Context: an optimization exercise on an open-source flow, tuned for small area. The choices shown serve that exercise and are no tape-out recipe.
RTL that was checked went through simulation tests only; none was proved equivalent to the original.
Some runs may be left out. An edit can pass the tests and still lose a function that they never use.
No functional check of the RTL was part of run 6.

**config.mk**
```make
export PLATFORM = sky130hd
export DESIGN_NAME = rtop
export DESIGN_NICKNAME = rtop
export VERILOG_FILES = /design/flow/design.v
export SDC_FILE = /design/flow/constraint.sdc
export NUM_CORES = 4
export LEC_CHECK = 0
export CAP_MARGIN = 20
export CORE_MARGIN = 2
export CORE_UTILIZATION = 40
export SLEW_MARGIN = 20
```
**constraint.sdc**
```tcl
create_clock -name core_clock -period 5.0 [get_ports {clk}]
set_input_delay 1.0000 -clock core_clock [delete_from_list [all_inputs] [get_ports {clk}]]
set_output_delay 1.0000 -clock core_clock [all_outputs]
set_load 0.01 [all_outputs]
```
**design.v**
```verilog
module routerfifo(clk,rstn,re,we,din,lfd_state,softrst,empty,dout,full);
input clk,rstn,re,we,softrst,lfd_state;
input [7:0]din;
output empty,full;
output reg [7:0]dout;
reg [8:0] mem [0:15];
reg [4:0]wr_ptr,rd_ptr;
reg lfd_state_s;
reg [6:0]count;
integer i;
always@(posedge clk)
begin
	if(!rstn)
		lfd_state_s<=1'b0;
	else
		lfd_state_s<=lfd_state;
end
always@(posedge clk)
begin
	if(!rstn)
		count<=7'b0;
	else if(softrst)
		count<=7'b0;
	else if(re && ~empty)
	begin 
	if(mem[rd_ptr[3:0]][8]==1'b1)
		count<=mem[rd_ptr[3:0]][7:2]+1'b1;
	else if(count!=0)
		count<=count-1'b1;
		end
end
always@(posedge clk)
begin
	if(!rstn)
		dout<=0;
	else if(softrst)
		dout<=8'h00;
	else if(re&&!empty)
		dout<=mem[rd_ptr[3:0]][7:0];
		else
		dout<=8'h00;
end
always@(posedge clk)
begin
	if(!rstn)
	begin
	for(i=0;i<16;i=i+1)
		mem[i]<=9'h0;
	end
	else if(softrst)
		mem[wr_ptr[3:0]][8:0]<=9'h0;
	else if(we &&!full )
	if(lfd_state_s)
	begin
		mem[wr_ptr[3:0]][8]<=1'b1;
		mem[wr_ptr[3:0]][7:0]<=din;
		end
		else
		begin
		mem[wr_ptr[3:0]][8]<=1'b0;
		mem[wr_ptr[3:0]][7:0]<=din;
		end
		end
always@(posedge clk)
begin
	if(!rstn)
		wr_ptr<=0;
	else if(softrst)
		wr_ptr<=0;
	else if(we && !full)
		wr_ptr<=wr_ptr+1'b1;
end
always@(posedge clk)
begin
	if(!rstn)
		rd_ptr<=0;
	else if(softrst)
		rd_ptr<=0;
	else if(re && !empty)
		rd_ptr<=rd_ptr+1'b1;
end
assign full=(wr_ptr=={~rd_ptr[4],rd_ptr[3:0]}&&rd_ptr==0)?1'b1:1'b0;
assign empty=(wr_ptr==rd_ptr)?1'b1:1'b0;
endmodule
module fsm_r(clk,rstn,pkt_valid,low_pkt_valid,sftrst_0,sftrst_1,sftrst_2,fifo_full,fifo_empty0,fifo_empty1,fifo_empty2,parity_done,din,busy,detect_add,ld_state,laf_state,full_state,we_reg,rst_int_reg,lfd_state);
input clk,rstn,pkt_valid,low_pkt_valid,sftrst_0,sftrst_1,sftrst_2,fifo_full,fifo_empty0,fifo_empty1,fifo_empty2,parity_done;
input [1:0]din;
output busy,detect_add,ld_state,laf_state,full_state,we_reg,rst_int_reg,lfd_state;
parameter DECODE_ADDR=3'b000,
	  LOAD_FIRST_DATA=3'b001,
	  WAIT_TILL_EMPTY=3'b010,
	  LOAD_DATA=3'b011,
     LOAD_PARITY=3'b100,
	  FIFO_FULL_STATE=3'b101,
	  LOAD_AFTER_FULL=3'b110,
	  CHECK_PARITY_ERROR=3'b111;
reg [1:0]addr;
reg [2:0]state,nxt;
always @(posedge clk)
begin
	if(!rstn)
		addr<=0;
	else
		addr<=din;
end
always@(posedge clk)
begin
	if(!rstn)
		state<=DECODE_ADDR;
		else if(sftrst_0||sftrst_1||sftrst_2)
		state<=DECODE_ADDR;
	else
		state<=nxt;
end
always@(*)
begin
nxt=DECODE_ADDR;
	case(state)
		DECODE_ADDR:
		begin
			if((pkt_valid & (din[1:0]==0) & fifo_empty0)|(pkt_valid & (din[1:0]==1) & fifo_empty1)|(pkt_valid & (din[1:0]==2) & fifo_empty2))
				nxt=LOAD_FIRST_DATA;
			else if((pkt_valid & (din[1:0]==0) & !fifo_empty0)|(pkt_valid & (din[1:0]==1) & !fifo_empty1)|(pkt_valid & (din[1:0]==2) & !fifo_empty2))
				nxt=WAIT_TILL_EMPTY;
			else
				nxt=DECODE_ADDR;
		end
		LOAD_FIRST_DATA:nxt=LOAD_DATA;
		WAIT_TILL_EMPTY:
		begin
			if(fifo_empty0 &&(addr==0)||fifo_empty1 &&(addr==1)||fifo_empty2 &&(addr==2))
				nxt=LOAD_FIRST_DATA;
			else
				nxt=WAIT_TILL_EMPTY;
		end
		LOAD_DATA:
		begin
			if(!fifo_full&&!pkt_valid)
				nxt=LOAD_PARITY;
			else if(fifo_full)
				nxt=FIFO_FULL_STATE;
			else
				nxt=LOAD_DATA;
		end
		LOAD_PARITY:nxt=CHECK_PARITY_ERROR;
		FIFO_FULL_STATE:
		begin
			if(!fifo_full)
				nxt=LOAD_AFTER_FULL;
			else 
				nxt=FIFO_FULL_STATE;
		end
		LOAD_AFTER_FULL:
		     begin
				if(!parity_done && low_pkt_valid)
				    nxt=LOAD_PARITY;
			        else if(!parity_done && !low_pkt_valid)
				     nxt=LOAD_DATA;
			        else if(parity_done)
				     nxt=DECODE_ADDR;
		     end
		CHECK_PARITY_ERROR:
		begin
			if(!fifo_full)
				nxt=DECODE_ADDR;
			else if(fifo_full)
				nxt=FIFO_FULL_STATE;
		end
	endcase
end
assign lfd_state=(state==LOAD_FIRST_DATA)?1'b1:1'b0;
assign detect_add=(state==DECODE_ADDR)?1'b1:1'b0;
assign ld_state=(state==LOAD_DATA)?1'b1:1'b0;
assign full_state=(state==FIFO_FULL_STATE)?1'b1:1'b0;
assign laf_state=(state==LOAD_AFTER_FULL)?1'b1:1'b0;
assign we_reg=((state==LOAD_DATA)||(state==LOAD_PARITY)||(state==LOAD_AFTER_FULL))?1'b1:1'b0;
assign rst_int_reg=(state==CHECK_PARITY_ERROR)?1'b1:1'b0;
assign busy=((state==DECODE_ADDR)||(state==LOAD_DATA))? 1'b0:1'b1;
endmodule
module registerR(clk,rstn,pkt_valid,din,fifo_full,rst_int_reg,detect_add,ld_state,laf_state,full_state,lfd_state,parity_done,low_pkt_valid,error,dout);
input clk,rstn,pkt_valid,fifo_full,rst_int_reg,detect_add,ld_state,laf_state,full_state,lfd_state;
input [7:0]din;
output reg parity_done,low_pkt_valid,error;
output reg [7:0]dout;
reg [7:0]pkt_parity,internal_parity,header_byte,fifo_full_state;
always@(posedge clk)
begin
	if(!rstn)
	begin
		dout<=0;
	end
	else if(lfd_state)
		dout<=header_byte;
	else if(pkt_valid&&ld_state&&!fifo_full)
		dout<=din;
	else if(ld_state&&fifo_full)
	begin
		fifo_full_state<=din;
		if(laf_state)
			dout<=fifo_full_state;
			end
	else if(~pkt_valid)
		dout<=din;
	else
		dout<=dout;
end
always@(posedge clk)
begin
	if(!rstn)
		header_byte<=0;
	else if(detect_add && pkt_valid && din[1:0]!=2'b11)
		header_byte<=din;
	else
		header_byte<=header_byte;
end
always@(posedge clk)
begin
	if(!rstn)
		low_pkt_valid<=0;
	else if(rst_int_reg)
		low_pkt_valid<=0;
	else if(ld_state && !pkt_valid)
		low_pkt_valid<=1;
	else
		low_pkt_valid<=low_pkt_valid;
end
always@(posedge clk)
begin
	if(!rstn)
		pkt_parity<=0;
	else if(detect_add)
		pkt_parity<=0;
	else if((ld_state&&!pkt_valid&&!fifo_full)||(laf_state&&!parity_done&&low_pkt_valid))
		pkt_parity<=din;
	else
		pkt_parity<=pkt_parity;
end
always@(posedge clk)
begin
	if(!rstn)
		internal_parity<=0;
	else if(detect_add)
		internal_parity<=0;
	else if(lfd_state&&pkt_valid)
		internal_parity<=internal_parity^header_byte;
	else if(ld_state&&pkt_valid&&!full_state)
		internal_parity<=internal_parity^din;
	else
		internal_parity<=internal_parity;
end
always@(posedge clk)
begin
	if(!rstn)
		parity_done<=0;
	else if(detect_add)
		parity_done<=0;
	else if((ld_state&&!pkt_valid&&!fifo_full)||(laf_state&&!parity_done&&low_pkt_valid))
		parity_done<=1;
        else
		parity_done<=0;
end
always@(posedge clk)
begin
	if(!rstn)
		error<=0;
	else if(parity_done)
	begin
		if(internal_parity==pkt_parity)
			error<=0;
		else
			error<=1;
	end
	else
		error<=0;
end
endmodule
module synch(clk,rstn,we_reg,det_addr,re0,re1,re2,empty0,empty1,empty2,full0,full1,full2,din,wr_enb,fifo_full,vld0,vld1,vld2,sft0,sft1,sft2);
input clk,rstn,we_reg,det_addr,re0,re1,re2,empty0,empty1,empty2,full0,full1,full2;
input [1:0]din;
output vld0,vld1,vld2;
output reg sft0,sft1,sft2,fifo_full;
output reg[2:0]wr_enb;
reg [1:0]fifo_addr;
reg [4:0]count_sft0;
reg [4:0]count_sft1;
reg [4:0]count_sft2;
always@(posedge clk)
begin
	if(!rstn)
		fifo_addr<=0;
	else if(det_addr)
		fifo_addr<=din;
end
always @(*)
begin
	if(!we_reg)
		wr_enb=0;
	else 
	begin
		case(fifo_addr)
			2'b00:wr_enb=3'b001;
			2'b01:wr_enb=3'b010;
			2'b10:wr_enb=3'b100;
			default:wr_enb=3'b000;
		endcase
	end
end
always@(*)
begin
	case(fifo_addr)
		2'b00:fifo_full=full0;
		2'b01:fifo_full=full1;
		2'b10:fifo_full=full2;
		default:fifo_full=1'b0;
	endcase
end
assign vld0=!empty0;
assign vld1=!empty1;
assign vld2=!empty2;
always@(posedge clk)
begin
	if(!rstn)
	begin
		count_sft0<=5'b1;
		sft0<=0;
	end
	else if(!vld0)
	begin
		count_sft0<=5'b1;
		sft0<=0;
	end
	else if(re0)
	begin
		count_sft0<=5'b1;
		sft0<=0;
	end
	else if(count_sft0==30)
	begin
		count_sft0<=5'b1;
		sft0<=1;
	end
	else
	begin
		count_sft0<=count_sft0+1'b1;
		sft0<=0;
	end
end
always@(posedge clk)
begin
	if(!rstn)
	begin
		count_sft1<=5'b1;
		sft1<=0;
	end
	else if(!vld1)
	begin
		count_sft1<=5'b1;
		sft1<=0;
	end
	else if(re1)
	begin
		count_sft1<=5'b1;
		sft1<=0;
	end
	else if(count_sft1==30)
	begin
		count_sft1<=5'b1;
		sft1<=1;
	end
	else
	begin
		count_sft1<=count_sft1+1'b1;
		sft1<=0;
	end
end
always@(posedge clk)
begin
	if(!rstn)
	begin
		count_sft2<=5'b1;
		sft2<=0;
	end
	else if(!vld2)
	begin
		count_sft2<=5'b1;
		sft2<=0;
	end
	else if(re2)
	begin
		count_sft2<=5'b1;
		sft2<=0;
	end
	else if(count_sft2==30)
	begin
		count_sft2<=5'b1;
		sft2<=1;
	end
	else
	begin
		count_sft2<=count_sft2+1'b1;
		sft2<=0;
	end
end
endmodule
module rtop(clk,rstn,re0,re1,re2,din,pkt_valid,dout0,dout1,dout2,vld0,vld1,vld2,error,busy);
input clk,rstn,re0,re1,re2,pkt_valid;
input [7:0]din;
output vld0,vld1,vld2,error,busy;
output [7:0]dout0,dout1,dout2;
wire [2:0]we_enb;
wire [7:0]dout;
wire empty0,empty1,empty2,full0,full1,full2;
wire sft0,sft1,sft2;
wire detect_add,ld_state,laf_state,full_state,we_reg,rst_int_reg,lfd_state;
wire low_pkt_valid,parity_done,fifo_full;
fsm_r FSM(clk,rstn,pkt_valid,low_pkt_valid,sft0,sft1,sft2,fifo_full,empty0,empty1,empty2,parity_done,din[1:0],busy,detect_add,ld_state,laf_state,full_state,we_reg,rst_int_reg,lfd_state);
synch SYNC(clk,rstn,we_reg,detect_add,re0,re1,re2,empty0,empty1,empty2,full0,full1,full2,din[1:0],we_enb,fifo_full,vld0,vld1,vld2,sft0,sft1,sft2);
routerfifo FIFO_0(clk,rstn,re0,we_enb[0],dout,lfd_state,sft0,empty0,dout0,full0);
routerfifo FIFO_1(clk,rstn,re1,we_enb[1],dout,lfd_state,sft1,empty1,dout1,full1);
routerfifo FIFO_2(clk,rstn,re2,we_enb[2],dout,lfd_state,sft2,empty2,dout2,full2);
registerR REGISTER(clk,rstn,pkt_valid,din,fifo_full,rst_int_reg,detect_add,ld_state,laf_state,full_state,lfd_state,parity_done,low_pkt_valid,error,dout);
endmodule
```
**run.sh**
```bash
#!/bin/bash
# synth_recipe.tcl (not shown) runs the flow's synth.tcl, then flattens the netlist and writes it again
# the make line also repeats each setting of config.mk as NAME=value (left out here)
make -C /OpenROAD-flow-scripts/flow DESIGN_CONFIG=/design/flow/config.mk WORK_HOME=/design/flow/orfs CLKGATE_MAP_FILE= SYNTH_SCRIPT=/design/flow/synth_recipe.tcl finish
```
### Wire density map, run 1

Scale: 1.5 px per um. 24 x 24 tiles, from white (low) to dark blue (high), scaled to the fullest tile. Values are wire area over tile area, all layers added.
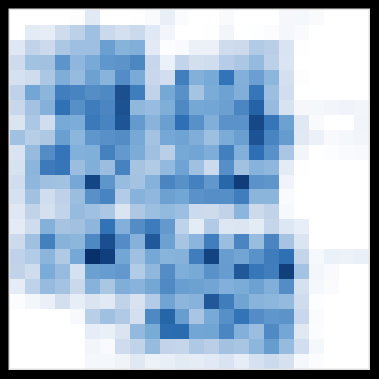
mean over tiles = 0.15
nearly empty tiles = 21%
tiles over half the peak = 26%
emptiest ninth of the die = top right
fullest tile = 0.49

### Clock wires, drivers and flops, run 1

Scale: 1.5 px per um.
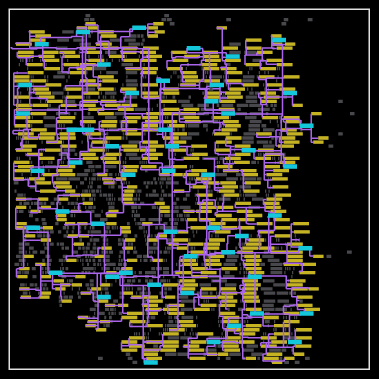
clock drivers -> cyan  # count 51
flip-flops -> yellow  # count 498
clock wires -> purple  # length 6230 um
routed clock nets = 52

### Power grid, run 1

Scale: 2 px per um. Pins as bars on the die edge.
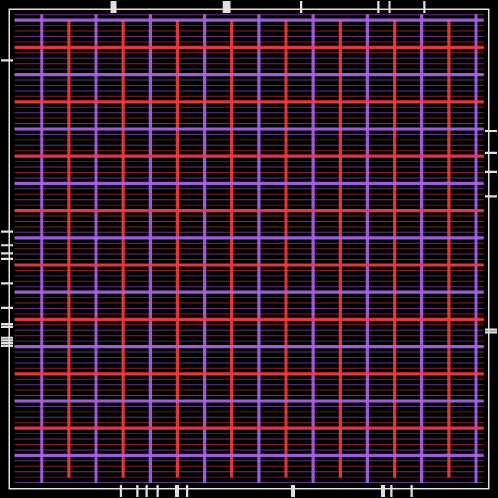
VSS -> purple
VDD -> red
signal pins = 43
rows = 86
met4 straps = 17

==> flow_metrics.env, run 1 <==
export IMPL_reg2reg_to="FIFO_1.mem[15][2]$_SDFFCE_PN0P_"
export IMPL_fin_area_um2=24720
export IMPL_gp_congestion=0.8222
export IMPL_worstPathArrival_ns=4.30
export IMPL_async_flop_share_pct=0
export IMPL_synthCells=1665
export IMPL_timing_rr_start="FSM.state[1]$_SDFF_PP0_"
export IMPL_die_area_um2=57130
export IMPL_fin_tns_setup_ns=0
export IMPL_htreeDepth=2
export IMPL_clockRootBuffer="clkbuf_16"
export IMPL_grt_usage_pct=19.00
export IMPL_final_cell_mix="454 x nor2_1, 384 x edfxtp_1, 120 x mux4_2, 111 x dfxtp_1, 101 x nand2_1"
export IMPL_antenna_found_initial=1
export IMPL_inverters_excl_clock=21
export IMPL_final_common_cell="nor2_1"
export IMPL_cts_made_buffers=51
export IMPL_synth_flop_cell="edfxtp_1"
export IMPL_synthSimpleGateAreaFrac_pct=15.34
export IMPL_synthAdderAreaFrac_pct=1.359
export IMPL_synth_compound_area_share_pct=2.713
export IMPL_seq_share_pct=55.89
export IMPL_slew_viol_final=0
export IMPL_rsz0062_at_grt="false"
export IMPL_status="complete, no violations"
export IMPL_netlist_area_um2=22090
export IMPL_met2_length_um=25170
export IMPL_top_layer_used="met5"
export IMPL_fillers=4918
export IMPL_final_cells=2417
export IMPL_maxSlewHeadroom_pct=30.20
export IMPL_hold_class="reg2reg"
export IMPL_grt_busiest_layer="met2"
export IMPL_place_ws_ns=1.049
export IMPL_design_seq_count=498
export IMPL_synth_xor_area_share_pct=2.299
export IMPL_path_clk_slew_ns=0.06
export IMPL_whs_ns=0.4623
export IMPL_ys_ff_latch=498
export IMPL_cts_path_max_buffers=3
export IMPL_via_per_inst=5.501
export IMPL_multi_input_gates=1043
export IMPL_seqCellArea_um2=13820
export IMPL_synth_edf_count=384
export IMPL_finalSetupViolations=0
export IMPL_crit_start="FSM.state[1]$_SDFF_PP0_"
export IMPL_ys_warn_count=4
export IMPL_min_path_cells=2
export IMPL_met2_usage_pct=30.18
export IMPL_clock_latency_ns=0.60
export IMPL_cp_required_ns=5.26
export IMPL_cts_setup_buffers=0
export IMPL_min_from="REGISTER.parity_done$_SDFF_PP0_"
export IMPL_finalWorstSetupSlack_ns=0.9602
export IMPL_wl_met3_um=4163
export IMPL_slowest_delay_ns=0.86
export IMPL_num_vias=13296
export IMPL_syn_area_per_cell_um2=13.27
export IMPL_diodes=0
export IMPL_period_share_pct=80.80
export IMPL_muxShareOfSynthArea_pct=13.09
export IMPL_final_clk_cell_share_pct=7.040
export IMPL_hold_viol=0
export IMPL_grt_pass1_wl_um=81810
export IMPL_ff2ff_setup_slack_ns=0.96
export IMPL_drc=0
export IMPL_postPlaceCellArea_um2=22980
export IMPL_synth_distinct_cells=64
export IMPL_n_all_buffers=55
export IMPL_synth_top_cell_area_share_pct=52.19
export IMPL_hold_buffers=0
export IMPL_cts_tree="done"
export IMPL_worstSetupPathType="reg2reg"
export IMPL_ioPinCount=43
export IMPL_reg2reg_depth=6
export IMPL_cts_resized=0
export IMPL_crit_buf_inv=0
### Path with the least slack, run 1

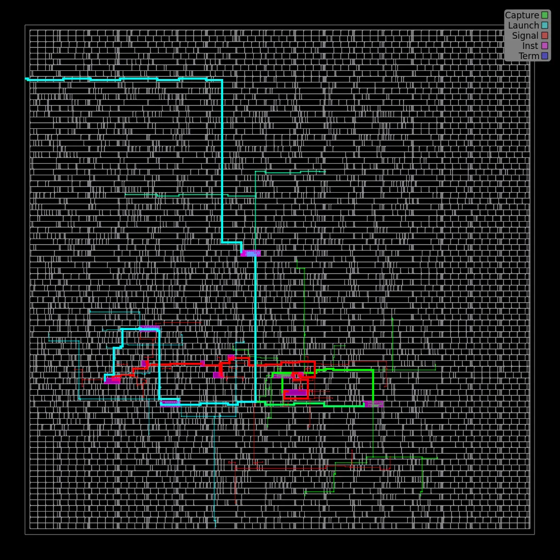

--- run 2 (changed files replaced; the others as in run 1) ---
==> design.v <==
module routerfifo(clk,rstn,re,we,din,softrst,empty,dout,full);
input clk,rstn,re,we,softrst;
input [7:0]din;
output empty,full;
output reg [7:0]dout;
reg [7:0] mem [0:15];
reg [4:0]wr_ptr,rd_ptr;
wire rd=re&&!empty;
wire wr=we&&!full;
always@(posedge clk)
	if(wr)
		mem[wr_ptr[3:0]]<=din;
always@(posedge clk)
	if(!rstn||softrst||!rd)
		dout<=8'h00;
	else
		dout<=mem[rd_ptr[3:0]];
always@(posedge clk)
	if(!rstn||softrst)
		wr_ptr<=0;
	else if(wr)
		wr_ptr<=wr_ptr+1'b1;
always@(posedge clk)
	if(!rstn||softrst)
		rd_ptr<=0;
	else if(rd)
		rd_ptr<=rd_ptr+1'b1;
assign full=(wr_ptr==5'b10000)&&(rd_ptr==5'b00000);
assign empty=(wr_ptr==rd_ptr);
endmodule
module fsm_r(clk,rstn,pkt_valid,low_pkt_valid,sftrst,fifo_full,fifo_empty0,fifo_empty1,fifo_empty2,parity_done,din,busy,detect_add,ld_state,laf_state,we_reg,rst_int_reg,lfd_state);
input clk,rstn,pkt_valid,low_pkt_valid,sftrst,fifo_full,fifo_empty0,fifo_empty1,fifo_empty2,parity_done;
input [1:0]din;
output busy,detect_add,ld_state,laf_state,we_reg,rst_int_reg,lfd_state;
parameter DECODE_ADDR=3'b000,
	  LOAD_FIRST_DATA=3'b001,
	  WAIT_TILL_EMPTY=3'b010,
	  LOAD_DATA=3'b011,
	  LOAD_PARITY=3'b100,
	  FIFO_FULL_STATE=3'b101,
	  LOAD_AFTER_FULL=3'b110,
	  CHECK_PARITY_ERROR=3'b111;
reg [1:0]addr;
reg [2:0]state,nxt;
always @(posedge clk)
	if(!rstn)
		addr<=0;
	else
		addr<=din;
always@(posedge clk)
	if(!rstn||sftrst)
		state<=DECODE_ADDR;
	else
		state<=nxt;
wire empty_din=(din==2'd0)?fifo_empty0:(din==2'd1)?fifo_empty1:fifo_empty2;
wire empty_addr=(addr==2'd0)?fifo_empty0:(addr==2'd1)?fifo_empty1:(addr==2'd2)?fifo_empty2:1'b0;
always@(*)
begin
	nxt=DECODE_ADDR;
	case(state)
		DECODE_ADDR:
			if(pkt_valid&&din!=2'd3)
				nxt=empty_din?LOAD_FIRST_DATA:WAIT_TILL_EMPTY;
		LOAD_FIRST_DATA:nxt=LOAD_DATA;
		WAIT_TILL_EMPTY:
			nxt=empty_addr?LOAD_FIRST_DATA:WAIT_TILL_EMPTY;
		LOAD_DATA:
			if(fifo_full)
				nxt=FIFO_FULL_STATE;
			else if(!pkt_valid)
				nxt=LOAD_PARITY;
			else
				nxt=LOAD_DATA;
		LOAD_PARITY:nxt=CHECK_PARITY_ERROR;
		FIFO_FULL_STATE:
			nxt=fifo_full?FIFO_FULL_STATE:LOAD_AFTER_FULL;
		LOAD_AFTER_FULL:
			if(parity_done)
				nxt=DECODE_ADDR;
			else if(low_pkt_valid)
				nxt=LOAD_PARITY;
			else
				nxt=LOAD_DATA;
		CHECK_PARITY_ERROR:
			nxt=fifo_full?FIFO_FULL_STATE:DECODE_ADDR;
	endcase
end
assign lfd_state=(state==LOAD_FIRST_DATA);
assign detect_add=(state==DECODE_ADDR);
assign ld_state=(state==LOAD_DATA);
assign laf_state=(state==LOAD_AFTER_FULL);
assign we_reg=(state==LOAD_DATA)||(state==LOAD_PARITY)||(state==LOAD_AFTER_FULL);
assign rst_int_reg=(state==CHECK_PARITY_ERROR);
assign busy=!((state==DECODE_ADDR)||(state==LOAD_DATA));
endmodule
module registerR(clk,rstn,pkt_valid,din,fifo_full,rst_int_reg,detect_add,ld_state,laf_state,lfd_state,parity_done,low_pkt_valid,error,dout);
input clk,rstn,pkt_valid,fifo_full,rst_int_reg,detect_add,ld_state,laf_state,lfd_state;
input [7:0]din;
output reg parity_done,low_pkt_valid,error;
output reg [7:0]dout;
reg [7:0]internal_parity,header_byte;
reg parity_mismatch;
always@(posedge clk)
	if(!rstn)
		dout<=0;
	else if(lfd_state)
		dout<=header_byte;
	else if(ld_state?!fifo_full:!pkt_valid)
		dout<=din;
always@(posedge clk)
	if(!rstn)
		header_byte<=0;
	else if(detect_add&&pkt_valid&&din[1:0]!=2'b11)
		header_byte<=din;
always@(posedge clk)
	if(!rstn||rst_int_reg)
		low_pkt_valid<=0;
	else if(ld_state&&!pkt_valid)
		low_pkt_valid<=1;
always@(posedge clk)
	if(!rstn||detect_add)
		internal_parity<=0;
	else if(lfd_state&&pkt_valid)
		internal_parity<=internal_parity^header_byte;
	else if(ld_state&&pkt_valid)
		internal_parity<=internal_parity^din;
always@(posedge clk)
	parity_mismatch<=(internal_parity!=din);
always@(posedge clk)
	if(!rstn||detect_add)
		parity_done<=0;
	else
		parity_done<=(ld_state&&!pkt_valid&&!fifo_full)||(laf_state&&!parity_done&&low_pkt_valid);
always@(posedge clk)
	if(!rstn)
		error<=0;
	else
		error<=parity_done&&parity_mismatch;
endmodule
module synch(clk,rstn,we_reg,det_addr,re0,re1,re2,empty0,empty1,empty2,full0,full1,full2,din,wr_enb,fifo_full,vld0,vld1,vld2,sft0,sft1,sft2);
input clk,rstn,we_reg,det_addr,re0,re1,re2,empty0,empty1,empty2,full0,full1,full2;
input [1:0]din;
output vld0,vld1,vld2;
output sft0,sft1,sft2;
output fifo_full;
output [2:0]wr_enb;
reg [1:0]fifo_addr;
always@(posedge clk)
	if(!rstn)
		fifo_addr<=0;
	else if(det_addr)
		fifo_addr<=din;
assign wr_enb={we_reg&&fifo_addr==2'd2,we_reg&&fifo_addr==2'd1,we_reg&&fifo_addr==2'd0};
assign fifo_full=(fifo_addr==2'd0)?full0:(fifo_addr==2'd1)?full1:(fifo_addr==2'd2)?full2:1'b0;
assign vld0=!empty0;
assign vld1=!empty1;
assign vld2=!empty2;
timeout T0(clk,rstn,vld0,re0,sft0);
timeout T1(clk,rstn,vld1,re1,sft1);
timeout T2(clk,rstn,vld2,re2,sft2);
endmodule
module timeout(clk,rstn,vld,re,sft);
input clk,rstn,vld,re;
output reg sft;
reg [4:0]count;
always@(posedge clk)
	if(!rstn||!vld||re||count==30)
		count<=5'd1;
	else
		count<=count+1'b1;
always@(posedge clk)
	sft<=rstn&&vld&&!re&&count==30;
endmodule
module rtop(clk,rstn,re0,re1,re2,din,pkt_valid,dout0,dout1,dout2,vld0,vld1,vld2,error,busy);
input clk,rstn,re0,re1,re2,pkt_valid;
input [7:0]din;
output vld0,vld1,vld2,error,busy;
output [7:0]dout0,dout1,dout2;
wire [2:0]we_enb;
wire [7:0]dout;
wire empty0,empty1,empty2,full0,full1,full2;
wire sft0,sft1,sft2;
wire detect_add,ld_state,laf_state,we_reg,rst_int_reg,lfd_state;
wire low_pkt_valid,parity_done,fifo_full;
fsm_r FSM(clk,rstn,pkt_valid,low_pkt_valid,sft0||sft1||sft2,fifo_full,empty0,empty1,empty2,parity_done,din[1:0],busy,detect_add,ld_state,laf_state,we_reg,rst_int_reg,lfd_state);
synch SYNC(clk,rstn,we_reg,detect_add,re0,re1,re2,empty0,empty1,empty2,full0,full1,full2,din[1:0],we_enb,fifo_full,vld0,vld1,vld2,sft0,sft1,sft2);
routerfifo FIFO_0(clk,rstn,re0,we_enb[0],dout,sft0,empty0,dout0,full0);
routerfifo FIFO_1(clk,rstn,re1,we_enb[1],dout,sft1,empty1,dout1,full1);
routerfifo FIFO_2(clk,rstn,re2,we_enb[2],dout,sft2,empty2,dout2,full2);
registerR REGISTER(clk,rstn,pkt_valid,din,fifo_full,rst_int_reg,detect_add,ld_state,laf_state,lfd_state,parity_done,low_pkt_valid,error,dout);
endmodule
==> config.mk <==
export PLATFORM = sky130hd
export DESIGN_NAME = rtop
export DESIGN_NICKNAME = rtop
export VERILOG_FILES = /design/flow/design.v
export SDC_FILE = /design/flow/constraint.sdc
export NUM_CORES = 4
export LEC_CHECK = 0
export CAP_MARGIN = 20
export CORE_MARGIN = 2
export CORE_UTILIZATION = 40
export CTS_BUF_LIST = sky130_fd_sc_hd__clkbuf_4 sky130_fd_sc_hd__clkbuf_8
export SLEW_MARGIN = 20
### Path with the least slack, run 2

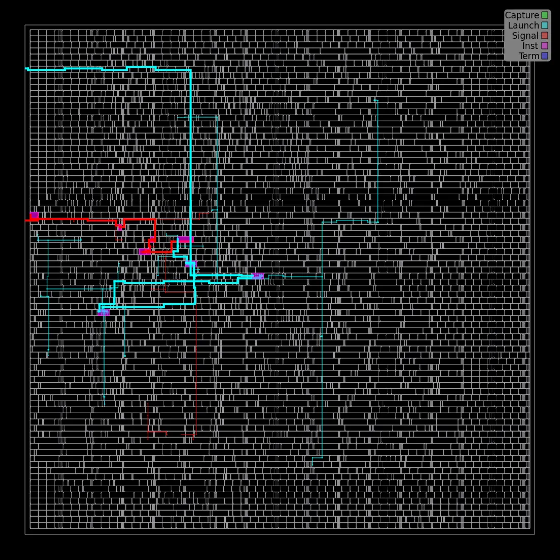
post-layout min period: 3.847 ns
post-route setup TNS: 0 ns
final setup margin: 1.153 ns

### Logic cells by family, run 2

Scale: 1.5 px per um.
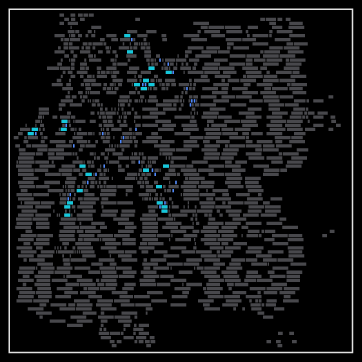
adder and majority cells -> cyan  # cells 24
inverters -> blue  # cells 29

==> run 2 against run 1 <==
  * Area after synthesis down 9.3%
  * Still clean
  * Global-route usage down 2.5 points
  * Register-to-register slack better by 0.61 ns
  * Cell area down 8.2%
  * Maximum frequency up 5.0%
==> flow_metrics.env, run 2 <==
export IMPL_synthCells=1129
export IMPL_cts_resized=0
export IMPL_muxShareOfSynthArea_pct=15.79
export IMPL_via_per_inst=5.216
export IMPL_place_ws_ns=1.527
export IMPL_seqCellArea_um2=13700
export IMPL_clock_sinks=491
export IMPL_finalSetupViolations=0
export IMPL_met2_usage_pct=27.12
export IMPL_worst_setup_path_end_kind="primary output"
export IMPL_worstPathArrival_ns=2.85
export IMPL_path_clk_slew_ns=0.06
export IMPL_slew_viol_final=0
export IMPL_final_cells=1946
export IMPL_n_all_buffers=58
export IMPL_synth_distinct_cells=63
export IMPL_hold_class="reg2reg"
export IMPL_htreeDepth=3
export IMPL_critPathCapture="vld0"
export IMPL_ff2ff_setup_slack_ns=1.57
export IMPL_die_area_um2=51930
export IMPL_syn_area_per_cell_um2=17.76
export IMPL_cts_made_buffers=81
export IMPL_synth_flop_cell="edfxtp_1"
export IMPL_final_clk_cell_share_pct=6.987
export IMPL_min_from="REGISTER.parity_mismatch$_DFF_P_"
export IMPL_wl_met3_um=2079
export IMPL_synth_top_cell_area_share_pct=57.52
export IMPL_multiInputGateArea_um2=5913
export IMPL_async_flop_share_pct=0
export IMPL_inverters_excl_clock=29
export IMPL_multi_input_gates=549
export IMPL_cts_path_max_buffers=3
export IMPL_skew_ns=0.02678
export IMPL_post_route_util_pct=45.50
export IMPL_clkbuf_count=116
export IMPL_gp_congestion=0.7815
export IMPL_path_cells="xnor2_1 -> nand3_1 -> nor2_1 -> inv_1 -> clkdlybuf4s50_1"
export IMPL_core_um2=49860
export IMPL_synthSimpleGateAreaFrac_pct=6.815
export IMPL_timing_fmax_mhz=259.9
export IMPL_drc=0
export IMPL_cts_tree="done"
export IMPL_crit_buf_inv=2
export IMPL_min_path_cells=1
export IMPL_status="complete, no violations"
export IMPL_ys_warn_count=5
export IMPL_ys_ff_latch=491
export IMPL_cap_viol_max_count=0
export IMPL_ys_top_cells_by_area="edfxtp_1 58%, mux4_1 11%, dfxtp_1 11%"
export IMPL_rsz0062_at_grt="false"
export IMPL_grt_usage_pct=16.54
export IMPL_postPlaceCellArea_um2=21080
export IMPL_synth_compound_area_share_pct=2.690
export IMPL_grtUsageMet1_pct=21.51
export IMPL_period_share_pct=76.95
export IMPL_grt_ovfl_total=0
export IMPL_initial_utilization_pct=40.21
export IMPL_taps=672
export IMPL_reg2reg_depth=8
export IMPL_antenna_found_initial=0
export IMPL_netlist_area_um2=20050
export IMPL_synth_edf_count=384
export IMPL_io_buffer_count=42
export IMPL_clock_latency_ns=0.66
export IMPL_grt_pass1_wl_um=64230
export IMPL_fillers=4378
export IMPL_diodes=0
export IMPL_crit_start="FIFO_0.rd_ptr[2]$_SDFFE_PP0P_"
export IMPL_cts_setup_buffers=0
export IMPL_met2_length_um=20950
export IMPL_hold_buffers=0
export IMPL_worstSetupPathType="reg2out"
export IMPL_top_layer_used="met4"
export IMPL_grt_busiest_layer="met2"
export IMPL_hold_viol=0
export IMPL_fin_area_um2=22690
export IMPL_synth_most_common_cell="edfxtp_1"
export IMPL_grt_pass1_vias=10520
export IMPL_synth_xor_area_share_pct=2.578
export IMPL_dp_hpwl_um=25960
export IMPL_drt_initial_drc_count=762
export IMPL_final_common_cell="edfxtp_1"
export IMPL_clockRootBuffer="clkbuf_8"
export IMPL_num_vias=10150
export IMPL_synthAdderAreaFrac_pct=1.498
export IMPL_crit_slowest_cell="dfxtp_1"
export IMPL_die_h_um=227.9
export IMPL_final_cell_mix="384 x edfxtp_1, 96 x dfxtp_1, 87 x nor2_1, 86 x mux4_1, 85 x clkbuf_8"
export IMPL_reg2reg_to="FIFO_0.mem[2][4]$_DFFE_PP_"
export IMPL_maxSlewHeadroom_pct=29.36
export IMPL_seq_share_pct=60.38
export IMPL_ioPinCount=43
export IMPL_cp_required_ns=4.00
export IMPL_timing_rr_start="FIFO_0.rd_ptr[0]$_SDFFE_PP0P_"
export IMPL_whs_ns=0.4655
export IMPL_slowest_delay_ns=0.82
export IMPL_design_seq_count=491
### Power grid, run 2

Scale: 2 px per um. Pins as bars on the die edge.
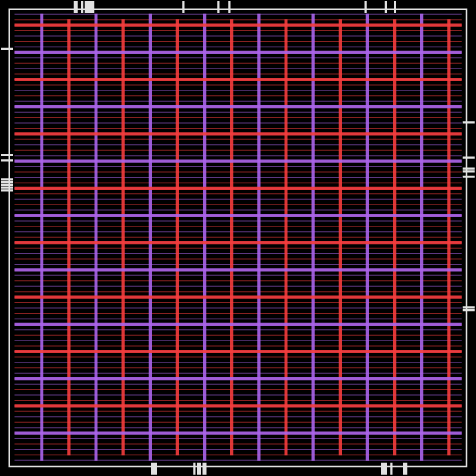
VDD -> red
VSS -> purple
rows = 82
met5 straps = 16

### Wire density map, run 2

Scale: 1.5 px per um. 23 x 23 tiles, from white (low) to dark blue (high), scaled to the fullest tile. Values are wire area over tile area, all layers added.
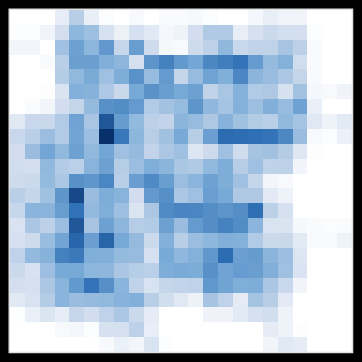

==> run 3: changes to the inputs <==
--- a/config.mk
+++ b/config.mk
@@ -8,5 +8,4 @@
 export CAP_MARGIN = 20
 export CORE_MARGIN = 2
 export CORE_UTILIZATION = 40
-export CTS_BUF_LIST = sky130_fd_sc_hd__clkbuf_4 sky130_fd_sc_hd__clkbuf_8
 export SLEW_MARGIN = 20
### Wire density map, run 3

Scale: 1.5 px per um. 23 x 23 tiles, from white (low) to dark blue (high), scaled to the fullest tile. Values are wire area over tile area, all layers added.
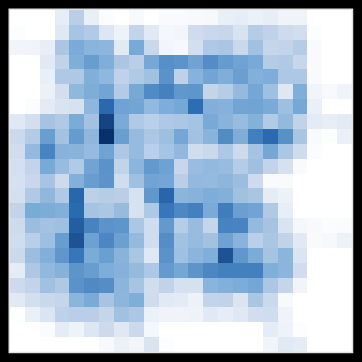
mean over tiles = 0.13
emptiest ninth of the die = bottom right
nearly empty tiles = 18%
fullest tile = 0.45

### Clock wires, drivers and flops, run 3

Scale: 1.5 px per um.
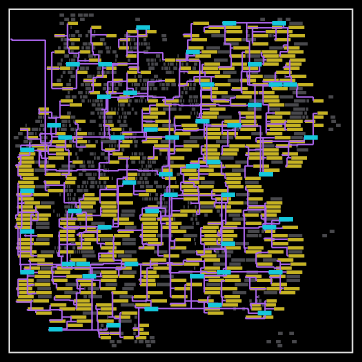
clock wires -> purple  # length 5700 um
clock drivers -> cyan  # count 50
flip-flops -> yellow  # count 491
flops lie = widely spread

==> run 3 against run 2 <==
  * Still clean
  * Via count shrank 1.5%
  * Sequential cell count is the same
  * Clock skew shrank 0.0058 ns
  * Worst hold slack lost 0.0019 ns
  * Global-route usage shrank 0.29 points
  * First-iteration DRC count shrank 3.1%
  * Non-clock buffer count is the same
  * Register-to-register slack is essentially flat
  * Area after synthesis is the same
  * Wire length shrank 1.5%
  * Largest cell class unchanged
==> flow_metrics.env, run 3 <==
export IMPL_final_common_cell="edfxtp_1"
export IMPL_synth_top_cell_area_share_pct=57.52
export IMPL_dominant_cells="flip-flops and latches"
export IMPL_synth_flop_cell="edfxtp_1"
export IMPL_grt_ovfl_total=0
export IMPL_io_buffer_count=42
export IMPL_crit_buf_inv=2
export IMPL_grtUsageMet1_pct=21.46
export IMPL_via_per_inst=5.279
export IMPL_syn_to_final_growth_pct=13.13
export IMPL_die_area_um2=51930
export IMPL_cap_viol_max_count=0
export IMPL_skew_ns=0.02098
export IMPL_cp_required_ns=4.00
export IMPL_clkbuf_count=67
export IMPL_multiInputGateArea_um2=5913
export IMPL_dp_cells=1799
export IMPL_synth_most_common_cell="edfxtp_1"
export IMPL_grt_pass1_wl_um=63480
export IMPL_top_layer_used="met4"
export IMPL_period_share_pct=74.96
export IMPL_grt_pass1_vias=10254
export IMPL_slowest_delay_ns=0.82
export IMPL_hold_buffers=0
export IMPL_place_ws_ns=1.527
export IMPL_whs_ns=0.4636
export IMPL_taps=672
export IMPL_die_h_um=227.9
export IMPL_final_cells=1894
export IMPL_core_um2=49860
export IMPL_fillers=4352
export IMPL_ant_nets=0
export IMPL_ys_warn_count=5
export IMPL_path_cells="xnor2_1 -> nand3_1 -> nor2_1 -> inv_1 -> clkdlybuf4s50_1"
export IMPL_reg2reg_to="FIFO_0.mem[2][0]$_DFFE_PP_"
export IMPL_synth_edf_count=384
export IMPL_fin_area_um2=22680
export IMPL_clock_latency_ns=0.59
export IMPL_seqCellArea_um2=13700
export IMPL_grt_max_degree=50
export IMPL_fp_dieW_um=227.9
export IMPL_critical_path_depth=5
export IMPL_synthSimpleGateAreaFrac_pct=6.815
export IMPL_path_delay_family="flip-flops"
export IMPL_syn_area_per_cell_um2=17.76
export IMPL_dp_hpwl_um=25960
export IMPL_met2_length_um=20800
export IMPL_synthCells=1129
export IMPL_cts_path_max_buffers=3
export IMPL_yosys_area_top_type="edfxtp_1"
export IMPL_synthAdderAreaFrac_pct=1.498
export IMPL_rows=82
export IMPL_worstSetupPathType="reg2out"
export IMPL_finalSetupViolations=0
export IMPL_cts_resized=0
export IMPL_synth_distinct_cells=63
export IMPL_num_vias=9998
export IMPL_path_clk_slew_ns=0.06
export IMPL_ioPinCount=43
export IMPL_critPathCapture="vld0"
export IMPL_cts_made_buffers=50
export IMPL_antenna_found_initial=0
export IMPL_slew_viol_final=0
export IMPL_clock_sinks=491
export IMPL_postPlaceCellArea_um2=21080
export IMPL_async_flop_share_pct=0
export IMPL_multi_input_gates=549
export IMPL_netlist_area_um2=20050
export IMPL_postRouteWirelength_um=41850
export IMPL_drive_gt1_share_pct=12.78
export IMPL_fin_tns_setup_ns=0
export IMPL_inverters_excl_clock=29
export IMPL_muxShareOfSynthArea_pct=15.79
export IMPL_wl_met1_um=17810
export IMPL_synth_xor_area_share_pct=2.578
export IMPL_bufAreaShareNonClock_pct=2.383
export IMPL_final_clk_cell_share_pct=6.945
export IMPL_final_cell_mix="384 x edfxtp_1, 96 x dfxtp_1, 87 x nor2_1, 86 x mux4_1, 50 x clkbuf_16"
export IMPL_crit_slowest_cell="dfxtp_1"
export IMPL_ys_top_cells_by_area="edfxtp_1 58%, mux4_1 11%, dfxtp_1 11%"
export IMPL_wire_per_inst_um=22.10
export IMPL_timing_rr_start="FIFO_0.rd_ptr[0]$_SDFFE_PP0P_"
export IMPL_cp_max_fo=12
export IMPL_reg2reg_depth=8
export IMPL_wl_met3_um=2162
export IMPL_ys_ff_latch=491
export IMPL_synth_compound_area_share_pct=2.690
export IMPL_multi_input_area_share_pct=26.07
export IMPL_grt_usage_pct=16.25
export IMPL_maxSlewHeadroom_pct=29.13
export IMPL_finalWorstSetupSlack_ns=1.252
export IMPL_gp_congestion=0.7815
export IMPL_met2_usage_pct=27.10
export IMPL_post_route_util_pct=45.49
export IMPL_first_pass_iters=5
export IMPL_design_seq_count=491
export IMPL_worstPathArrival_ns=2.75
export IMPL_n_all_buffers=58
export IMPL_hold_viol=0
export IMPL_fin_crit_ns=3.748
export IMPL_rsz0062_at_grt="false"
export IMPL_crit_start="FIFO_0.rd_ptr[2]$_SDFFE_PP0P_"
export IMPL_drt_initial_drc_count=738
export IMPL_drc=0
export IMPL_initial_utilization_pct=40.21
export IMPL_final_nets=1217
export IMPL_status="complete, no violations"
export IMPL_cts_tree="done"
export IMPL_cts_setup_buffers=0
export IMPL_grt_busiest_layer="met2"
export IMPL_seq_share_pct=60.40
export IMPL_worst_setup_path_end_kind="primary output"
export IMPL_min_from="REGISTER.parity_mismatch$_DFF_P_"
export IMPL_timing_fmax_mhz=266.8
export IMPL_clockRootBuffer="clkbuf_16"
export IMPL_diodes=1
export IMPL_ff2ff_setup_slack_ns=1.56
export IMPL_synth_seq_area_share_pct=68.20
export IMPL_start_kind="flip-flop"
export IMPL_hold_class="reg2reg"
export IMPL_min_path_cells=1
export IMPL_htreeDepth=2
### Logic cells by family, run 3

Scale: 1.5 px per um.
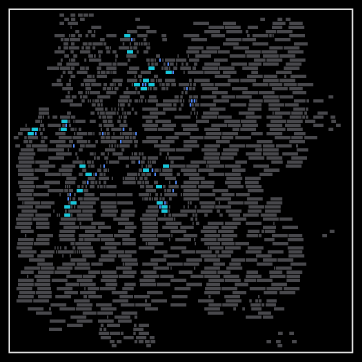
adder and majority cells -> cyan  # cells 24
inverters -> blue  # cells 29

### Path with the least slack, run 3

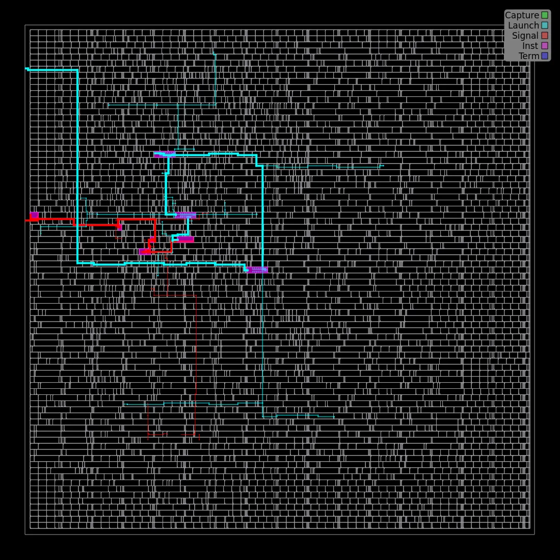

==> run 4: changes to the inputs <==
--- a/design.v
+++ b/design.v
@@ -7,14 +7,20 @@
 reg [4:0]wr_ptr,rd_ptr;
 wire rd=re&&!empty;
 wire wr=we&&!full;
+wire ld=rstn&&!softrst&&rd;
 always@(posedge clk)
 	if(wr)
 		mem[wr_ptr[3:0]]<=din;
+reg [7:0]rdata;
+integer i;
+always@(*)
+begin
+	rdata=8'h00;
+	for(i=0;i<16;i=i+1)
+		rdata=rdata|({8{ld&&rd_ptr[3:0]==i}}&mem[i]);
+end
 always@(posedge clk)
-	if(!rstn||softrst||!rd)
-		dout<=8'h00;
-	else
-		dout<=mem[rd_ptr[3:0]];
+	dout<=rdata;
 always@(posedge clk)
 	if(!rstn||softrst)
 		wr_ptr<=0;
@@ -98,30 +104,25 @@
 input [7:0]din;
 output reg parity_done,low_pkt_valid,error;
 output reg [7:0]dout;
-reg [7:0]internal_parity,header_byte;
+reg [7:0]internal_parity;
 reg parity_mismatch;
 always@(posedge clk)
 	if(!rstn)
 		dout<=0;
 	else if(lfd_state)
-		dout<=header_byte;
+		dout<=internal_parity;
 	else if(ld_state?!fifo_full:!pkt_valid)
 		dout<=din;
-always@(posedge clk)
-	if(!rstn)
-		header_byte<=0;
-	else if(detect_add&&pkt_valid&&din[1:0]!=2'b11)
-		header_byte<=din;
 always@(posedge clk)
 	if(!rstn||rst_int_reg)
 		low_pkt_valid<=0;
 	else if(ld_state&&!pkt_valid)
 		low_pkt_valid<=1;
 always@(posedge clk)
-	if(!rstn||detect_add)
+	if(detect_add)
+		internal_parity<=din;
+	else if(lfd_state&&!pkt_valid)
 		internal_parity<=0;
-	else if(lfd_state&&pkt_valid)
-		internal_parity<=internal_parity^header_byte;
 	else if(ld_state&&pkt_valid)
 		internal_parity<=internal_parity^din;
 always@(posedge clk)
@@ -163,13 +164,14 @@
 input clk,rstn,vld,re;
 output reg sft;
 reg [4:0]count;
+wire hit=(count[4]|count[2]|count[1]|count[0])==1'b0;
 always@(posedge clk)
-	if(!rstn||!vld||re||count==30)
-		count<=5'd1;
+	if(!rstn||!vld||re||hit)
+		count<=5'b00001;
 	else
-		count<=count+1'b1;
+		count<={count[3:0],count[4]^count[2]};
 always@(posedge clk)
-	sft<=rstn&&vld&&!re&&count==30;
+	sft<=rstn&&vld&&!re&&hit;
 endmodule
 module rtop(clk,rstn,re0,re1,re2,din,pkt_valid,dout0,dout1,dout2,vld0,vld1,vld2,error,busy);
 input clk,rstn,re0,re1,re2,pkt_valid;
==> flow/run.sh (new file) <==
#!/bin/bash
# Standard ORFS layout, with a leaner clock tree (no dummy balancing loads,
# larger sink clusters) and the smallest buffer on each port.
set -euo pipefail
export CTS_ARGS="-sink_clustering_enable -repair_clock_nets -dont_use_dummy_load -sink_clustering_size ${CTS_SIZE:-30} -sink_clustering_max_diameter ${CTS_DIAM:-100}"
export BUFFER_PORTS_ARGS="-buffer_cell sky130_fd_sc_hd__buf_1"
bash standard.sh > standard.log 2>&1
==> standard.sh (new file) <==
#!/bin/bash
# synth_recipe.tcl (not shown) runs the flow's synth.tcl, then flattens the netlist and writes it again
# the make line also repeats each setting of config.mk as NAME=value (left out here)
make -C /OpenROAD-flow-scripts/flow DESIGN_CONFIG=/design/flow/config.mk WORK_HOME=/design/flow/orfs CLKGATE_MAP_FILE= SYNTH_SCRIPT=/design/flow/synth_recipe.tcl "${@:-finish}"
removed: run.sh
### Path with the least slack, run 4

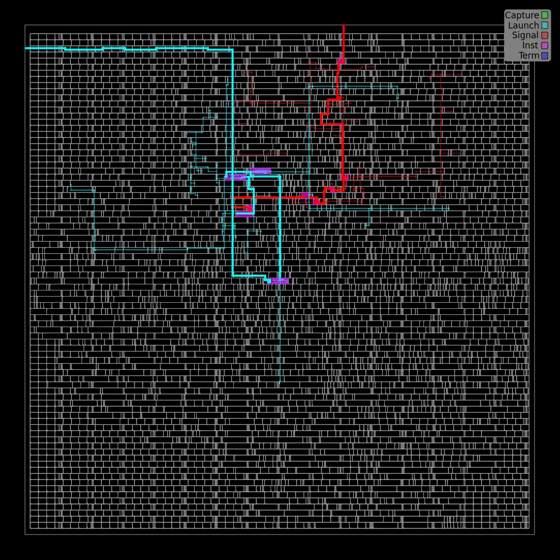
Core Util, Final: 43.53%
post-layout min period: 3.868 ns
fin cells: 2087
final setup margin: 1.132 ns

### Logic cells by family, run 4

Scale: 1.5 px per um.
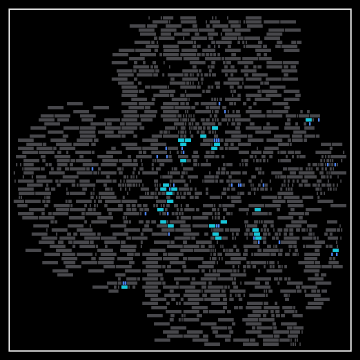
adder and majority cells -> cyan  # cells 27, where middle
inverters -> blue  # cells 33

==> run 4 against run 3 <==
  * Die area decreased by 0.85%
  * Highest routed layer unchanged
  * Clock-buffer cell count decreased by 46
  * Register-to-register slack improved by 0.17 ns
  * Global-route usage increased by 3.2 points
  * Critical path type unchanged
==> flow_metrics.env, run 4 <==
export IMPL_final_nets=1465
export IMPL_die_h_um=226.9
export IMPL_crit_start="FIFO_2.rd_ptr[3]$_SDFFE_PP0N_"
export IMPL_crit_buf_inv=3
export IMPL_top_layer_used="met4"
export IMPL_timing_rr_start="FSM.state[0]$_SDFF_PP0_"
export IMPL_start_kind="flip-flop"
export IMPL_grt_busiest_layer="met2"
export IMPL_die_area_um2=51490
export IMPL_inverters_excl_clock=33
export IMPL_maxSlewHeadroom_pct=25.91
export IMPL_fp_dieW_um=226.9
export IMPL_period_share_pct=77.35
export IMPL_min_path_cells=1
export IMPL_wire_per_inst_um=24.15
export IMPL_fin_tns_setup_ns=0
export IMPL_muxShareOfSynthArea_pct=3.607
export IMPL_ys_top_cells_by_area="edfxtp_1 59%, dfxtp_1 9.2%, a22oi_1 2.2%"
export IMPL_via_per_inst=5.873
export IMPL_synth_compound_area_share_pct=12.31
export IMPL_grt_ovfl_total=0
export IMPL_synth_edf_count=392
export IMPL_netlist_area_um2=19880
export IMPL_drive_gt1_share_pct=8.368
export IMPL_gp_congestion=0.8878
export IMPL_synth_flop_cell="edfxtp_1"
export IMPL_async_flop_share_pct=0
export IMPL_slowest_delay_ns=0.68
export IMPL_timing_fmax_mhz=258.5
export IMPL_core_um2=48950
export IMPL_worstSetupPathType="reg2out"
export IMPL_ys_ff_latch=483
export IMPL_synthSimpleGateAreaFrac_pct=9.632
export IMPL_ff2ff_setup_slack_ns=1.73
export IMPL_met2_length_um=22870
export IMPL_whs_ns=0.4401
export IMPL_n_all_buffers=68
export IMPL_antenna_found_initial=0
export IMPL_htreeDepth=1
export IMPL_clock_sinks=483
export IMPL_grtUsageMet1_pct=28.92
export IMPL_path_cells="buf_4 -> xnor2_1 -> nand4_1 -> nor2_1 -> inv_2 -> buf_1"
export IMPL_diodes=1
export IMPL_cts_path_max_buffers=3
export IMPL_ys_warn_count=5
export IMPL_multi_input_gates=817
export IMPL_first_pass_iters=7
export IMPL_rows=81
export IMPL_critical_path_depth=6
export IMPL_postPlaceCellArea_um2=20730
export IMPL_status="complete, no violations"
export IMPL_synth_xor_area_share_pct=1.895
export IMPL_grt_pass1_wl_um=75310
export IMPL_taps=664
export IMPL_cp_required_ns=4.00
export IMPL_initial_utilization_pct=40.60
export IMPL_dp_hpwl_um=32150
export IMPL_finalSetupViolations=0
export IMPL_design_seq_count=483
export IMPL_synthAdderAreaFrac_pct=1.700
export IMPL_syn_area_per_cell_um2=14.04
export IMPL_min_from="SYNC.T0.count[0]$_SDFF_PP1_"
export IMPL_final_cell_mix="392 x edfxtp_1, 102 x nor2_1, 83 x dfxtp_1, 78 x nand2_1, 58 x a22oi_1"
export IMPL_path_delay_family="simple AND/OR/NAND/NOR gates"
export IMPL_hold_class="reg2reg"
export IMPL_slew_viol_final=0
export IMPL_grt_pass1_vias=11692
export IMPL_worst_setup_path_end_kind="primary output"
export IMPL_grt_max_degree=50
export IMPL_path_clk_slew_ns=0.11
export IMPL_ant_nets=0
export IMPL_reg2reg_depth=4
export IMPL_cts_resized=0
export IMPL_io_buffer_count=42
export IMPL_cp_max_fo=30
export IMPL_met2_usage_pct=30.20
export IMPL_clock_latency_ns=0.58
export IMPL_fin_area_um2=21310
export IMPL_synth_seq_area_share_pct=68.39
export IMPL_synth_commonest_cells="392 x edfxtp_1, 102 x nor2_1, 91 x dfxtp_1"
export IMPL_multi_input_area_share_pct=27.45
export IMPL_synth_distinct_cells=83
export IMPL_critPathCapture="vld2"
export IMPL_wl_met3_um=3638
export IMPL_cts_setup_buffers=0
export IMPL_hold_viol=0
export IMPL_clockRootBuffer="clkbuf_16"
export IMPL_multiInputGateArea_um2=5849
export IMPL_wl_met1_um=22920
export IMPL_synth_top_cell_area_share_pct=59.23
export IMPL_grt_usage_pct=19.43
export IMPL_hold_buffers=0
export IMPL_drc=0
export IMPL_seqCellArea_um2=13610
export IMPL_cts_tree="done"
export IMPL_syn_to_final_growth_pct=7.220
export IMPL_cts_made_buffers=21
export IMPL_final_common_cell="edfxtp_1"
export IMPL_worstPathArrival_ns=2.87
export IMPL_synthCells=1416
export IMPL_yosys_area_top_type="edfxtp_1"
export IMPL_drt_initial_drc_count=1349
export IMPL_postRouteWirelength_um=50410
export IMPL_reg2reg_to="FIFO_0.mem[9][5]$_DFFE_PP_"
export IMPL_ioPinCount=43
export IMPL_cap_viol_max_count=0
export IMPL_dp_cells=2064
export IMPL_dominant_cells="flip-flops and latches"
export IMPL_skew_ns=0.06555
export IMPL_bufAreaShareNonClock_pct=1.750
export IMPL_final_clk_cell_share_pct=2.466
export IMPL_rsz0062_at_grt="false"
### Wire density map, run 4

Scale: 1.5 px per um. 23 x 23 tiles, from white (low) to dark blue (high), scaled to the fullest tile. Values are wire area over tile area, all layers added.
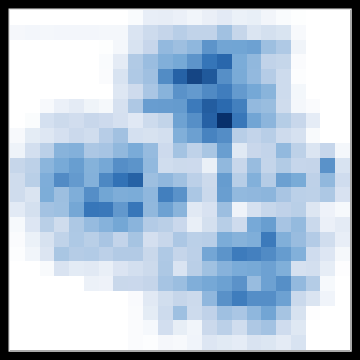
emptiest ninth of the die = top left
tiles over half the peak = 16%
densest ninth of the die = top middle
mean over tiles = 0.16

### Clock wires, drivers and flops, run 4

Scale: 1.5 px per um.
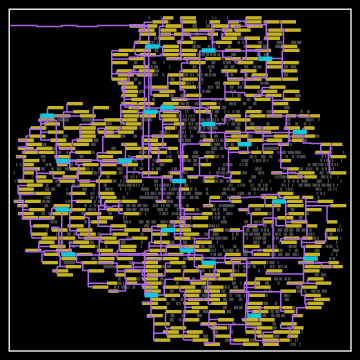

==> run 5: changes to the inputs <==
--- a/design.v
+++ b/design.v
@@ -7,20 +7,14 @@
 reg [4:0]wr_ptr,rd_ptr;
 wire rd=re&&!empty;
 wire wr=we&&!full;
-wire ld=rstn&&!softrst&&rd;
 always@(posedge clk)
 	if(wr)
 		mem[wr_ptr[3:0]]<=din;
-reg [7:0]rdata;
-integer i;
-always@(*)
-begin
-	rdata=8'h00;
-	for(i=0;i<16;i=i+1)
-		rdata=rdata|({8{ld&&rd_ptr[3:0]==i}}&mem[i]);
-end
 always@(posedge clk)
-	dout<=rdata;
+	if(!rstn||softrst||!rd)
+		dout<=8'h00;
+	else
+		dout<=mem[rd_ptr[3:0]];
 always@(posedge clk)
 	if(!rstn||softrst)
 		wr_ptr<=0;
--- a/config.mk
+++ b/config.mk
@@ -9,3 +9,4 @@
 export CORE_MARGIN = 2
 export CORE_UTILIZATION = 40
 export SLEW_MARGIN = 20
+export SYNTH_HIERARCHICAL = 1
### Clock wires, drivers and flops, run 5

Scale: 1.5 px per um.
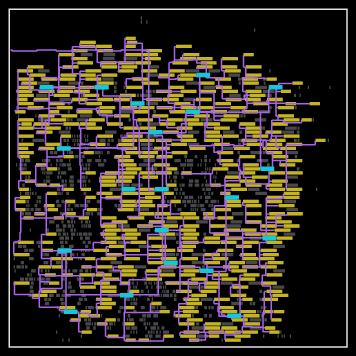
clock drivers -> cyan  # count 20
clock wires -> purple  # length 5010 um
flip-flops -> yellow  # count 483
routed clock nets = 21

### Power grid, run 5

Scale: 2 px per um. Pins as bars on the die edge.
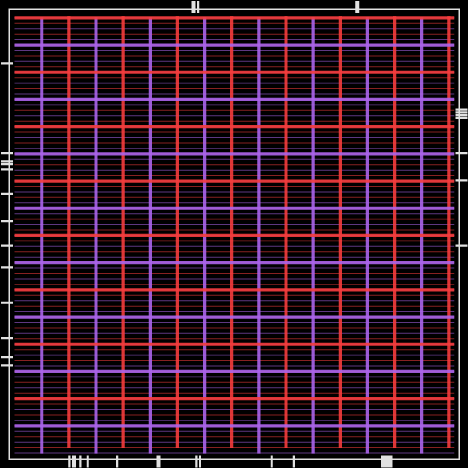
VDD -> red
VSS -> purple
met5 straps = 16
rows = 80
met1 rails = 81
signal pins = 43

### Wire density map, run 5

Scale: 1.5 px per um. 22 x 22 tiles, from white (low) to dark blue (high), scaled to the fullest tile. Values are wire area over tile area, all layers added.
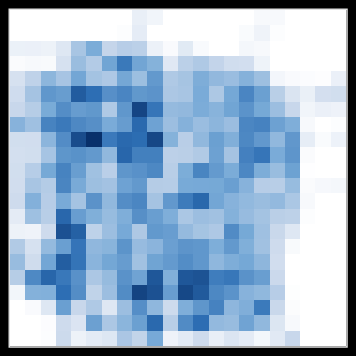
emptiest ninth of the die = top right
mean over tiles = 0.12
fullest tile = 0.36

==> run 5 against run 4 <==
  * Non-clock buffer count down 16
  * Still clean
  * Cell area shrank 3.4%
  * Area after synthesis shrank 2.4%
==> flow_metrics.env, run 5 <==
export IMPL_drc=0
export IMPL_hold_viol=0
export IMPL_muxShareOfSynthArea_pct=12.49
export IMPL_path_clk_slew_ns=0.11
export IMPL_synthAdderAreaFrac_pct=1.354
export IMPL_postPlaceCellArea_um2=20060
export IMPL_initial_utilization_pct=40.55
export IMPL_design_seq_count=483
export IMPL_cp_max_fo=23
export IMPL_crit_start="FIFO_1.rd_ptr[2]$_SDFFE_PP0P_"
export IMPL_maxSlewHeadroom_pct=27.14
export IMPL_drt_initial_drc_count=911
export IMPL_met2_usage_pct=26.20
export IMPL_postRouteWirelength_um=39450
export IMPL_multiInputGateArea_um2=5323
export IMPL_fillers=4231
export IMPL_clock_sinks=483
export IMPL_final_common_cell="edfxtp_1"
export IMPL_netlist_area_um2=19400
export IMPL_status="complete, no violations"
export IMPL_cts_resized=0
export IMPL_rows=80
export IMPL_die_area_um2=50280
export IMPL_synth_edf_count=392
export IMPL_timing_rr_start="FIFO_1.rd_ptr[2]$_SDFFE_PP0P_"
export IMPL_fin_area_um2=20590
export IMPL_post_route_util_pct=43.04
export IMPL_synth_commonest_cells="392 x edfxtp_1, 93 x mux4_2, 91 x dfxtp_1"
export IMPL_ys_top_cells_by_area="edfxtp_1 61%, mux4_2 11%, dfxtp_1 9.4%"
export IMPL_reg2reg_to="REGISTER.dout[0]$_SDFFE_PN0P_"
export IMPL_final_cell_mix="392 x edfxtp_1, 93 x mux4_2, 79 x dfxtp_1, 57 x nor2_1, 50 x nand2_1"
export IMPL_critPathCapture="vld1"
export IMPL_inverters_excl_clock=36
export IMPL_slowest_delay_ns=1.04
export IMPL_ioPinCount=43
export IMPL_path_cells="xor2_1 -> nor3_2 -> and2_1 -> inv_1 -> buf_1"
export IMPL_wl_met3_um=1568
export IMPL_finalSetupViolations=0
export IMPL_synth_top_cell_area_share_pct=60.67
export IMPL_fin_tns_setup_ns=0
export IMPL_bufAreaShareNonClock_pct=1.227
export IMPL_async_flop_share_pct=0
export IMPL_cts_made_buffers=20
export IMPL_taps=615
export IMPL_met2_length_um=19330
export IMPL_cts_path_max_buffers=3
export IMPL_hold_buffers=0
export IMPL_multi_input_gates=572
export IMPL_grt_pass1_vias=9927
export IMPL_synth_compound_area_share_pct=4.908
export IMPL_dominant_cells="flip-flops and latches"
export IMPL_top_layer_used="met4"
export IMPL_place_ws_ns=1.588
export IMPL_synthSimpleGateAreaFrac_pct=7.320
export IMPL_yosys_area_top_type="edfxtp_1"
export IMPL_synth_most_common_cell="edfxtp_1"
export IMPL_diodes=0
export IMPL_n_all_buffers=52
export IMPL_ys_ff_latch=483
export IMPL_final_cells=1778
export IMPL_cp_required_ns=4.00
export IMPL_synth_seq_area_share_pct=70.06
export IMPL_grt_pass1_wl_um=60820
export IMPL_worstPathArrival_ns=2.77
export IMPL_slew_viol_final=0
export IMPL_grt_busiest_layer="met2"
export IMPL_reg2reg_depth=8
export IMPL_first_pass_iters=5
export IMPL_synth_flop_cell="edfxtp_1"
export IMPL_dp_hpwl_um=25040
export IMPL_die_h_um=224.2
### Path with the least slack, run 5

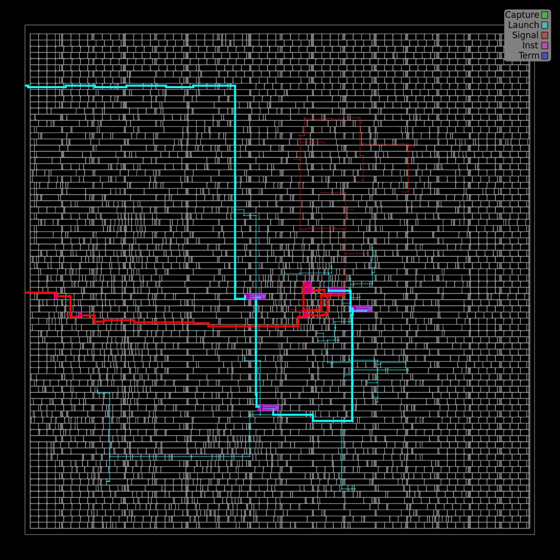

==> run 6: changes to the inputs <==
--- a/design.v
+++ b/design.v
@@ -4,29 +4,179 @@
 output empty,full;
 output reg [7:0]dout;
 reg [7:0] mem [0:15];
-reg [4:0]wr_ptr,rd_ptr;
-wire rd=re&&!empty;
-wire wr=we&&!full;
-always@(posedge clk)
-	if(wr)
-		mem[wr_ptr[3:0]]<=din;
-always@(posedge clk)
-	if(!rstn||softrst||!rd)
-		dout<=8'h00;
-	else
-		dout<=mem[rd_ptr[3:0]];
-always@(posedge clk)
-	if(!rstn||softrst)
-		wr_ptr<=0;
-	else if(wr)
-		wr_ptr<=wr_ptr+1'b1;
-always@(posedge clk)
-	if(!rstn||softrst)
-		rd_ptr<=0;
-	else if(rd)
-		rd_ptr<=rd_ptr+1'b1;
-assign full=(wr_ptr==5'b10000)&&(rd_ptr==5'b00000);
-assign empty=(wr_ptr==rd_ptr);
+wire [4:0]wr_ptr,rd_ptr;
+wire wr,ld;
+wire [15:0]wsel,rsel;
+wire [7:0]rdata;
+fifoctl CTL(clk,!rstn||softrst,re,we,wr_ptr,rd_ptr,wr,ld,empty,full);
+dec16 WDEC(wr,wr_ptr[3:0],wsel);
+dec16 RDEC(ld,rd_ptr[3:0],rsel);
+integer k;
+always@(posedge clk)
+	for(k=0;k<16;k=k+1)
+		if(wsel[k])
+			mem[k]<=din;
+genvar b;
+generate for(b=0;b<8;b=b+1) begin:RB
+	sel16 SEL(rsel,{mem[15][b],mem[14][b],mem[13][b],mem[12][b],mem[11][b],mem[10][b],mem[9][b],mem[8][b],
+	               mem[7][b],mem[6][b],mem[5][b],mem[4][b],mem[3][b],mem[2][b],mem[1][b],mem[0][b]},rdata[b]);
+end endgenerate
+always@(posedge clk)
+	dout<=rdata;
+endmodule
+module fifoctl(clk,clr,re,we,wr_ptr,rd_ptr,wr,ld,empty,full);
+input clk,clr,re,we;
+output reg [4:0]wr_ptr,rd_ptr;
+output wr,ld,empty,full;
+wire rd;
+wire [4:0]x;
+wire e0,e1,zw,zr;
+wire [4:0]wn,rn;
+g_xor2 X0(wr_ptr[0],rd_ptr[0],x[0]);
+g_xor2 X1(wr_ptr[1],rd_ptr[1],x[1]);
+g_xor2 X2(wr_ptr[2],rd_ptr[2],x[2]);
+g_xor2 X3(wr_ptr[3],rd_ptr[3],x[3]);
+g_xor2 X4(wr_ptr[4],rd_ptr[4],x[4]);
+g_nor3 E0(x[0],x[1],x[2],e0);
+g_nor2 E1(x[3],x[4],e1);
+g_and2 E2(e0,e1,empty);
+g_nor4 F0(wr_ptr[0],wr_ptr[1],wr_ptr[2],wr_ptr[3],zw);
+g_nor4 F1(rd_ptr[0],rd_ptr[1],rd_ptr[2],rd_ptr[3],zr);
+g_and4b F2(rd_ptr[4],wr_ptr[4],zw,zr,full);
+g_nor2b S0(full,we,wr);
+g_nor2b S1(empty,re,rd);
+g_nor3b S2(empty,clr,re,ld);
+cnt5 WC(clr,wr,wr_ptr,wn);
+cnt5 RC(clr,rd,rd_ptr,rn);
+always@(posedge clk)
+begin
+	wr_ptr<=wn;
+	rd_ptr<=rn;
+end
+endmodule
+module cnt5(clr,en,b,n);
+input clr,en;
+input [4:0]b;
+output [4:0]n;
+wire nt1,t2,nt3,t4;
+wire [4:0]q;
+g_nand2 C1(en,b[0],nt1);
+g_nor2b C2(nt1,b[1],t2);
+g_nand2 C3(t2,b[2],nt3);
+g_nor2b C4(nt3,b[3],t4);
+g_xnor2 Q0(b[0],en,q[0]);
+g_xor2 Q1(b[1],nt1,q[1]);
+g_xnor2 Q2(b[2],t2,q[2]);
+g_xor2 Q3(b[3],nt3,q[3]);
+g_xnor2 Q4(b[4],t4,q[4]);
+g_nor2 N0(clr,q[0],n[0]);
+g_nor2 N1(clr,q[1],n[1]);
+g_nor2 N2(clr,q[2],n[2]);
+g_nor2 N3(clr,q[3],n[3]);
+g_nor2 N4(clr,q[4],n[4]);
+endmodule
+module dec16(en,a,y);
+input en;
+input [3:0]a;
+output [15:0]y;
+wire [3:0]nl,nh;
+predec2 L(1'b1,a[1:0],nl);
+predec2 H(en,a[3:2],nh);
+genvar i,j;
+generate for(i=0;i<4;i=i+1) begin:HI
+	for(j=0;j<4;j=j+1) begin:LO
+		g_nor2 N(nh[i],nl[j],y[4*i+j]);
+	end
+end endgenerate
+endmodule
+module predec2(en,a,ny);
+input en;
+input [1:0]a;
+output [3:0]ny;
+assign ny[0]=!(en&&a==2'd0);
+assign ny[1]=!(en&&a==2'd1);
+assign ny[2]=!(en&&a==2'd2);
+assign ny[3]=!(en&&a==2'd3);
+endmodule
+module sel16(s,d,y);
+input [15:0]s,d;
+output y;
+wire [5:0]n;
+wire o0,o1;
+g_a222oi A0(s[0],d[0],s[1],d[1],s[2],d[2],n[0]);
+g_a222oi A1(s[3],d[3],s[4],d[4],s[5],d[5],n[1]);
+g_a222oi A2(s[6],d[6],s[7],d[7],s[8],d[8],n[2]);
+g_a222oi A3(s[9],d[9],s[10],d[10],s[11],d[11],n[3]);
+g_a222oi A4(s[12],d[12],s[13],d[13],s[14],d[14],n[4]);
+g_nand2 A5(s[15],d[15],n[5]);
+g_nand3 B0(n[0],n[1],n[2],o0);
+g_nand3 B1(n[3],n[4],n[5],o1);
+g_or2 C0(o0,o1,y);
+endmodule
+module g_a222oi(a1,a2,b1,b2,c1,c2,y);
+input a1,a2,b1,b2,c1,c2;
+output y;
+assign y=!(a1&&a2||b1&&b2||c1&&c2);
+endmodule
+module g_nand2(a,b,y);
+input a,b;
+output y;
+assign y=!(a&&b);
+endmodule
+module g_nand3(a,b,c,y);
+input a,b,c;
+output y;
+assign y=!(a&&b&&c);
+endmodule
+module g_nor2(a,b,y);
+input a,b;
+output y;
+assign y=!(a||b);
+endmodule
+module g_or2(a,b,y);
+input a,b;
+output y;
+assign y=a||b;
+endmodule
+module g_xor2(a,b,y);
+input a,b;
+output y;
+assign y=a^b;
+endmodule
+module g_xnor2(a,b,y);
+input a,b;
+output y;
+assign y=!(a^b);
+endmodule
+module g_nor3(a,b,c,y);
+input a,b,c;
+output y;
+assign y=!(a||b||c);
+endmodule
+module g_nor4(a,b,c,d,y);
+input a,b,c,d;
+output y;
+assign y=!(a||b||c||d);
+endmodule
+module g_and2(a,b,y);
+input a,b;
+output y;
+assign y=a&&b;
+endmodule
+module g_and4b(an,b,c,d,y);
+input an,b,c,d;
+output y;
+assign y=!an&&b&&c&&d;
+endmodule
+module g_nor2b(a,bn,y);
+input a,bn;
+output y;
+assign y=!a&&bn;
+endmodule
+module g_nor3b(a,b,cn,y);
+input a,b,cn;
+output y;
+assign y=!a&&!b&&cn;
 endmodule
 module fsm_r(clk,rstn,pkt_valid,low_pkt_valid,sftrst,fifo_full,fifo_empty0,fifo_empty1,fifo_empty2,parity_done,din,busy,detect_add,ld_state,laf_state,we_reg,rst_int_reg,lfd_state);
 input clk,rstn,pkt_valid,low_pkt_valid,sftrst,fifo_full,fifo_empty0,fifo_empty1,fifo_empty2,parity_done;
==> flow/run.sh (replaced) <==
#!/bin/bash
# Standard ORFS layout, with: every combinational cell first set to the
# smallest cell of its family (repair upsizes where needed), a leaner clock
# tree (no dummy balancing loads, larger sink clusters) and the smallest
# buffer on each port.
set -euo pipefail
here=$(pwd)
export PRE_FLOORPLAN_TCL=$here/flow/downsize.tcl
export CTS_ARGS="-sink_clustering_enable -repair_clock_nets -dont_use_dummy_load -sink_clustering_size ${CTS_SIZE:-30} -sink_clustering_max_diameter ${CTS_DIAM:-100}"
export BUFFER_PORTS_ARGS="-buffer_cell sky130_fd_sc_hd__buf_1"
bash standard.sh > standard.log 2>&1
==> flow/downsize.tcl (new file) <==
# Resize every combinational cell to the smallest-area cell of its family
# (same name up to the drive suffix); timing and design repair later in the
# flow upsize where needed. Flip-flops, clock cells and tie cells are left.
set lib_area {}
set fam_best {}
foreach lib [get_libs *] {
  foreach cell [get_lib_cells [get_name $lib]/*] {
    set name [get_name $cell]
    if {![regexp {^(sky130_fd_sc_hd__[a-z0-9]+)_([0-9]+)$} $name -> fam drv]} { continue }
    if {[regexp {__(df|edf|sdf|sedf|dl|sdl|ebuf|einv)} $fam]} { continue }
    if {[regexp {clk|probe|lpflow|dly|conb|tap|fill|decap|diode} $fam]} { continue }
    set area [get_property $cell area]
    if {![dict exists $fam_best $fam]} {
      dict set fam_best $fam [list $name $area $drv]
    } else {
      lassign [dict get $fam_best $fam] bn ba bd
      if {$area < $ba - 1e-6 || (abs($area - $ba) < 1e-6 && $drv > $bd)} {
        dict set fam_best $fam [list $name $area $drv]
      }
    }
  }
}
set n 0
set before 0.0
set after 0.0
foreach inst [get_cells *] {
  set master [get_property $inst ref_name]
  if {![regexp {^(sky130_fd_sc_hd__[a-z0-9]+)_([0-9]+)$} $master -> fam drv]} { continue }
  if {![dict exists $fam_best $fam]} { continue }
  set best [lindex [dict get $fam_best $fam] 0]
  if {$best ne $master} {
    replace_cell $inst $best
    incr n
  }
}
puts "downsize: resized $n cells"
### Path with the least slack, run 6

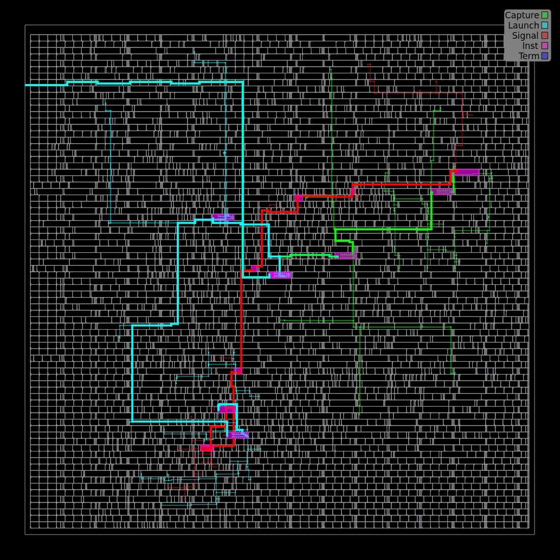
final setup margin: 1.413 ns
fin cells: 1826
post-layout min period: 3.587 ns

### Wire density map, run 6

Scale: 1.5 px per um. 22 x 22 tiles, from white (low) to dark blue (high), scaled to the fullest tile. Values are wire area over tile area, all layers added.
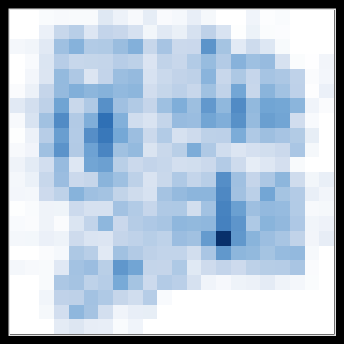
tiles over half the peak = 7.4%
fullest tile = 0.58
nearly empty tiles = 16%
mean over tiles = 0.13
densest ninth of the die = middle

### Logic cells by family, run 6

Scale: 1.5 px per um.
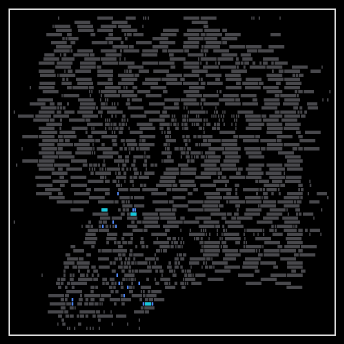
inverters -> blue  # cells 15
adder and majority cells -> cyan  # cells 3

==> run 6 against run 5 <==
  * Worst setup slack improved by 0.18 ns
  * Sequential share of layout area increased by 3.5 points
  * Worst hold slack got worse by 0.022 ns
  * Global-route usage increased by 0.81 points
  * Via count increased by 5.4%
  * Critical endpoint is now FIFO_1.mem[3][1]$_DFFE_PP_
==> flow_metrics.env, run 6 <==
export IMPL_cts_made_buffers=20
export IMPL_multiInputGateArea_um2=4412
export IMPL_die_h_um=216.3
export IMPL_clock_sinks=483
export IMPL_dp_cells=1804
export IMPL_slew_viol_final=0
export IMPL_rows=77
export IMPL_wl_met3_um=2371
export IMPL_seq_share_pct=69.57
export IMPL_grt_usage_pct=16.62
export IMPL_seqCellArea_um2=13610
export IMPL_hold_buffers=0
export IMPL_worst_setup_path_end_kind="flip-flop"
export IMPL_final_common_cell="edfxtp_1"
export IMPL_grt_pass1_vias=10100
export IMPL_grtUsageMet1_pct=23.53
export IMPL_clockRootBuffer="clkbuf_16"
export IMPL_ioPinCount=43
export IMPL_grt_pass1_wl_um=60700
export IMPL_status="complete, no violations"
export IMPL_maxSlewHeadroom_pct=29.41
export IMPL_fillers=3975
export IMPL_critical_path_depth=7
export IMPL_met2_usage_pct=27.86
export IMPL_final_cell_mix="392 x edfxtp_1, 133 x nor2_1, 120 x a222oi_1, 83 x dfxtp_1, 62 x nand3_1"
export IMPL_drc=0
export IMPL_n_all_buffers=48
export IMPL_final_clk_cell_share_pct=2.559
export IMPL_min_path_cells=1
export IMPL_path_cells="nand2_1 -> nor2_1 -> a21o_1 -> and3b_1 -> nor2b_1 -> or3b_2 -> nor2_1"
export IMPL_wl_met1_um=17050
export IMPL_drive_gt1_share_pct=8.104
export IMPL_reg2reg_to="FIFO_1.mem[3][1]$_DFFE_PP_"
export IMPL_place_ws_ns=1.075
export IMPL_clock_latency_ns=0.55
export IMPL_drt_initial_drc_count=1248
export IMPL_cts_resized=0
export IMPL_min_from="SYNC.T1.count[1]$_SDFF_PP0_"
export IMPL_clkbuf_count=20
export IMPL_bufAreaShareNonClock_pct=1.241
export IMPL_worstPathArrival_ns=3.77
export IMPL_via_per_inst=5.684
export IMPL_hold_class="reg2reg"
export IMPL_fp_dieW_um=216.3
export IMPL_cp_required_ns=5.18
export IMPL_design_seq_count=483
export IMPL_period_share_pct=71.73
export IMPL_dominant_cells="flip-flops and latches"
export IMPL_diodes=0
export IMPL_taps=592
export IMPL_crit_slowest_cell="nor2_1"
export IMPL_skew_ns=0.04330
export IMPL_cp_max_fo=14
export IMPL_met2_length_um=18880
export IMPL_initial_utilization_pct=40.67
export IMPL_crit_buf_inv=0
export IMPL_cts_tree="done"
export IMPL_final_nets=1253
export IMPL_io_buffer_count=42
export IMPL_critPathCapture="FIFO_1.mem[3][1]$_DFFE_PP_"
export IMPL_post_route_util_pct=44.14
export IMPL_slowest_delay_ns=0.74
export IMPL_reg2reg_depth=7
export IMPL_crit_start="FSM.state[0]$_SDFF_PP0_"
export IMPL_cts_setup_buffers=0
export IMPL_cap_viol_max_count=0
export IMPL_inverters_excl_clock=15
export IMPL_ys_warn_count=13
export IMPL_dp_hpwl_um=24640
export IMPL_timing_rr_start="FSM.state[0]$_SDFF_PP0_"
export IMPL_ant_nets=0
export IMPL_grt_busiest_layer="met2"
export IMPL_path_clk_slew_ns=0.12
export IMPL_num_vias=10379
export IMPL_fin_tns_setup_ns=0
export IMPL_wire_per_inst_um=21.37
export IMPL_start_kind="flip-flop"
export IMPL_top_layer_used="met4"
export IMPL_path_delay_family="simple AND/OR/NAND/NOR gates"
export IMPL_postRouteWirelength_um=39020
### Clock wires, drivers and flops, run 6

Scale: 1.5 px per um.
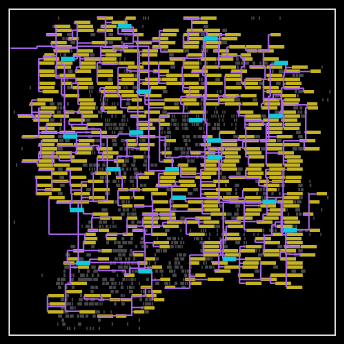

==> run 7: changes to the inputs <==
--- a/design.v
+++ b/design.v
@@ -80,7 +80,7 @@
 input [3:0]a;
 output [15:0]y;
 wire [3:0]nl,nh;
-predec2 L(1'b1,a[1:0],nl);
+predec2n L(a[1:0],nl);
 predec2 H(en,a[3:2],nh);
 genvar i,j;
 generate for(i=0;i<4;i=i+1) begin:HI
@@ -89,6 +89,14 @@
 	end
 end endgenerate
 endmodule
+module predec2n(a,ny);
+input [1:0]a;
+output [3:0]ny;
+assign ny[0]=!(a==2'd0);
+assign ny[1]=!(a==2'd1);
+assign ny[2]=!(a==2'd2);
+assign ny[3]=!(a==2'd3);
+endmodule
 module predec2(en,a,ny);
 input en;
 input [1:0]a;
@@ -250,10 +258,9 @@
 output reg [7:0]dout;
 reg [7:0]internal_parity;
 reg parity_mismatch;
+wire [7:0]x=internal_parity^din;
 always@(posedge clk)
-	if(!rstn)
-		dout<=0;
-	else if(lfd_state)
+	if(lfd_state)
 		dout<=internal_parity;
 	else if(ld_state?!fifo_full:!pkt_valid)
 		dout<=din;
@@ -268,19 +275,16 @@
 	else if(lfd_state&&!pkt_valid)
 		internal_parity<=0;
 	else if(ld_state&&pkt_valid)
-		internal_parity<=internal_parity^din;
+		internal_parity<=x;
 always@(posedge clk)
-	parity_mismatch<=(internal_parity!=din);
+	parity_mismatch<=|x;
 always@(posedge clk)
 	if(!rstn||detect_add)
 		parity_done<=0;
 	else
 		parity_done<=(ld_state&&!pkt_valid&&!fifo_full)||(laf_state&&!parity_done&&low_pkt_valid);
 always@(posedge clk)
-	if(!rstn)
-		error<=0;
-	else
-		error<=parity_done&&parity_mismatch;
+	error<=rstn&&parity_done&&parity_mismatch;
 endmodule
 module synch(clk,rstn,we_reg,det_addr,re0,re1,re2,empty0,empty1,empty2,full0,full1,full2,din,wr_enb,fifo_full,vld0,vld1,vld2,sft0,sft1,sft2);
 input clk,rstn,we_reg,det_addr,re0,re1,re2,empty0,empty1,empty2,full0,full1,full2;
### Clock wires, drivers and flops, run 7

Scale: 1.5 px per um.
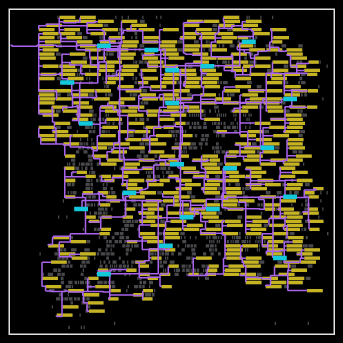
clock wires -> purple  # length 4720 um
clock drivers -> cyan  # count 20
flip-flops -> yellow  # count 483
flops lie = widely spread
routed clock nets = 21

### Path with the least slack, run 7

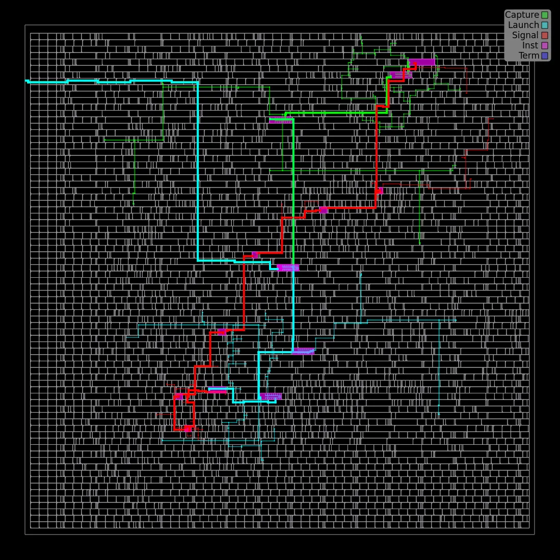
final setup margin: 1.399 ns
post-layout min period: 3.601 ns
fin cells: 1793
Core Util, Final: 43.83%

### Wire density map, run 7

Scale: 1.5 px per um. 22 x 22 tiles, from white (low) to dark blue (high), scaled to the fullest tile. Values are wire area over tile area, all layers added.
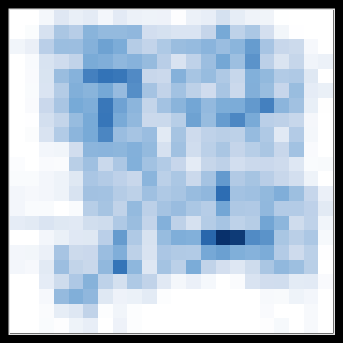
mean over tiles = 0.13
tiles over half the peak = 7.2%
nearly empty tiles = 16%
emptiest ninth of the die = bottom left
fullest tile = 0.54

==> run 7 against run 6 <==
  * Clock skew grew 0.011 ns
  * First-iteration DRC count increased by 9.4%
  * Critical path depth stayed put
  * Non-clock buffer count rose by 5
  * Maximum frequency is 0.40% lower
  * Clock-buffer cell count unchanged
  * Die area is 0.55% lower
  * Worst hold slack gained 0.024 ns
  * Via count down 3.5%
  * Largest cell class unchanged
==> flow_metrics.env, run 7 <==
export IMPL_status="complete, no violations"
export IMPL_met2_length_um=18530
export IMPL_final_cell_mix="400 x edfxtp_1, 133 x nor2_1, 120 x a222oi_1, 83 x dfxtp_1, 55 x nand3_1"
export IMPL_reg2reg_depth=7
export IMPL_critical_path_depth=7
export IMPL_grt_ovfl_total=0
export IMPL_inverters_excl_clock=15
export IMPL_io_buffer_count=42
export IMPL_final_nets=1219
export IMPL_bufAreaShareNonClock_pct=1.239
export IMPL_gp_congestion=0.8316
export IMPL_taps=592
export IMPL_multiInputGateArea_um2=4169
export IMPL_met2_usage_pct=27.41
export IMPL_timing_fmax_mhz=277.7
export IMPL_final_clk_cell_share_pct=2.582
export IMPL_grt_pass1_vias=9806
export IMPL_cp_required_ns=5.18
export IMPL_fin_tns_setup_ns=0
export IMPL_multi_input_gates=629
export IMPL_hold_viol=0
export IMPL_worstPathArrival_ns=3.78
export IMPL_num_vias=10019
export IMPL_clock_latency_ns=0.56
export IMPL_fillers=3865
export IMPL_wl_met3_um=1979
export IMPL_finalSetupViolations=0
export IMPL_multi_input_area_share_pct=21.51
export IMPL_min_from="SYNC.T1.count[0]$_SDFF_PP1_"
export IMPL_wire_per_inst_um=21.52
export IMPL_dp_cells=1772
export IMPL_ioPinCount=43
export IMPL_synthCells=1133
export IMPL_crit_buf_inv=0
export IMPL_maxSlewHeadroom_pct=34.65
export IMPL_path_clk_slew_ns=0.11
export IMPL_seqCellArea_um2=13670
export IMPL_period_share_pct=72.02
export IMPL_rows=77
export IMPL_cp_max_fo=14
export IMPL_dp_hpwl_um=24410
export IMPL_worst_setup_path_end_kind="flip-flop"
export IMPL_hold_class="reg2reg"
export IMPL_cts_path_max_buffers=3
export IMPL_crit_slowest_cell="nor2_1"
export IMPL_critPathCapture="FIFO_1.mem[3][3]$_DFFE_PP_"
export IMPL_die_h_um=215.7
export IMPL_cap_viol_max_count=0
export IMPL_wl_met1_um=17440
export IMPL_ant_nets=0
export IMPL_min_path_cells=1
export IMPL_ys_warn_count=13
export IMPL_cts_made_buffers=20
export IMPL_via_per_inst=5.588
export IMPL_diodes=1
export IMPL_postPlaceCellArea_um2=18880
export IMPL_dominant_cells="flip-flops and latches"
export IMPL_n_all_buffers=53
export IMPL_start_kind="flip-flop"
export IMPL_grtUsageMet1_pct=23.09
export IMPL_path_cells="nand2_1 -> nor2_1 -> a21o_1 -> and3b_1 -> nor2b_1 -> or3b_2 -> nor2_1"
export IMPL_cts_resized=0
export IMPL_postRouteWirelength_um=38580
export IMPL_grt_busiest_layer="met2"
export IMPL_drive_gt1_share_pct=8.000
export IMPL_worstSetupPathType="reg2reg"
export IMPL_slew_viol_final=0
export IMPL_whs_ns=0.4423
export IMPL_place_ws_ns=0.8113
export IMPL_fp_dieW_um=215.7
export IMPL_core_um2=44220
export IMPL_final_common_cell="edfxtp_1"
export IMPL_seq_share_pct=70.54
export IMPL_hold_buffers=0
export IMPL_crit_start="FSM.state[0]$_SDFF_PP0_"
export IMPL_cts_tree="done"
export IMPL_grt_max_degree=49
### Logic cells by family, run 7

Scale: 1.5 px per um.
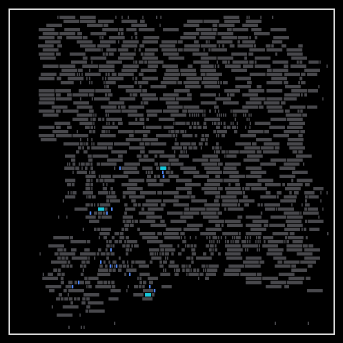

==> run 8: changes to the inputs <==
--- a/flow/run.sh
+++ b/flow/run.sh
@@ -6,6 +6,6 @@
 set -euo pipefail
 here=$(pwd)
 export PRE_FLOORPLAN_TCL=$here/flow/downsize.tcl
-export CTS_ARGS="-sink_clustering_enable -repair_clock_nets -dont_use_dummy_load -sink_clustering_size ${CTS_SIZE:-30} -sink_clustering_max_diameter ${CTS_DIAM:-100}"
+export CTS_ARGS="-sink_clustering_enable -repair_clock_nets -dont_use_dummy_load -sink_clustering_size ${CTS_SIZE:-20} -sink_clustering_max_diameter ${CTS_DIAM:-60} -buf_list sky130_fd_sc_hd__clkbuf_8"
 export BUFFER_PORTS_ARGS="-buffer_cell sky130_fd_sc_hd__buf_1"
 bash standard.sh > standard.log 2>&1
### Logic cells by family, run 8

Scale: 1.5 px per um.
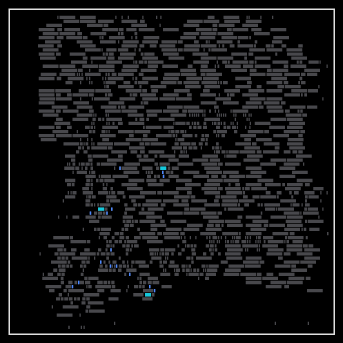
inverters -> blue  # cells 15
adder and majority cells -> cyan  # cells 3

### Power grid, run 8

Scale: 2 px per um. Pins as bars on the die edge.
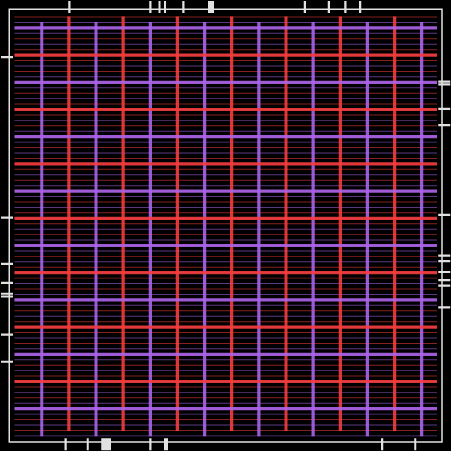
VSS -> purple
VDD -> red
signal pins = 43
met1 rails = 78

### Wire density map, run 8

Scale: 1.5 px per um. 22 x 22 tiles, from white (low) to dark blue (high), scaled to the fullest tile. Values are wire area over tile area, all layers added.
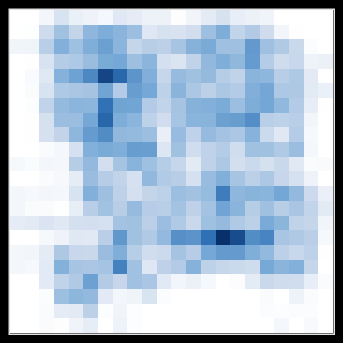
emptiest ninth of the die = bottom left
nearly empty tiles = 18%
tiles over half the peak = 8.9%
fullest tile = 0.54
mean over tiles = 0.13

==> run 8 against run 7 <==
  * Still clean
  * Register-to-register slack barely moved
  * Worst setup slack improved by 0.0014 ns
==> flow_metrics.env, run 8 <==
export IMPL_status="complete, no violations"
export IMPL_io_buffer_count=42
export IMPL_via_per_inst=5.590
export IMPL_cts_setup_buffers=0
export IMPL_wl_met1_um=17260
export IMPL_crit_buf_inv=0
export IMPL_grt_max_degree=49
export IMPL_cp_max_fo=14
export IMPL_fin_crit_ns=3.600
export IMPL_drt_initial_drc_count=1249
export IMPL_reg2reg_to="FIFO_1.mem[3][5]$_DFFE_PP_"
export IMPL_min_path_cells=1
export IMPL_whs_ns=0.4107
export IMPL_ant_nets=0
export IMPL_initial_utilization_pct=40.53
export IMPL_critical_path_depth=7
export IMPL_postPlaceCellArea_um2=18880
export IMPL_final_clk_cell_share_pct=2.419
export IMPL_n_all_buffers=53
export IMPL_postRouteWirelength_um=39010
export IMPL_inverters_excl_clock=15
export IMPL_worstPathArrival_ns=3.80
export IMPL_seqCellArea_um2=13670
export IMPL_fin_tns_setup_ns=0
export IMPL_grt_pass1_vias=9910
export IMPL_cts_resized=0
export IMPL_first_pass_iters=6
export IMPL_synthCells=1133
export IMPL_reg2reg_depth=7
export IMPL_cts_tree="done"
export IMPL_cts_made_buffers=34
export IMPL_ys_warn_count=13
export IMPL_fillers=3892
export IMPL_crit_start="FSM.state[0]$_SDFF_PP0_"
export IMPL_top_layer_used="met4"
export IMPL_skew_ns=0.07920
export IMPL_ioPinCount=43
export IMPL_grt_usage_pct=16.71
export IMPL_crit_path_frequent_cell="nor2_1"
export IMPL_die_area_um2=46510
export IMPL_clkbuf_count=34
export IMPL_wire_per_inst_um=21.60
export IMPL_worst_setup_path_end_kind="flip-flop"
export IMPL_antenna_found_initial=0
export IMPL_die_h_um=215.7
export IMPL_post_route_util_pct=43.75
export IMPL_wl_met3_um=2321
export IMPL_worstMarginPinSlew_ns=0.9484
export IMPL_slew_viol_final=0
export IMPL_dp_hpwl_um=24410
export IMPL_min_from="SYNC.T0.count[1]$_SDFF_PP0_"
export IMPL_path_delay_family="simple AND/OR/NAND/NOR gates"
export IMPL_path_cells="nand2_1 -> nor2_1 -> a21o_1 -> and3b_1 -> nor2b_1 -> or3b_2 -> nor2_1"
export IMPL_core_um2=44220
export IMPL_cts_path_max_buffers=3
export IMPL_final_nets=1233
export IMPL_design_seq_count=483
export IMPL_clock_latency_ns=0.59
export IMPL_grtUsageMet1_pct=23.20
export IMPL_bufAreaShareNonClock_pct=1.242
export IMPL_cp_required_ns=5.20
export IMPL_htreeDepth=2
export IMPL_grt_ovfl_total=0
export IMPL_slowest_delay_ns=0.74
export IMPL_dominant_cells="flip-flops and latches"
export IMPL_clockRootBuffer="clkbuf_8"
export IMPL_crit_slowest_cell="nor2_1"
export IMPL_final_common_cell="edfxtp_1"
export IMPL_rsz0062_at_grt="false"
export IMPL_grtUsageMet3_pct=2.861
export IMPL_hold_buffers=0
export IMPL_start_kind="flip-flop"
export IMPL_multi_input_area_share_pct=21.55
export IMPL_hold_end="SYNC.T0.count[2]$_SDFF_PP0_"
export IMPL_hold_viol=0
export IMPL_gp_congestion=0.8316
export IMPL_fp_dieW_um=215.7
export IMPL_met2_usage_pct=27.50
export IMPL_timing_rr_start="FSM.state[0]$_SDFF_PP0_"
export IMPL_finalSetupViolations=0
export IMPL_fin_area_um2=19350
export IMPL_cap_viol_max_count=0
export IMPL_place_ws_ns=0.8113
export IMPL_grt_busiest_layer="met2"
export IMPL_ff2ff_setup_slack_ns=1.40
export IMPL_drc=0
export IMPL_timing_fmax_mhz=277.8
export IMPL_grt_pass1_wl_um=59890
export IMPL_clock_sinks=483
export IMPL_rows=77
export IMPL_hold_class="reg2reg"
export IMPL_multiInputGateArea_um2=4169
export IMPL_final_cells=1806
export IMPL_diodes=0
export IMPL_drive_gt1_share_pct=9.061
export IMPL_worstSetupPathType="reg2reg"
export IMPL_seq_share_pct=70.67
export IMPL_maxSlewHeadroom_pct=36.54
export IMPL_num_vias=10096
export IMPL_critPathCapture="FIFO_1.mem[3][5]$_DFFE_PP_"
export IMPL_dp_cells=1772
export IMPL_multi_input_gates=629
export IMPL_met2_length_um=18740
export IMPL_path_clk_slew_ns=0.11
export IMPL_period_share_pct=72.00
export IMPL_finalWorstSetupSlack_ns=1.400
export IMPL_taps=592
export IMPL_final_cell_mix="400 x edfxtp_1, 133 x nor2_1, 120 x a222oi_1, 83 x dfxtp_1, 55 x nand3_1"
### Clock wires, drivers and flops, run 8

Scale: 1.5 px per um.
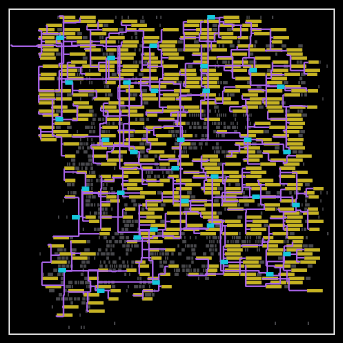

==> run 9: changes to the inputs <==
--- a/design.v
+++ b/design.v
@@ -191,26 +191,23 @@
 input [1:0]din;
 output busy,detect_add,ld_state,laf_state,we_reg,rst_int_reg,lfd_state;
 parameter DECODE_ADDR=3'b000,
-	  LOAD_FIRST_DATA=3'b001,
+	  LOAD_FIRST_DATA=3'b011,
 	  WAIT_TILL_EMPTY=3'b010,
-	  LOAD_DATA=3'b011,
-	  LOAD_PARITY=3'b100,
-	  FIFO_FULL_STATE=3'b101,
-	  LOAD_AFTER_FULL=3'b110,
-	  CHECK_PARITY_ERROR=3'b111;
+	  LOAD_DATA=3'b100,
+	  LOAD_PARITY=3'b101,
+	  FIFO_FULL_STATE=3'b110,
+	  LOAD_AFTER_FULL=3'b111,
+	  CHECK_PARITY_ERROR=3'b001;
 reg [1:0]addr;
 reg [2:0]state,nxt;
 always @(posedge clk)
-	if(!rstn)
-		addr<=0;
-	else
-		addr<=din;
+	addr<=din;
 always@(posedge clk)
 	if(!rstn||sftrst)
 		state<=DECODE_ADDR;
 	else
 		state<=nxt;
-wire empty_din=(din==2'd0)?fifo_empty0:(din==2'd1)?fifo_empty1:fifo_empty2;
+wire empty_din=din[1]?fifo_empty2:din[0]?fifo_empty1:fifo_empty0;
 wire empty_addr=(addr==2'd0)?fifo_empty0:(addr==2'd1)?fifo_empty1:(addr==2'd2)?fifo_empty2:1'b0;
 always@(*)
 begin
@@ -295,12 +292,10 @@
 output [2:0]wr_enb;
 reg [1:0]fifo_addr;
 always@(posedge clk)
-	if(!rstn)
-		fifo_addr<=0;
-	else if(det_addr)
+	if(det_addr)
 		fifo_addr<=din;
-assign wr_enb={we_reg&&fifo_addr==2'd2,we_reg&&fifo_addr==2'd1,we_reg&&fifo_addr==2'd0};
-assign fifo_full=(fifo_addr==2'd0)?full0:(fifo_addr==2'd1)?full1:(fifo_addr==2'd2)?full2:1'b0;
+assign wr_enb={we_reg&&fifo_addr[1],we_reg&&fifo_addr[0],we_reg&&fifo_addr==2'd0};
+assign fifo_full=fifo_addr[1]?full2:fifo_addr[0]?full1:full0;
 assign vld0=!empty0;
 assign vld1=!empty1;
 assign vld2=!empty2;
==> flow/run.sh (replaced) <==
#!/bin/bash
# Standard ORFS layout, with: every combinational cell first set to the
# smallest cell of its family (repair upsizes where needed), a leaner clock
# tree (no dummy balancing loads, larger sink clusters) and the smallest
# buffer on each port.
set -euo pipefail
here=$(pwd)
export PRE_FLOORPLAN_TCL=$here/flow/downsize.tcl
export CTS_ARGS="-sink_clustering_enable -repair_clock_nets -dont_use_dummy_load -sink_clustering_size ${CTS_SIZE:-30} -sink_clustering_max_diameter ${CTS_DIAM:-100}"
export BUFFER_PORTS_ARGS="-buffer_cell sky130_fd_sc_hd__buf_1"
bash standard.sh > standard.log 2>&1
--- a/config.mk
+++ b/config.mk
@@ -7,6 +7,6 @@
 export LEC_CHECK = 0
 export CAP_MARGIN = 20
 export CORE_MARGIN = 2
-export CORE_UTILIZATION = 40
+export CORE_UTILIZATION = 65
 export SLEW_MARGIN = 20
 export SYNTH_HIERARCHICAL = 1
### Clock wires, drivers and flops, run 9

Scale: 2 px per um.
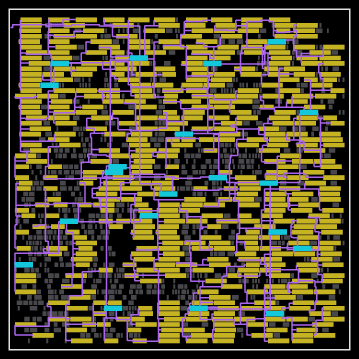
clock drivers -> cyan  # count 20
clock wires -> purple  # length 4280 um
flip-flops -> yellow  # count 483
routed clock nets = 21
flops lie = widely spread

### Wire density map, run 9

Scale: 2 px per um. 34 x 34 tiles, from white (low) to dark blue (high), scaled to the fullest tile. Values are wire area over tile area, all layers added.
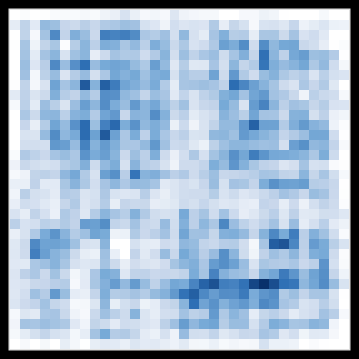
emptiest ninth of the die = bottom left
nearly empty tiles = 4.2%
tiles over half the peak = 14%
fullest tile = 0.67

==> run 9 against run 8 <==
  * Non-clock buffer count fell by 3
  * Highest routed layer unchanged
  * Synthesized cell count fell by 1.4%
  * Sequential cell count did not move
  * Global-route usage rose by 9.0 points
  * Worst hold slack improved by 0.047 ns
  * Still clean on timing, DRC and antenna
  * Die area fell by 38%
==> flow_metrics.env, run 9 <==
export IMPL_multiInputGateArea_um2=4035
export IMPL_postRouteWirelength_um=36540
export IMPL_top_layer_used="met4"
export IMPL_ant_nets=0
export IMPL_maxSlewHeadroom_pct=40.72
export IMPL_drc=0
export IMPL_min_path_cells=1
export IMPL_inverters_excl_clock=16
export IMPL_critical_path_depth=8
export IMPL_fillers=1777
export IMPL_cts_setup_buffers=0
export IMPL_critPathCapture="FIFO_1.dout[5]$_DFF_P_"
export IMPL_slew_viol_final=0
export IMPL_grt_ovfl_total=0
export IMPL_grt_busiest_layer="met2"
export IMPL_dominant_cells="flip-flops and latches"
export IMPL_grtUsageMet3_pct=3.335
export IMPL_design_seq_count=483
export IMPL_dp_hpwl_um=22700
export IMPL_met2_usage_pct=41.40
export IMPL_path_cells="buf_1 -> nand2b_1 -> nor3b_1 -> or3b_2 -> nor2_1 -> a222oi_1 -> nand3_1 -> or2_2"
export IMPL_worstPathArrival_ns=3.97
export IMPL_antenna_found_initial=0
export IMPL_cts_tree="done"
export IMPL_ys_warn_count=13
export IMPL_clkbuf_count=20
export IMPL_io_buffer_count=42
export IMPL_rsz0062_at_grt="false"
export IMPL_clockRootBuffer="clkbuf_16"
export IMPL_start_kind="primary input"
export IMPL_fp_dieW_um=169.5
export IMPL_hold_end="SYNC.T1.count[2]$_SDFF_PP0_"
export IMPL_timing_fmax_mhz=287.8
export IMPL_n_all_buffers=50
export IMPL_cp_required_ns=5.50
export IMPL_first_pass_iters=6
export IMPL_grt_pass1_vias=9732
export IMPL_rows=60
export IMPL_drt_initial_drc_count=1483
export IMPL_synthCells=1117
export IMPL_place_ws_ns=1.062
export IMPL_taps=341
export IMPL_status="complete, no violations"
export IMPL_seq_share_pct=72.32
export IMPL_postPlaceCellArea_um2=18430
export IMPL_final_cell_mix="402 x edfxtp_1, 136 x nor2_1, 120 x a222oi_1, 81 x dfxtp_1, 54 x nand3_1"
export IMPL_path_delay_family="simple AND/OR/NAND/NOR gates"
export IMPL_num_vias=10070
export IMPL_timing_rr_start="FSM.state[2]$_SDFF_PP0_"
export IMPL_hold_class="reg2reg"
export IMPL_crit_buf_inv=1
export IMPL_worst_setup_path_end_kind="flip-flop"
export IMPL_crit_slowest_cell="nor3b_1"
export IMPL_skew_ns=0.07029
export IMPL_ff2ff_setup_slack_ns=1.88
export IMPL_fin_area_um2=18930
export IMPL_final_common_cell="edfxtp_1"
export IMPL_cp_max_fo=13
export IMPL_grt_usage_pct=25.69
export IMPL_gp_congestion=0.8224
export IMPL_die_h_um=169.5
export IMPL_slowest_delay_ns=0.55
export IMPL_cts_made_buffers=20
export IMPL_hold_viol=0
export IMPL_cts_resized=0
export IMPL_seqCellArea_um2=13690
export IMPL_htreeDepth=1
export IMPL_grt_max_degree=49
export IMPL_multi_input_area_share_pct=21.31
export IMPL_worstSetupPathType="in2reg"
export IMPL_grtUsageMet1_pct=38.82
export IMPL_drive_gt1_share_pct=7.868
export IMPL_cts_path_max_buffers=3
export IMPL_die_area_um2=28740
export IMPL_whs_ns=0.4576
export IMPL_clock_sinks=483
export IMPL_cap_viol_max_count=0
export IMPL_final_nets=1201
export IMPL_dp_cells=1503
export IMPL_fin_tns_setup_ns=0
export IMPL_grt_pass1_wl_um=55640
export IMPL_initial_utilization_pct=66.07
export IMPL_bufAreaShareNonClock_pct=1.150
export IMPL_path_clk_slew_ns=0.11
export IMPL_finalSetupViolations=0
export IMPL_diodes=0
export IMPL_worstMarginPinSlew_ns=0.8859
export IMPL_wire_per_inst_um=23.99
export IMPL_crit_start="rstn"
export IMPL_via_per_inst=6.612
export IMPL_wl_met1_um=15770
export IMPL_final_clk_cell_share_pct=2.643
export IMPL_core_um2=26950
export IMPL_met2_length_um=17320
export IMPL_clock_latency_ns=0.53
export IMPL_min_from="SYNC.T1.count[1]$_SDFF_PP0_"
export IMPL_hold_buffers=0
export IMPL_reg2reg_to="FIFO_0.mem[3][3]$_DFFE_PP_"
export IMPL_multi_input_gates=613
export IMPL_reg2reg_depth=6
export IMPL_wl_met3_um=2898
export IMPL_period_share_pct=69.49
### Path with the least slack, run 9

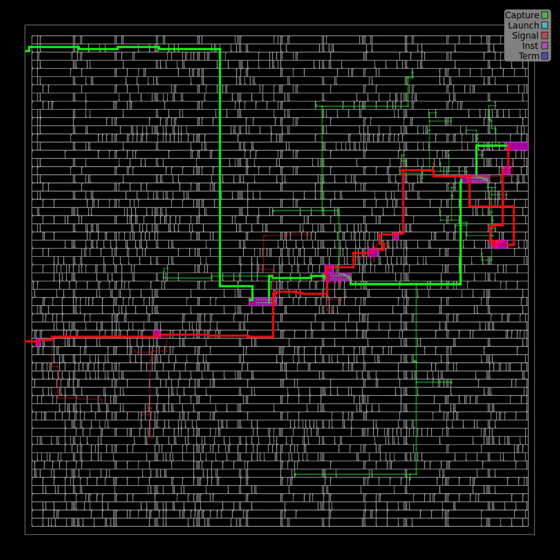
post-layout min period: 3.474 ns
final setup margin: 1.526 ns
fin cells: 1523
Core Util, Final: 70.25%

### Logic cells by family, run 9

Scale: 2 px per um.
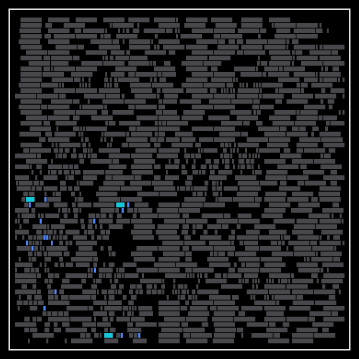

==> run 10: changes to the inputs <==
--- a/config.mk
+++ b/config.mk
@@ -7,6 +7,6 @@
 export LEC_CHECK = 0
 export CAP_MARGIN = 20
 export CORE_MARGIN = 2
-export CORE_UTILIZATION = 65
+export CORE_UTILIZATION = 40
 export SLEW_MARGIN = 20
 export SYNTH_HIERARCHICAL = 1
### Logic cells by family, run 10

Scale: 1.5 px per um.
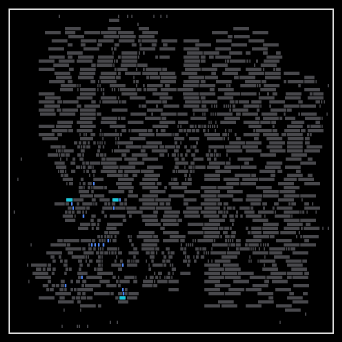
inverters -> blue  # cells 16
adder and majority cells -> cyan  # cells 3

### Wire density map, run 10

Scale: 1.5 px per um. 21 x 21 tiles, from white (low) to dark blue (high), scaled to the fullest tile. Values are wire area over tile area, all layers added.
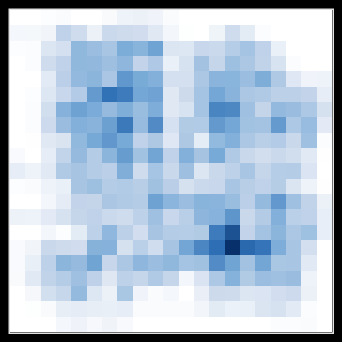
mean over tiles = 0.13
nearly empty tiles = 17%
tiles over half the peak = 8.4%
fullest tile = 0.54
emptiest ninth of the die = bottom left

### Path with the least slack, run 10

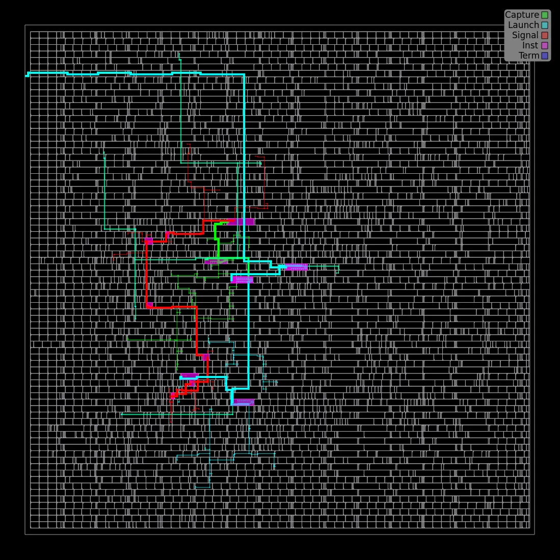
final setup margin: 1.827 ns
post-layout min period: 3.173 ns
fin cells: 1778
Core Util, Final: 43.69%

==> run 10 against run 9 <==
  * Worst setup slack better by 0.30 ns
  * Sequential share of layout area fell by 1.3 points
  * Critical endpoint is now FIFO_0.mem[3][5]$_DFFE_PP_
  * Critical path type is now reg2reg
  * Sequential cell count did not move
==> flow_metrics.env, run 10 <==
export IMPL_status="complete, no violations"
export IMPL_cts_made_buffers=20
export IMPL_final_nets=1205
export IMPL_grt_pass1_wl_um=58370
export IMPL_n_all_buffers=54
export IMPL_place_ws_ns=1.308
export IMPL_min_from="SYNC.T1.count[3]$_SDFF_PP0_"
export IMPL_rows=77
export IMPL_hold_end="SYNC.T1.count[4]$_SDFF_PP0_"
export IMPL_timing_rr_start="FSM.state[2]$_SDFF_PP0_"
export IMPL_multiInputGateArea_um2=4035
export IMPL_min_path_cells=1
export IMPL_dominant_cells="flip-flops and latches"
export IMPL_met2_length_um=18220
export IMPL_multi_input_area_share_pct=20.93
export IMPL_cts_setup_buffers=0
export IMPL_maxSlewHeadroom_pct=39.83
export IMPL_final_common_cell="edfxtp_1"
export IMPL_wl_met3_um=1997
export IMPL_period_share_pct=63.45
export IMPL_fin_tns_setup_ns=0
export IMPL_design_seq_count=483
export IMPL_die_h_um=215.0
export IMPL_timing_fmax_mhz=315.2
export IMPL_finalSetupViolations=0
export IMPL_num_vias=9992
export IMPL_whs_ns=0.3994
export IMPL_path_cells="inv_2 -> a21oi_1 -> nor3b_1 -> nor2b_1 -> or3b_2 -> nor2_1"
export IMPL_start_kind="flip-flop"
export IMPL_rsz0062_at_grt="false"
export IMPL_seq_share_pct=71.03
export IMPL_met2_usage_pct=26.34
export IMPL_synthCells=1117
export IMPL_grt_busiest_layer="met2"
export IMPL_cts_tree="done"
export IMPL_clock_latency_ns=0.54
export IMPL_diodes=0
export IMPL_grt_max_degree=49
export IMPL_wire_per_inst_um=21.77
export IMPL_ys_warn_count=13
export IMPL_clockRootBuffer="clkbuf_16"
export IMPL_cap_viol_max_count=0
export IMPL_slowest_delay_ns=0.65
export IMPL_worstMarginPinSlew_ns=0.8992
export IMPL_bufAreaShareNonClock_pct=1.285
export IMPL_postPlaceCellArea_um2=18780
export IMPL_multi_input_gates=613
export IMPL_dp_cells=1758
export IMPL_fp_dieW_um=215.0
export IMPL_skew_ns=0.05320
export IMPL_critical_path_depth=6
export IMPL_antenna_found_initial=0
export IMPL_final_cell_mix="402 x edfxtp_1, 136 x nor2_1, 120 x a222oi_1, 81 x dfxtp_1, 54 x nand3_1"
export IMPL_worstPathArrival_ns=3.34
export IMPL_dp_hpwl_um=24600
export IMPL_die_area_um2=46220
export IMPL_worst_setup_path_end_kind="flip-flop"
export IMPL_drt_initial_drc_count=1677
export IMPL_htreeDepth=1
export IMPL_hold_viol=0
export IMPL_wl_met1_um=17760
export IMPL_slew_viol_final=0
export IMPL_fin_area_um2=19280
export IMPL_top_layer_used="met4"
export IMPL_seqCellArea_um2=13690
export IMPL_grt_ovfl_total=0
export IMPL_critPathCapture="FIFO_0.mem[3][5]$_DFFE_PP_"
export IMPL_core_um2=44120
export IMPL_crit_start="FSM.state[2]$_SDFF_PP0_"
export IMPL_cp_max_fo=8
export IMPL_clkbuf_count=20
export IMPL_first_pass_iters=7
export IMPL_ioPinCount=43
export IMPL_via_per_inst=5.620
export IMPL_cts_path_max_buffers=3
export IMPL_inverters_excl_clock=16
export IMPL_path_delay_family="simple AND/OR/NAND/NOR gates"
export IMPL_hold_buffers=0
export IMPL_fillers=3925
export IMPL_clock_sinks=483
export IMPL_reg2reg_to="FIFO_0.mem[3][5]$_DFFE_PP_"
export IMPL_hold_class="reg2reg"
export IMPL_postRouteWirelength_um=38700
export IMPL_crit_slowest_cell="nor2_1"
export IMPL_ff2ff_setup_slack_ns=1.83
export IMPL_gp_congestion=0.8748
export IMPL_drc=0
export IMPL_grt_pass1_vias=9549
export IMPL_grtUsageMet1_pct=24.04
export IMPL_path_clk_slew_ns=0.11
export IMPL_cts_resized=0
export IMPL_worstSetupPathType="reg2reg"
export IMPL_grtUsageMet3_pct=2.052
export IMPL_reg2reg_depth=6
export IMPL_grt_usage_pct=16.37
export IMPL_final_clk_cell_share_pct=2.596
export IMPL_drive_gt1_share_pct=8.179
export IMPL_ant_nets=0
export IMPL_crit_buf_inv=1
export IMPL_initial_utilization_pct=40.36
export IMPL_cp_required_ns=5.17
export IMPL_io_buffer_count=42
export IMPL_taps=592
### Power grid, run 10

Scale: 2 px per um. Pins as bars on the die edge.
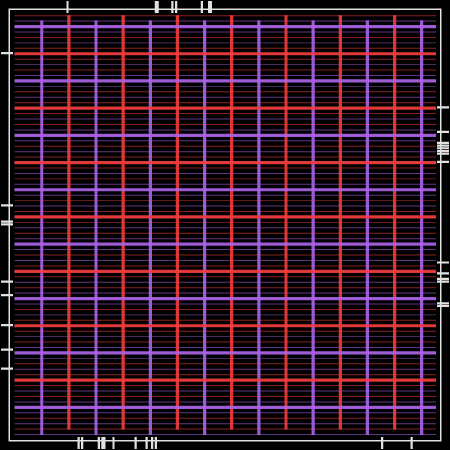

==> run 11: changes to the inputs <==
--- a/design.v
+++ b/design.v
@@ -255,26 +255,31 @@
 output reg [7:0]dout;
 reg [7:0]internal_parity;
 reg parity_mismatch;
-wire [7:0]x=internal_parity^din;
+wire [7:0]x,ip_d,dout_d;
+wire m0,m1,mismatch;
+wire nlfd=!lfd_state;
+genvar i;
+generate for(i=0;i<8;i=i+1) begin:B
+	g_xor2 X(internal_parity[i],din[i],x[i]);
+	g_a22o P(detect_add,din[i],ld_state,x[i],ip_d[i]);
+	g_a22o D(lfd_state,internal_parity[i],nlfd,din[i],dout_d[i]);
+end endgenerate
+g_nor4 M0(x[0],x[1],x[2],x[3],m0);
+g_nor4 M1(x[4],x[5],x[6],x[7],m1);
+g_nand2 M2(m0,m1,mismatch);
 always@(posedge clk)
-	if(lfd_state)
-		dout<=internal_parity;
-	else if(ld_state?!fifo_full:!pkt_valid)
-		dout<=din;
+	if(lfd_state||(ld_state?!fifo_full:!pkt_valid))
+		dout<=dout_d;
+always@(posedge clk)
+	if(detect_add||(lfd_state&&!pkt_valid)||(ld_state&&pkt_valid))
+		internal_parity<=ip_d;
 always@(posedge clk)
 	if(!rstn||rst_int_reg)
 		low_pkt_valid<=0;
 	else if(ld_state&&!pkt_valid)
 		low_pkt_valid<=1;
 always@(posedge clk)
-	if(detect_add)
-		internal_parity<=din;
-	else if(lfd_state&&!pkt_valid)
-		internal_parity<=0;
-	else if(ld_state&&pkt_valid)
-		internal_parity<=x;
-always@(posedge clk)
-	parity_mismatch<=|x;
+	parity_mismatch<=mismatch;
 always@(posedge clk)
 	if(!rstn||detect_add)
 		parity_done<=0;
@@ -283,6 +288,11 @@
 always@(posedge clk)
 	error<=rstn&&parity_done&&parity_mismatch;
 endmodule
+module g_a22o(a1,a2,b1,b2,y);
+input a1,a2,b1,b2;
+output y;
+assign y=a1&&a2||b1&&b2;
+endmodule
 module synch(clk,rstn,we_reg,det_addr,re0,re1,re2,empty0,empty1,empty2,full0,full1,full2,din,wr_enb,fifo_full,vld0,vld1,vld2,sft0,sft1,sft2);
 input clk,rstn,we_reg,det_addr,re0,re1,re2,empty0,empty1,empty2,full0,full1,full2;
 input [1:0]din;
@@ -307,14 +317,28 @@
 input clk,rstn,vld,re;
 output reg sft;
 reg [4:0]count;
-wire hit=(count[4]|count[2]|count[1]|count[0])==1'b0;
+wire hit,fb,load0,load;
+wire [4:0]d;
+g_nor4 H(count[4],count[2],count[1],count[0],hit);
+g_or3b L0(!vld,re,rstn,load0);
+g_or2 L1(load0,hit,load);
+g_xor2 F(count[4],count[2],fb);
+g_or2 D0(load,fb,d[0]);
+g_nor2b D1(load,count[0],d[1]);
+g_nor2b D2(load,count[1],d[2]);
+g_nor2b D3(load,count[2],d[3]);
+g_nor2b D4(load,count[3],d[4]);
+always@(posedge clk)
+	count<=d;
+wire sft_d;
+g_nor2b S(load0,hit,sft_d);
 always@(posedge clk)
-	if(!rstn||!vld||re||hit)
-		count<=5'b00001;
-	else
-		count<={count[3:0],count[4]^count[2]};
-always@(posedge clk)
-	sft<=rstn&&vld&&!re&&hit;
+	sft<=sft_d;
+endmodule
+module g_or3b(a,b,cn,y);
+input a,b,cn;
+output y;
+assign y=a||b||!cn;
 endmodule
 module rtop(clk,rstn,re0,re1,re2,din,pkt_valid,dout0,dout1,dout2,vld0,vld1,vld2,error,busy);
 input clk,rstn,re0,re1,re2,pkt_valid;
==> config.mk (replaced) <==
export PLATFORM = sky130hd
export DESIGN_NAME = rtop
export DESIGN_NICKNAME = rtop
export VERILOG_FILES = /design/flow/design.v
export SDC_FILE = /design/flow/constraint.sdc
export NUM_CORES = 4
export LEC_CHECK = 0
export CAP_MARGIN = 0
export CORE_MARGIN = 2
export CORE_UTILIZATION = 65
export SLEW_MARGIN = 0
export SYNTH_HIERARCHICAL = 1
### Power grid, run 11

Scale: 3 px per um. Pins as bars on the die edge.
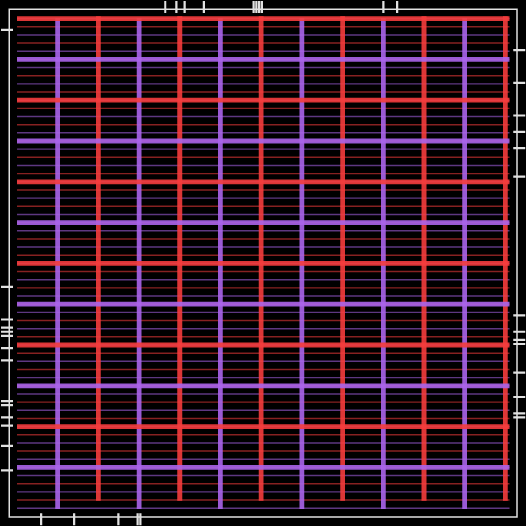
VSS -> purple
VDD -> red
met4 straps = 12
rows = 60
signal pins = 43

### Path with the least slack, run 11

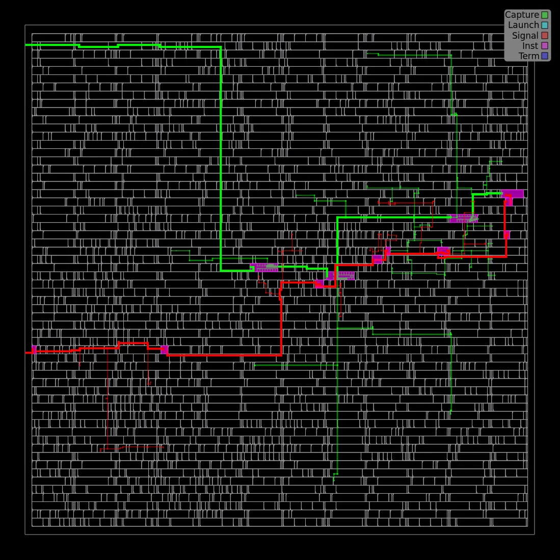
post-layout min period: 3.386 ns
fin cells: 1501
final setup margin: 1.614 ns
Core Util, Final: 70.10%

### Logic cells by family, run 11

Scale: 2 px per um.
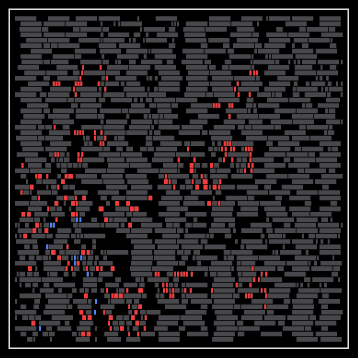
NOR gates -> red  # cells 192
inverters -> blue  # cells 12, where bottom left

==> run 11 against run 10 <==
  * Sequential share of layout area grew 1.8 points
  * Highest routed layer unchanged
  * Final cell count shrank 16%
  * Still clean on timing, DRC and antenna
  * Synthesized cell count shrank 2.2%
  * Sequential cell count is the same
==> flow_metrics.env, run 11 <==
export IMPL_critPathCapture="FIFO_1.dout[2]$_DFF_P_"
export IMPL_cp_required_ns=5.49
export IMPL_core_um2=26800
export IMPL_critical_path_depth=8
export IMPL_die_area_um2=28490
export IMPL_num_vias=9899
export IMPL_ant_nets=0
export IMPL_grtUsageMet1_pct=38.97
export IMPL_drc=0
export IMPL_cts_tree="done"
export IMPL_slowest_delay_ns=0.57
export IMPL_clock_latency_ns=0.54
export IMPL_finalSetupViolations=0
export IMPL_final_clk_cell_share_pct=2.664
export IMPL_crit_slowest_cell="nor3b_1"
export IMPL_inverters_excl_clock=12
export IMPL_worst_setup_path_end_kind="flip-flop"
export IMPL_path_cells="buf_1 -> nand2b_1 -> nor3b_1 -> or3b_2 -> nor2_1 -> a222oi_1 -> nand3_1 -> or2_2"
export IMPL_fin_tns_setup_ns=0
export IMPL_ys_warn_count=13
export IMPL_reg2reg_to="FIFO_1.dout[2]$_DFF_P_"
export IMPL_dominant_cells="flip-flops and latches"
export IMPL_slew_viol_final=0
export IMPL_maxSlewHeadroom_pct=37.12
export IMPL_crit_start="rstn"
export IMPL_wl_met1_um=15360
export IMPL_synthCells=1092
export IMPL_wl_met3_um=2616
export IMPL_dp_cells=1481
export IMPL_fillers=1846
export IMPL_grt_ovfl_total=0
export IMPL_initial_utilization_pct=65.86
export IMPL_cap_viol_max_count=0
export IMPL_status="complete, no violations"
export IMPL_seq_share_pct=72.88

==> screenshots <==
Clock wires, drivers and flops.
shot_01.png
Scale: 1.5 px per um.
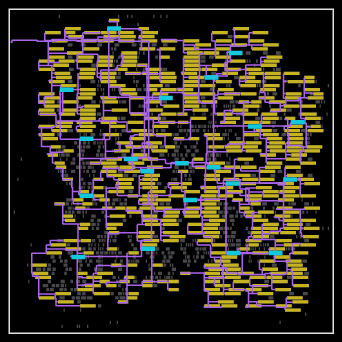
shot_02.png
Scale: 2 px per um.
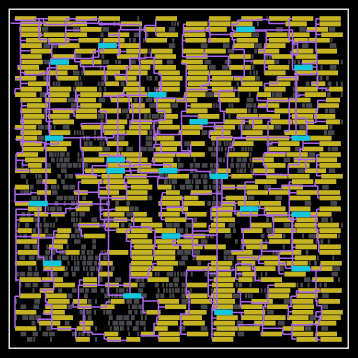
shot_03.png
Scale: 1.5 px per um.
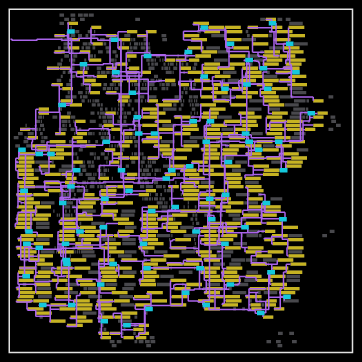
The one with the smallest die is shot_02.png.
shot_03.png is run 2.
shot_02.png is run 11.
shot_01.png is run 10.

Key to shot_01.png:
clock wires -> purple  # length 4700 um
clock drivers -> cyan  # count 20
flip-flops -> yellow  # count 483
flops lie = widely spread


==> layout pictures side by side <==
Power grid.
panel A
Scale: 3 px per um. Pins as bars on the die edge.
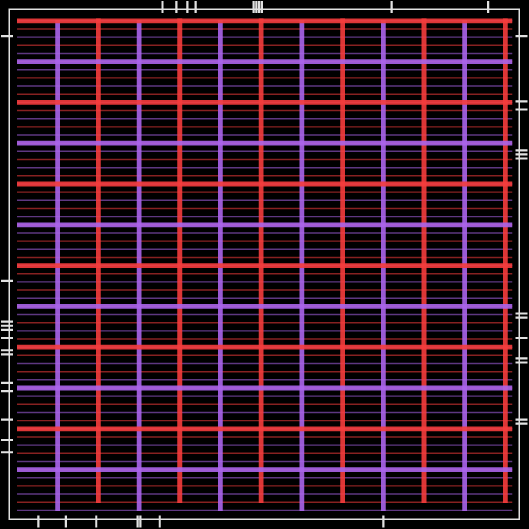
panel B
Scale: 2 px per um. Pins as bars on the die edge.
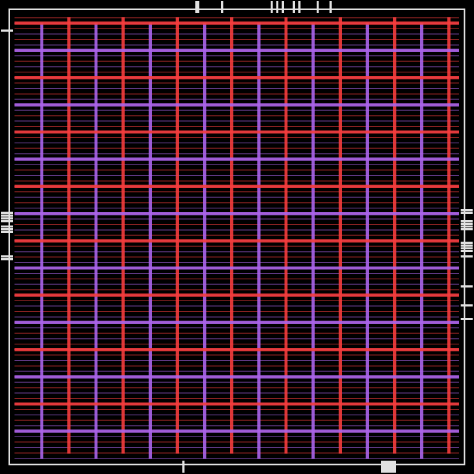
panel C
Scale: 2 px per um. Pins as bars on the die edge.
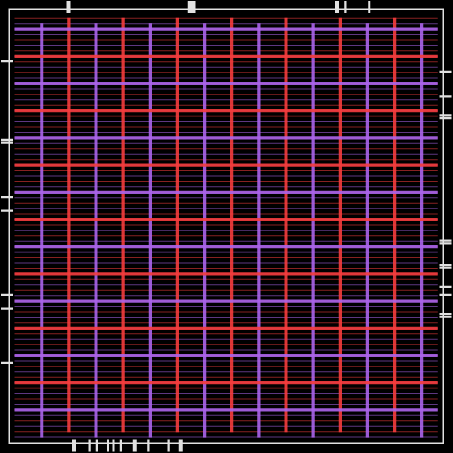
Panel C comes from run 6.
Panel B comes from run 4.
Panel A comes from run 9.
The one with the smallest die is panel A.

==> separate check: timing with driven ports <==
The results above use ideal ports. As a check the final layouts listed here were re-extracted and re-timed, cells and wires unchanged.
Step 1 assumes that a clkbuf_16 drives the clock port and a buf_2 every other input.
Step 2, shift: input delay + t, output delay - t, t = (earliest + latest rising clock arrival at the registers) / 2. This alone moves slack from input paths to output paths.
a / b / c = ideal / step 1 / step 2; a / b = the first two.
| run | t (ns) | setup slack, ns | worst hold slack (ns) |
|---|---|---|---|
| run 1 | 0.647 | 0.960 / 0.936 / 0.960 | 0.462 / 0.462 / 0.462 |
| run 2 | 0.702 | 1.153 / 1.101 / 1.568 | 0.466 / 0.466 / 0.466 |
| run 3 | 0.634 | 1.252 / 1.200 / 1.561 | 0.464 / 0.464 / 0.464 |
| run 4 | 0.599 | 1.132 / 1.079 / 1.628 | 0.440 / 0.440 / 0.440 |
| run 5 | 0.582 | 1.232 / 1.178 / 1.585 | 0.441 / 0.441 / 0.441 |
| run 6 | 0.587 | 1.413 / 1.413 / 1.081 | 0.419 / 0.419 / 0.419 |
| run 7 | 0.585 | 1.399 / 1.399 / 0.830 | 0.442 / 0.442 / 0.442 |
| run 8 | 0.607 | 1.400 / 1.400 / 0.812 | 0.411 / 0.411 / 0.411 |
| run 9 | 0.555 | 1.526 / 1.554 / 0.998 | 0.458 / 0.458 / 0.458 |
| run 10 | 0.564 | 1.827 / 1.827 / 1.283 | 0.399 / 0.399 / 0.399 |
| run 11 | 0.551 | 1.614 / 1.641 / 1.090 | 0.363 / 0.363 / 0.363 |
After both steps setup and hold are still met in every run listed. The setup slack of run 8, which loses most, moves by 0.000 ns with the drivers and by -0.588 ns with both steps.
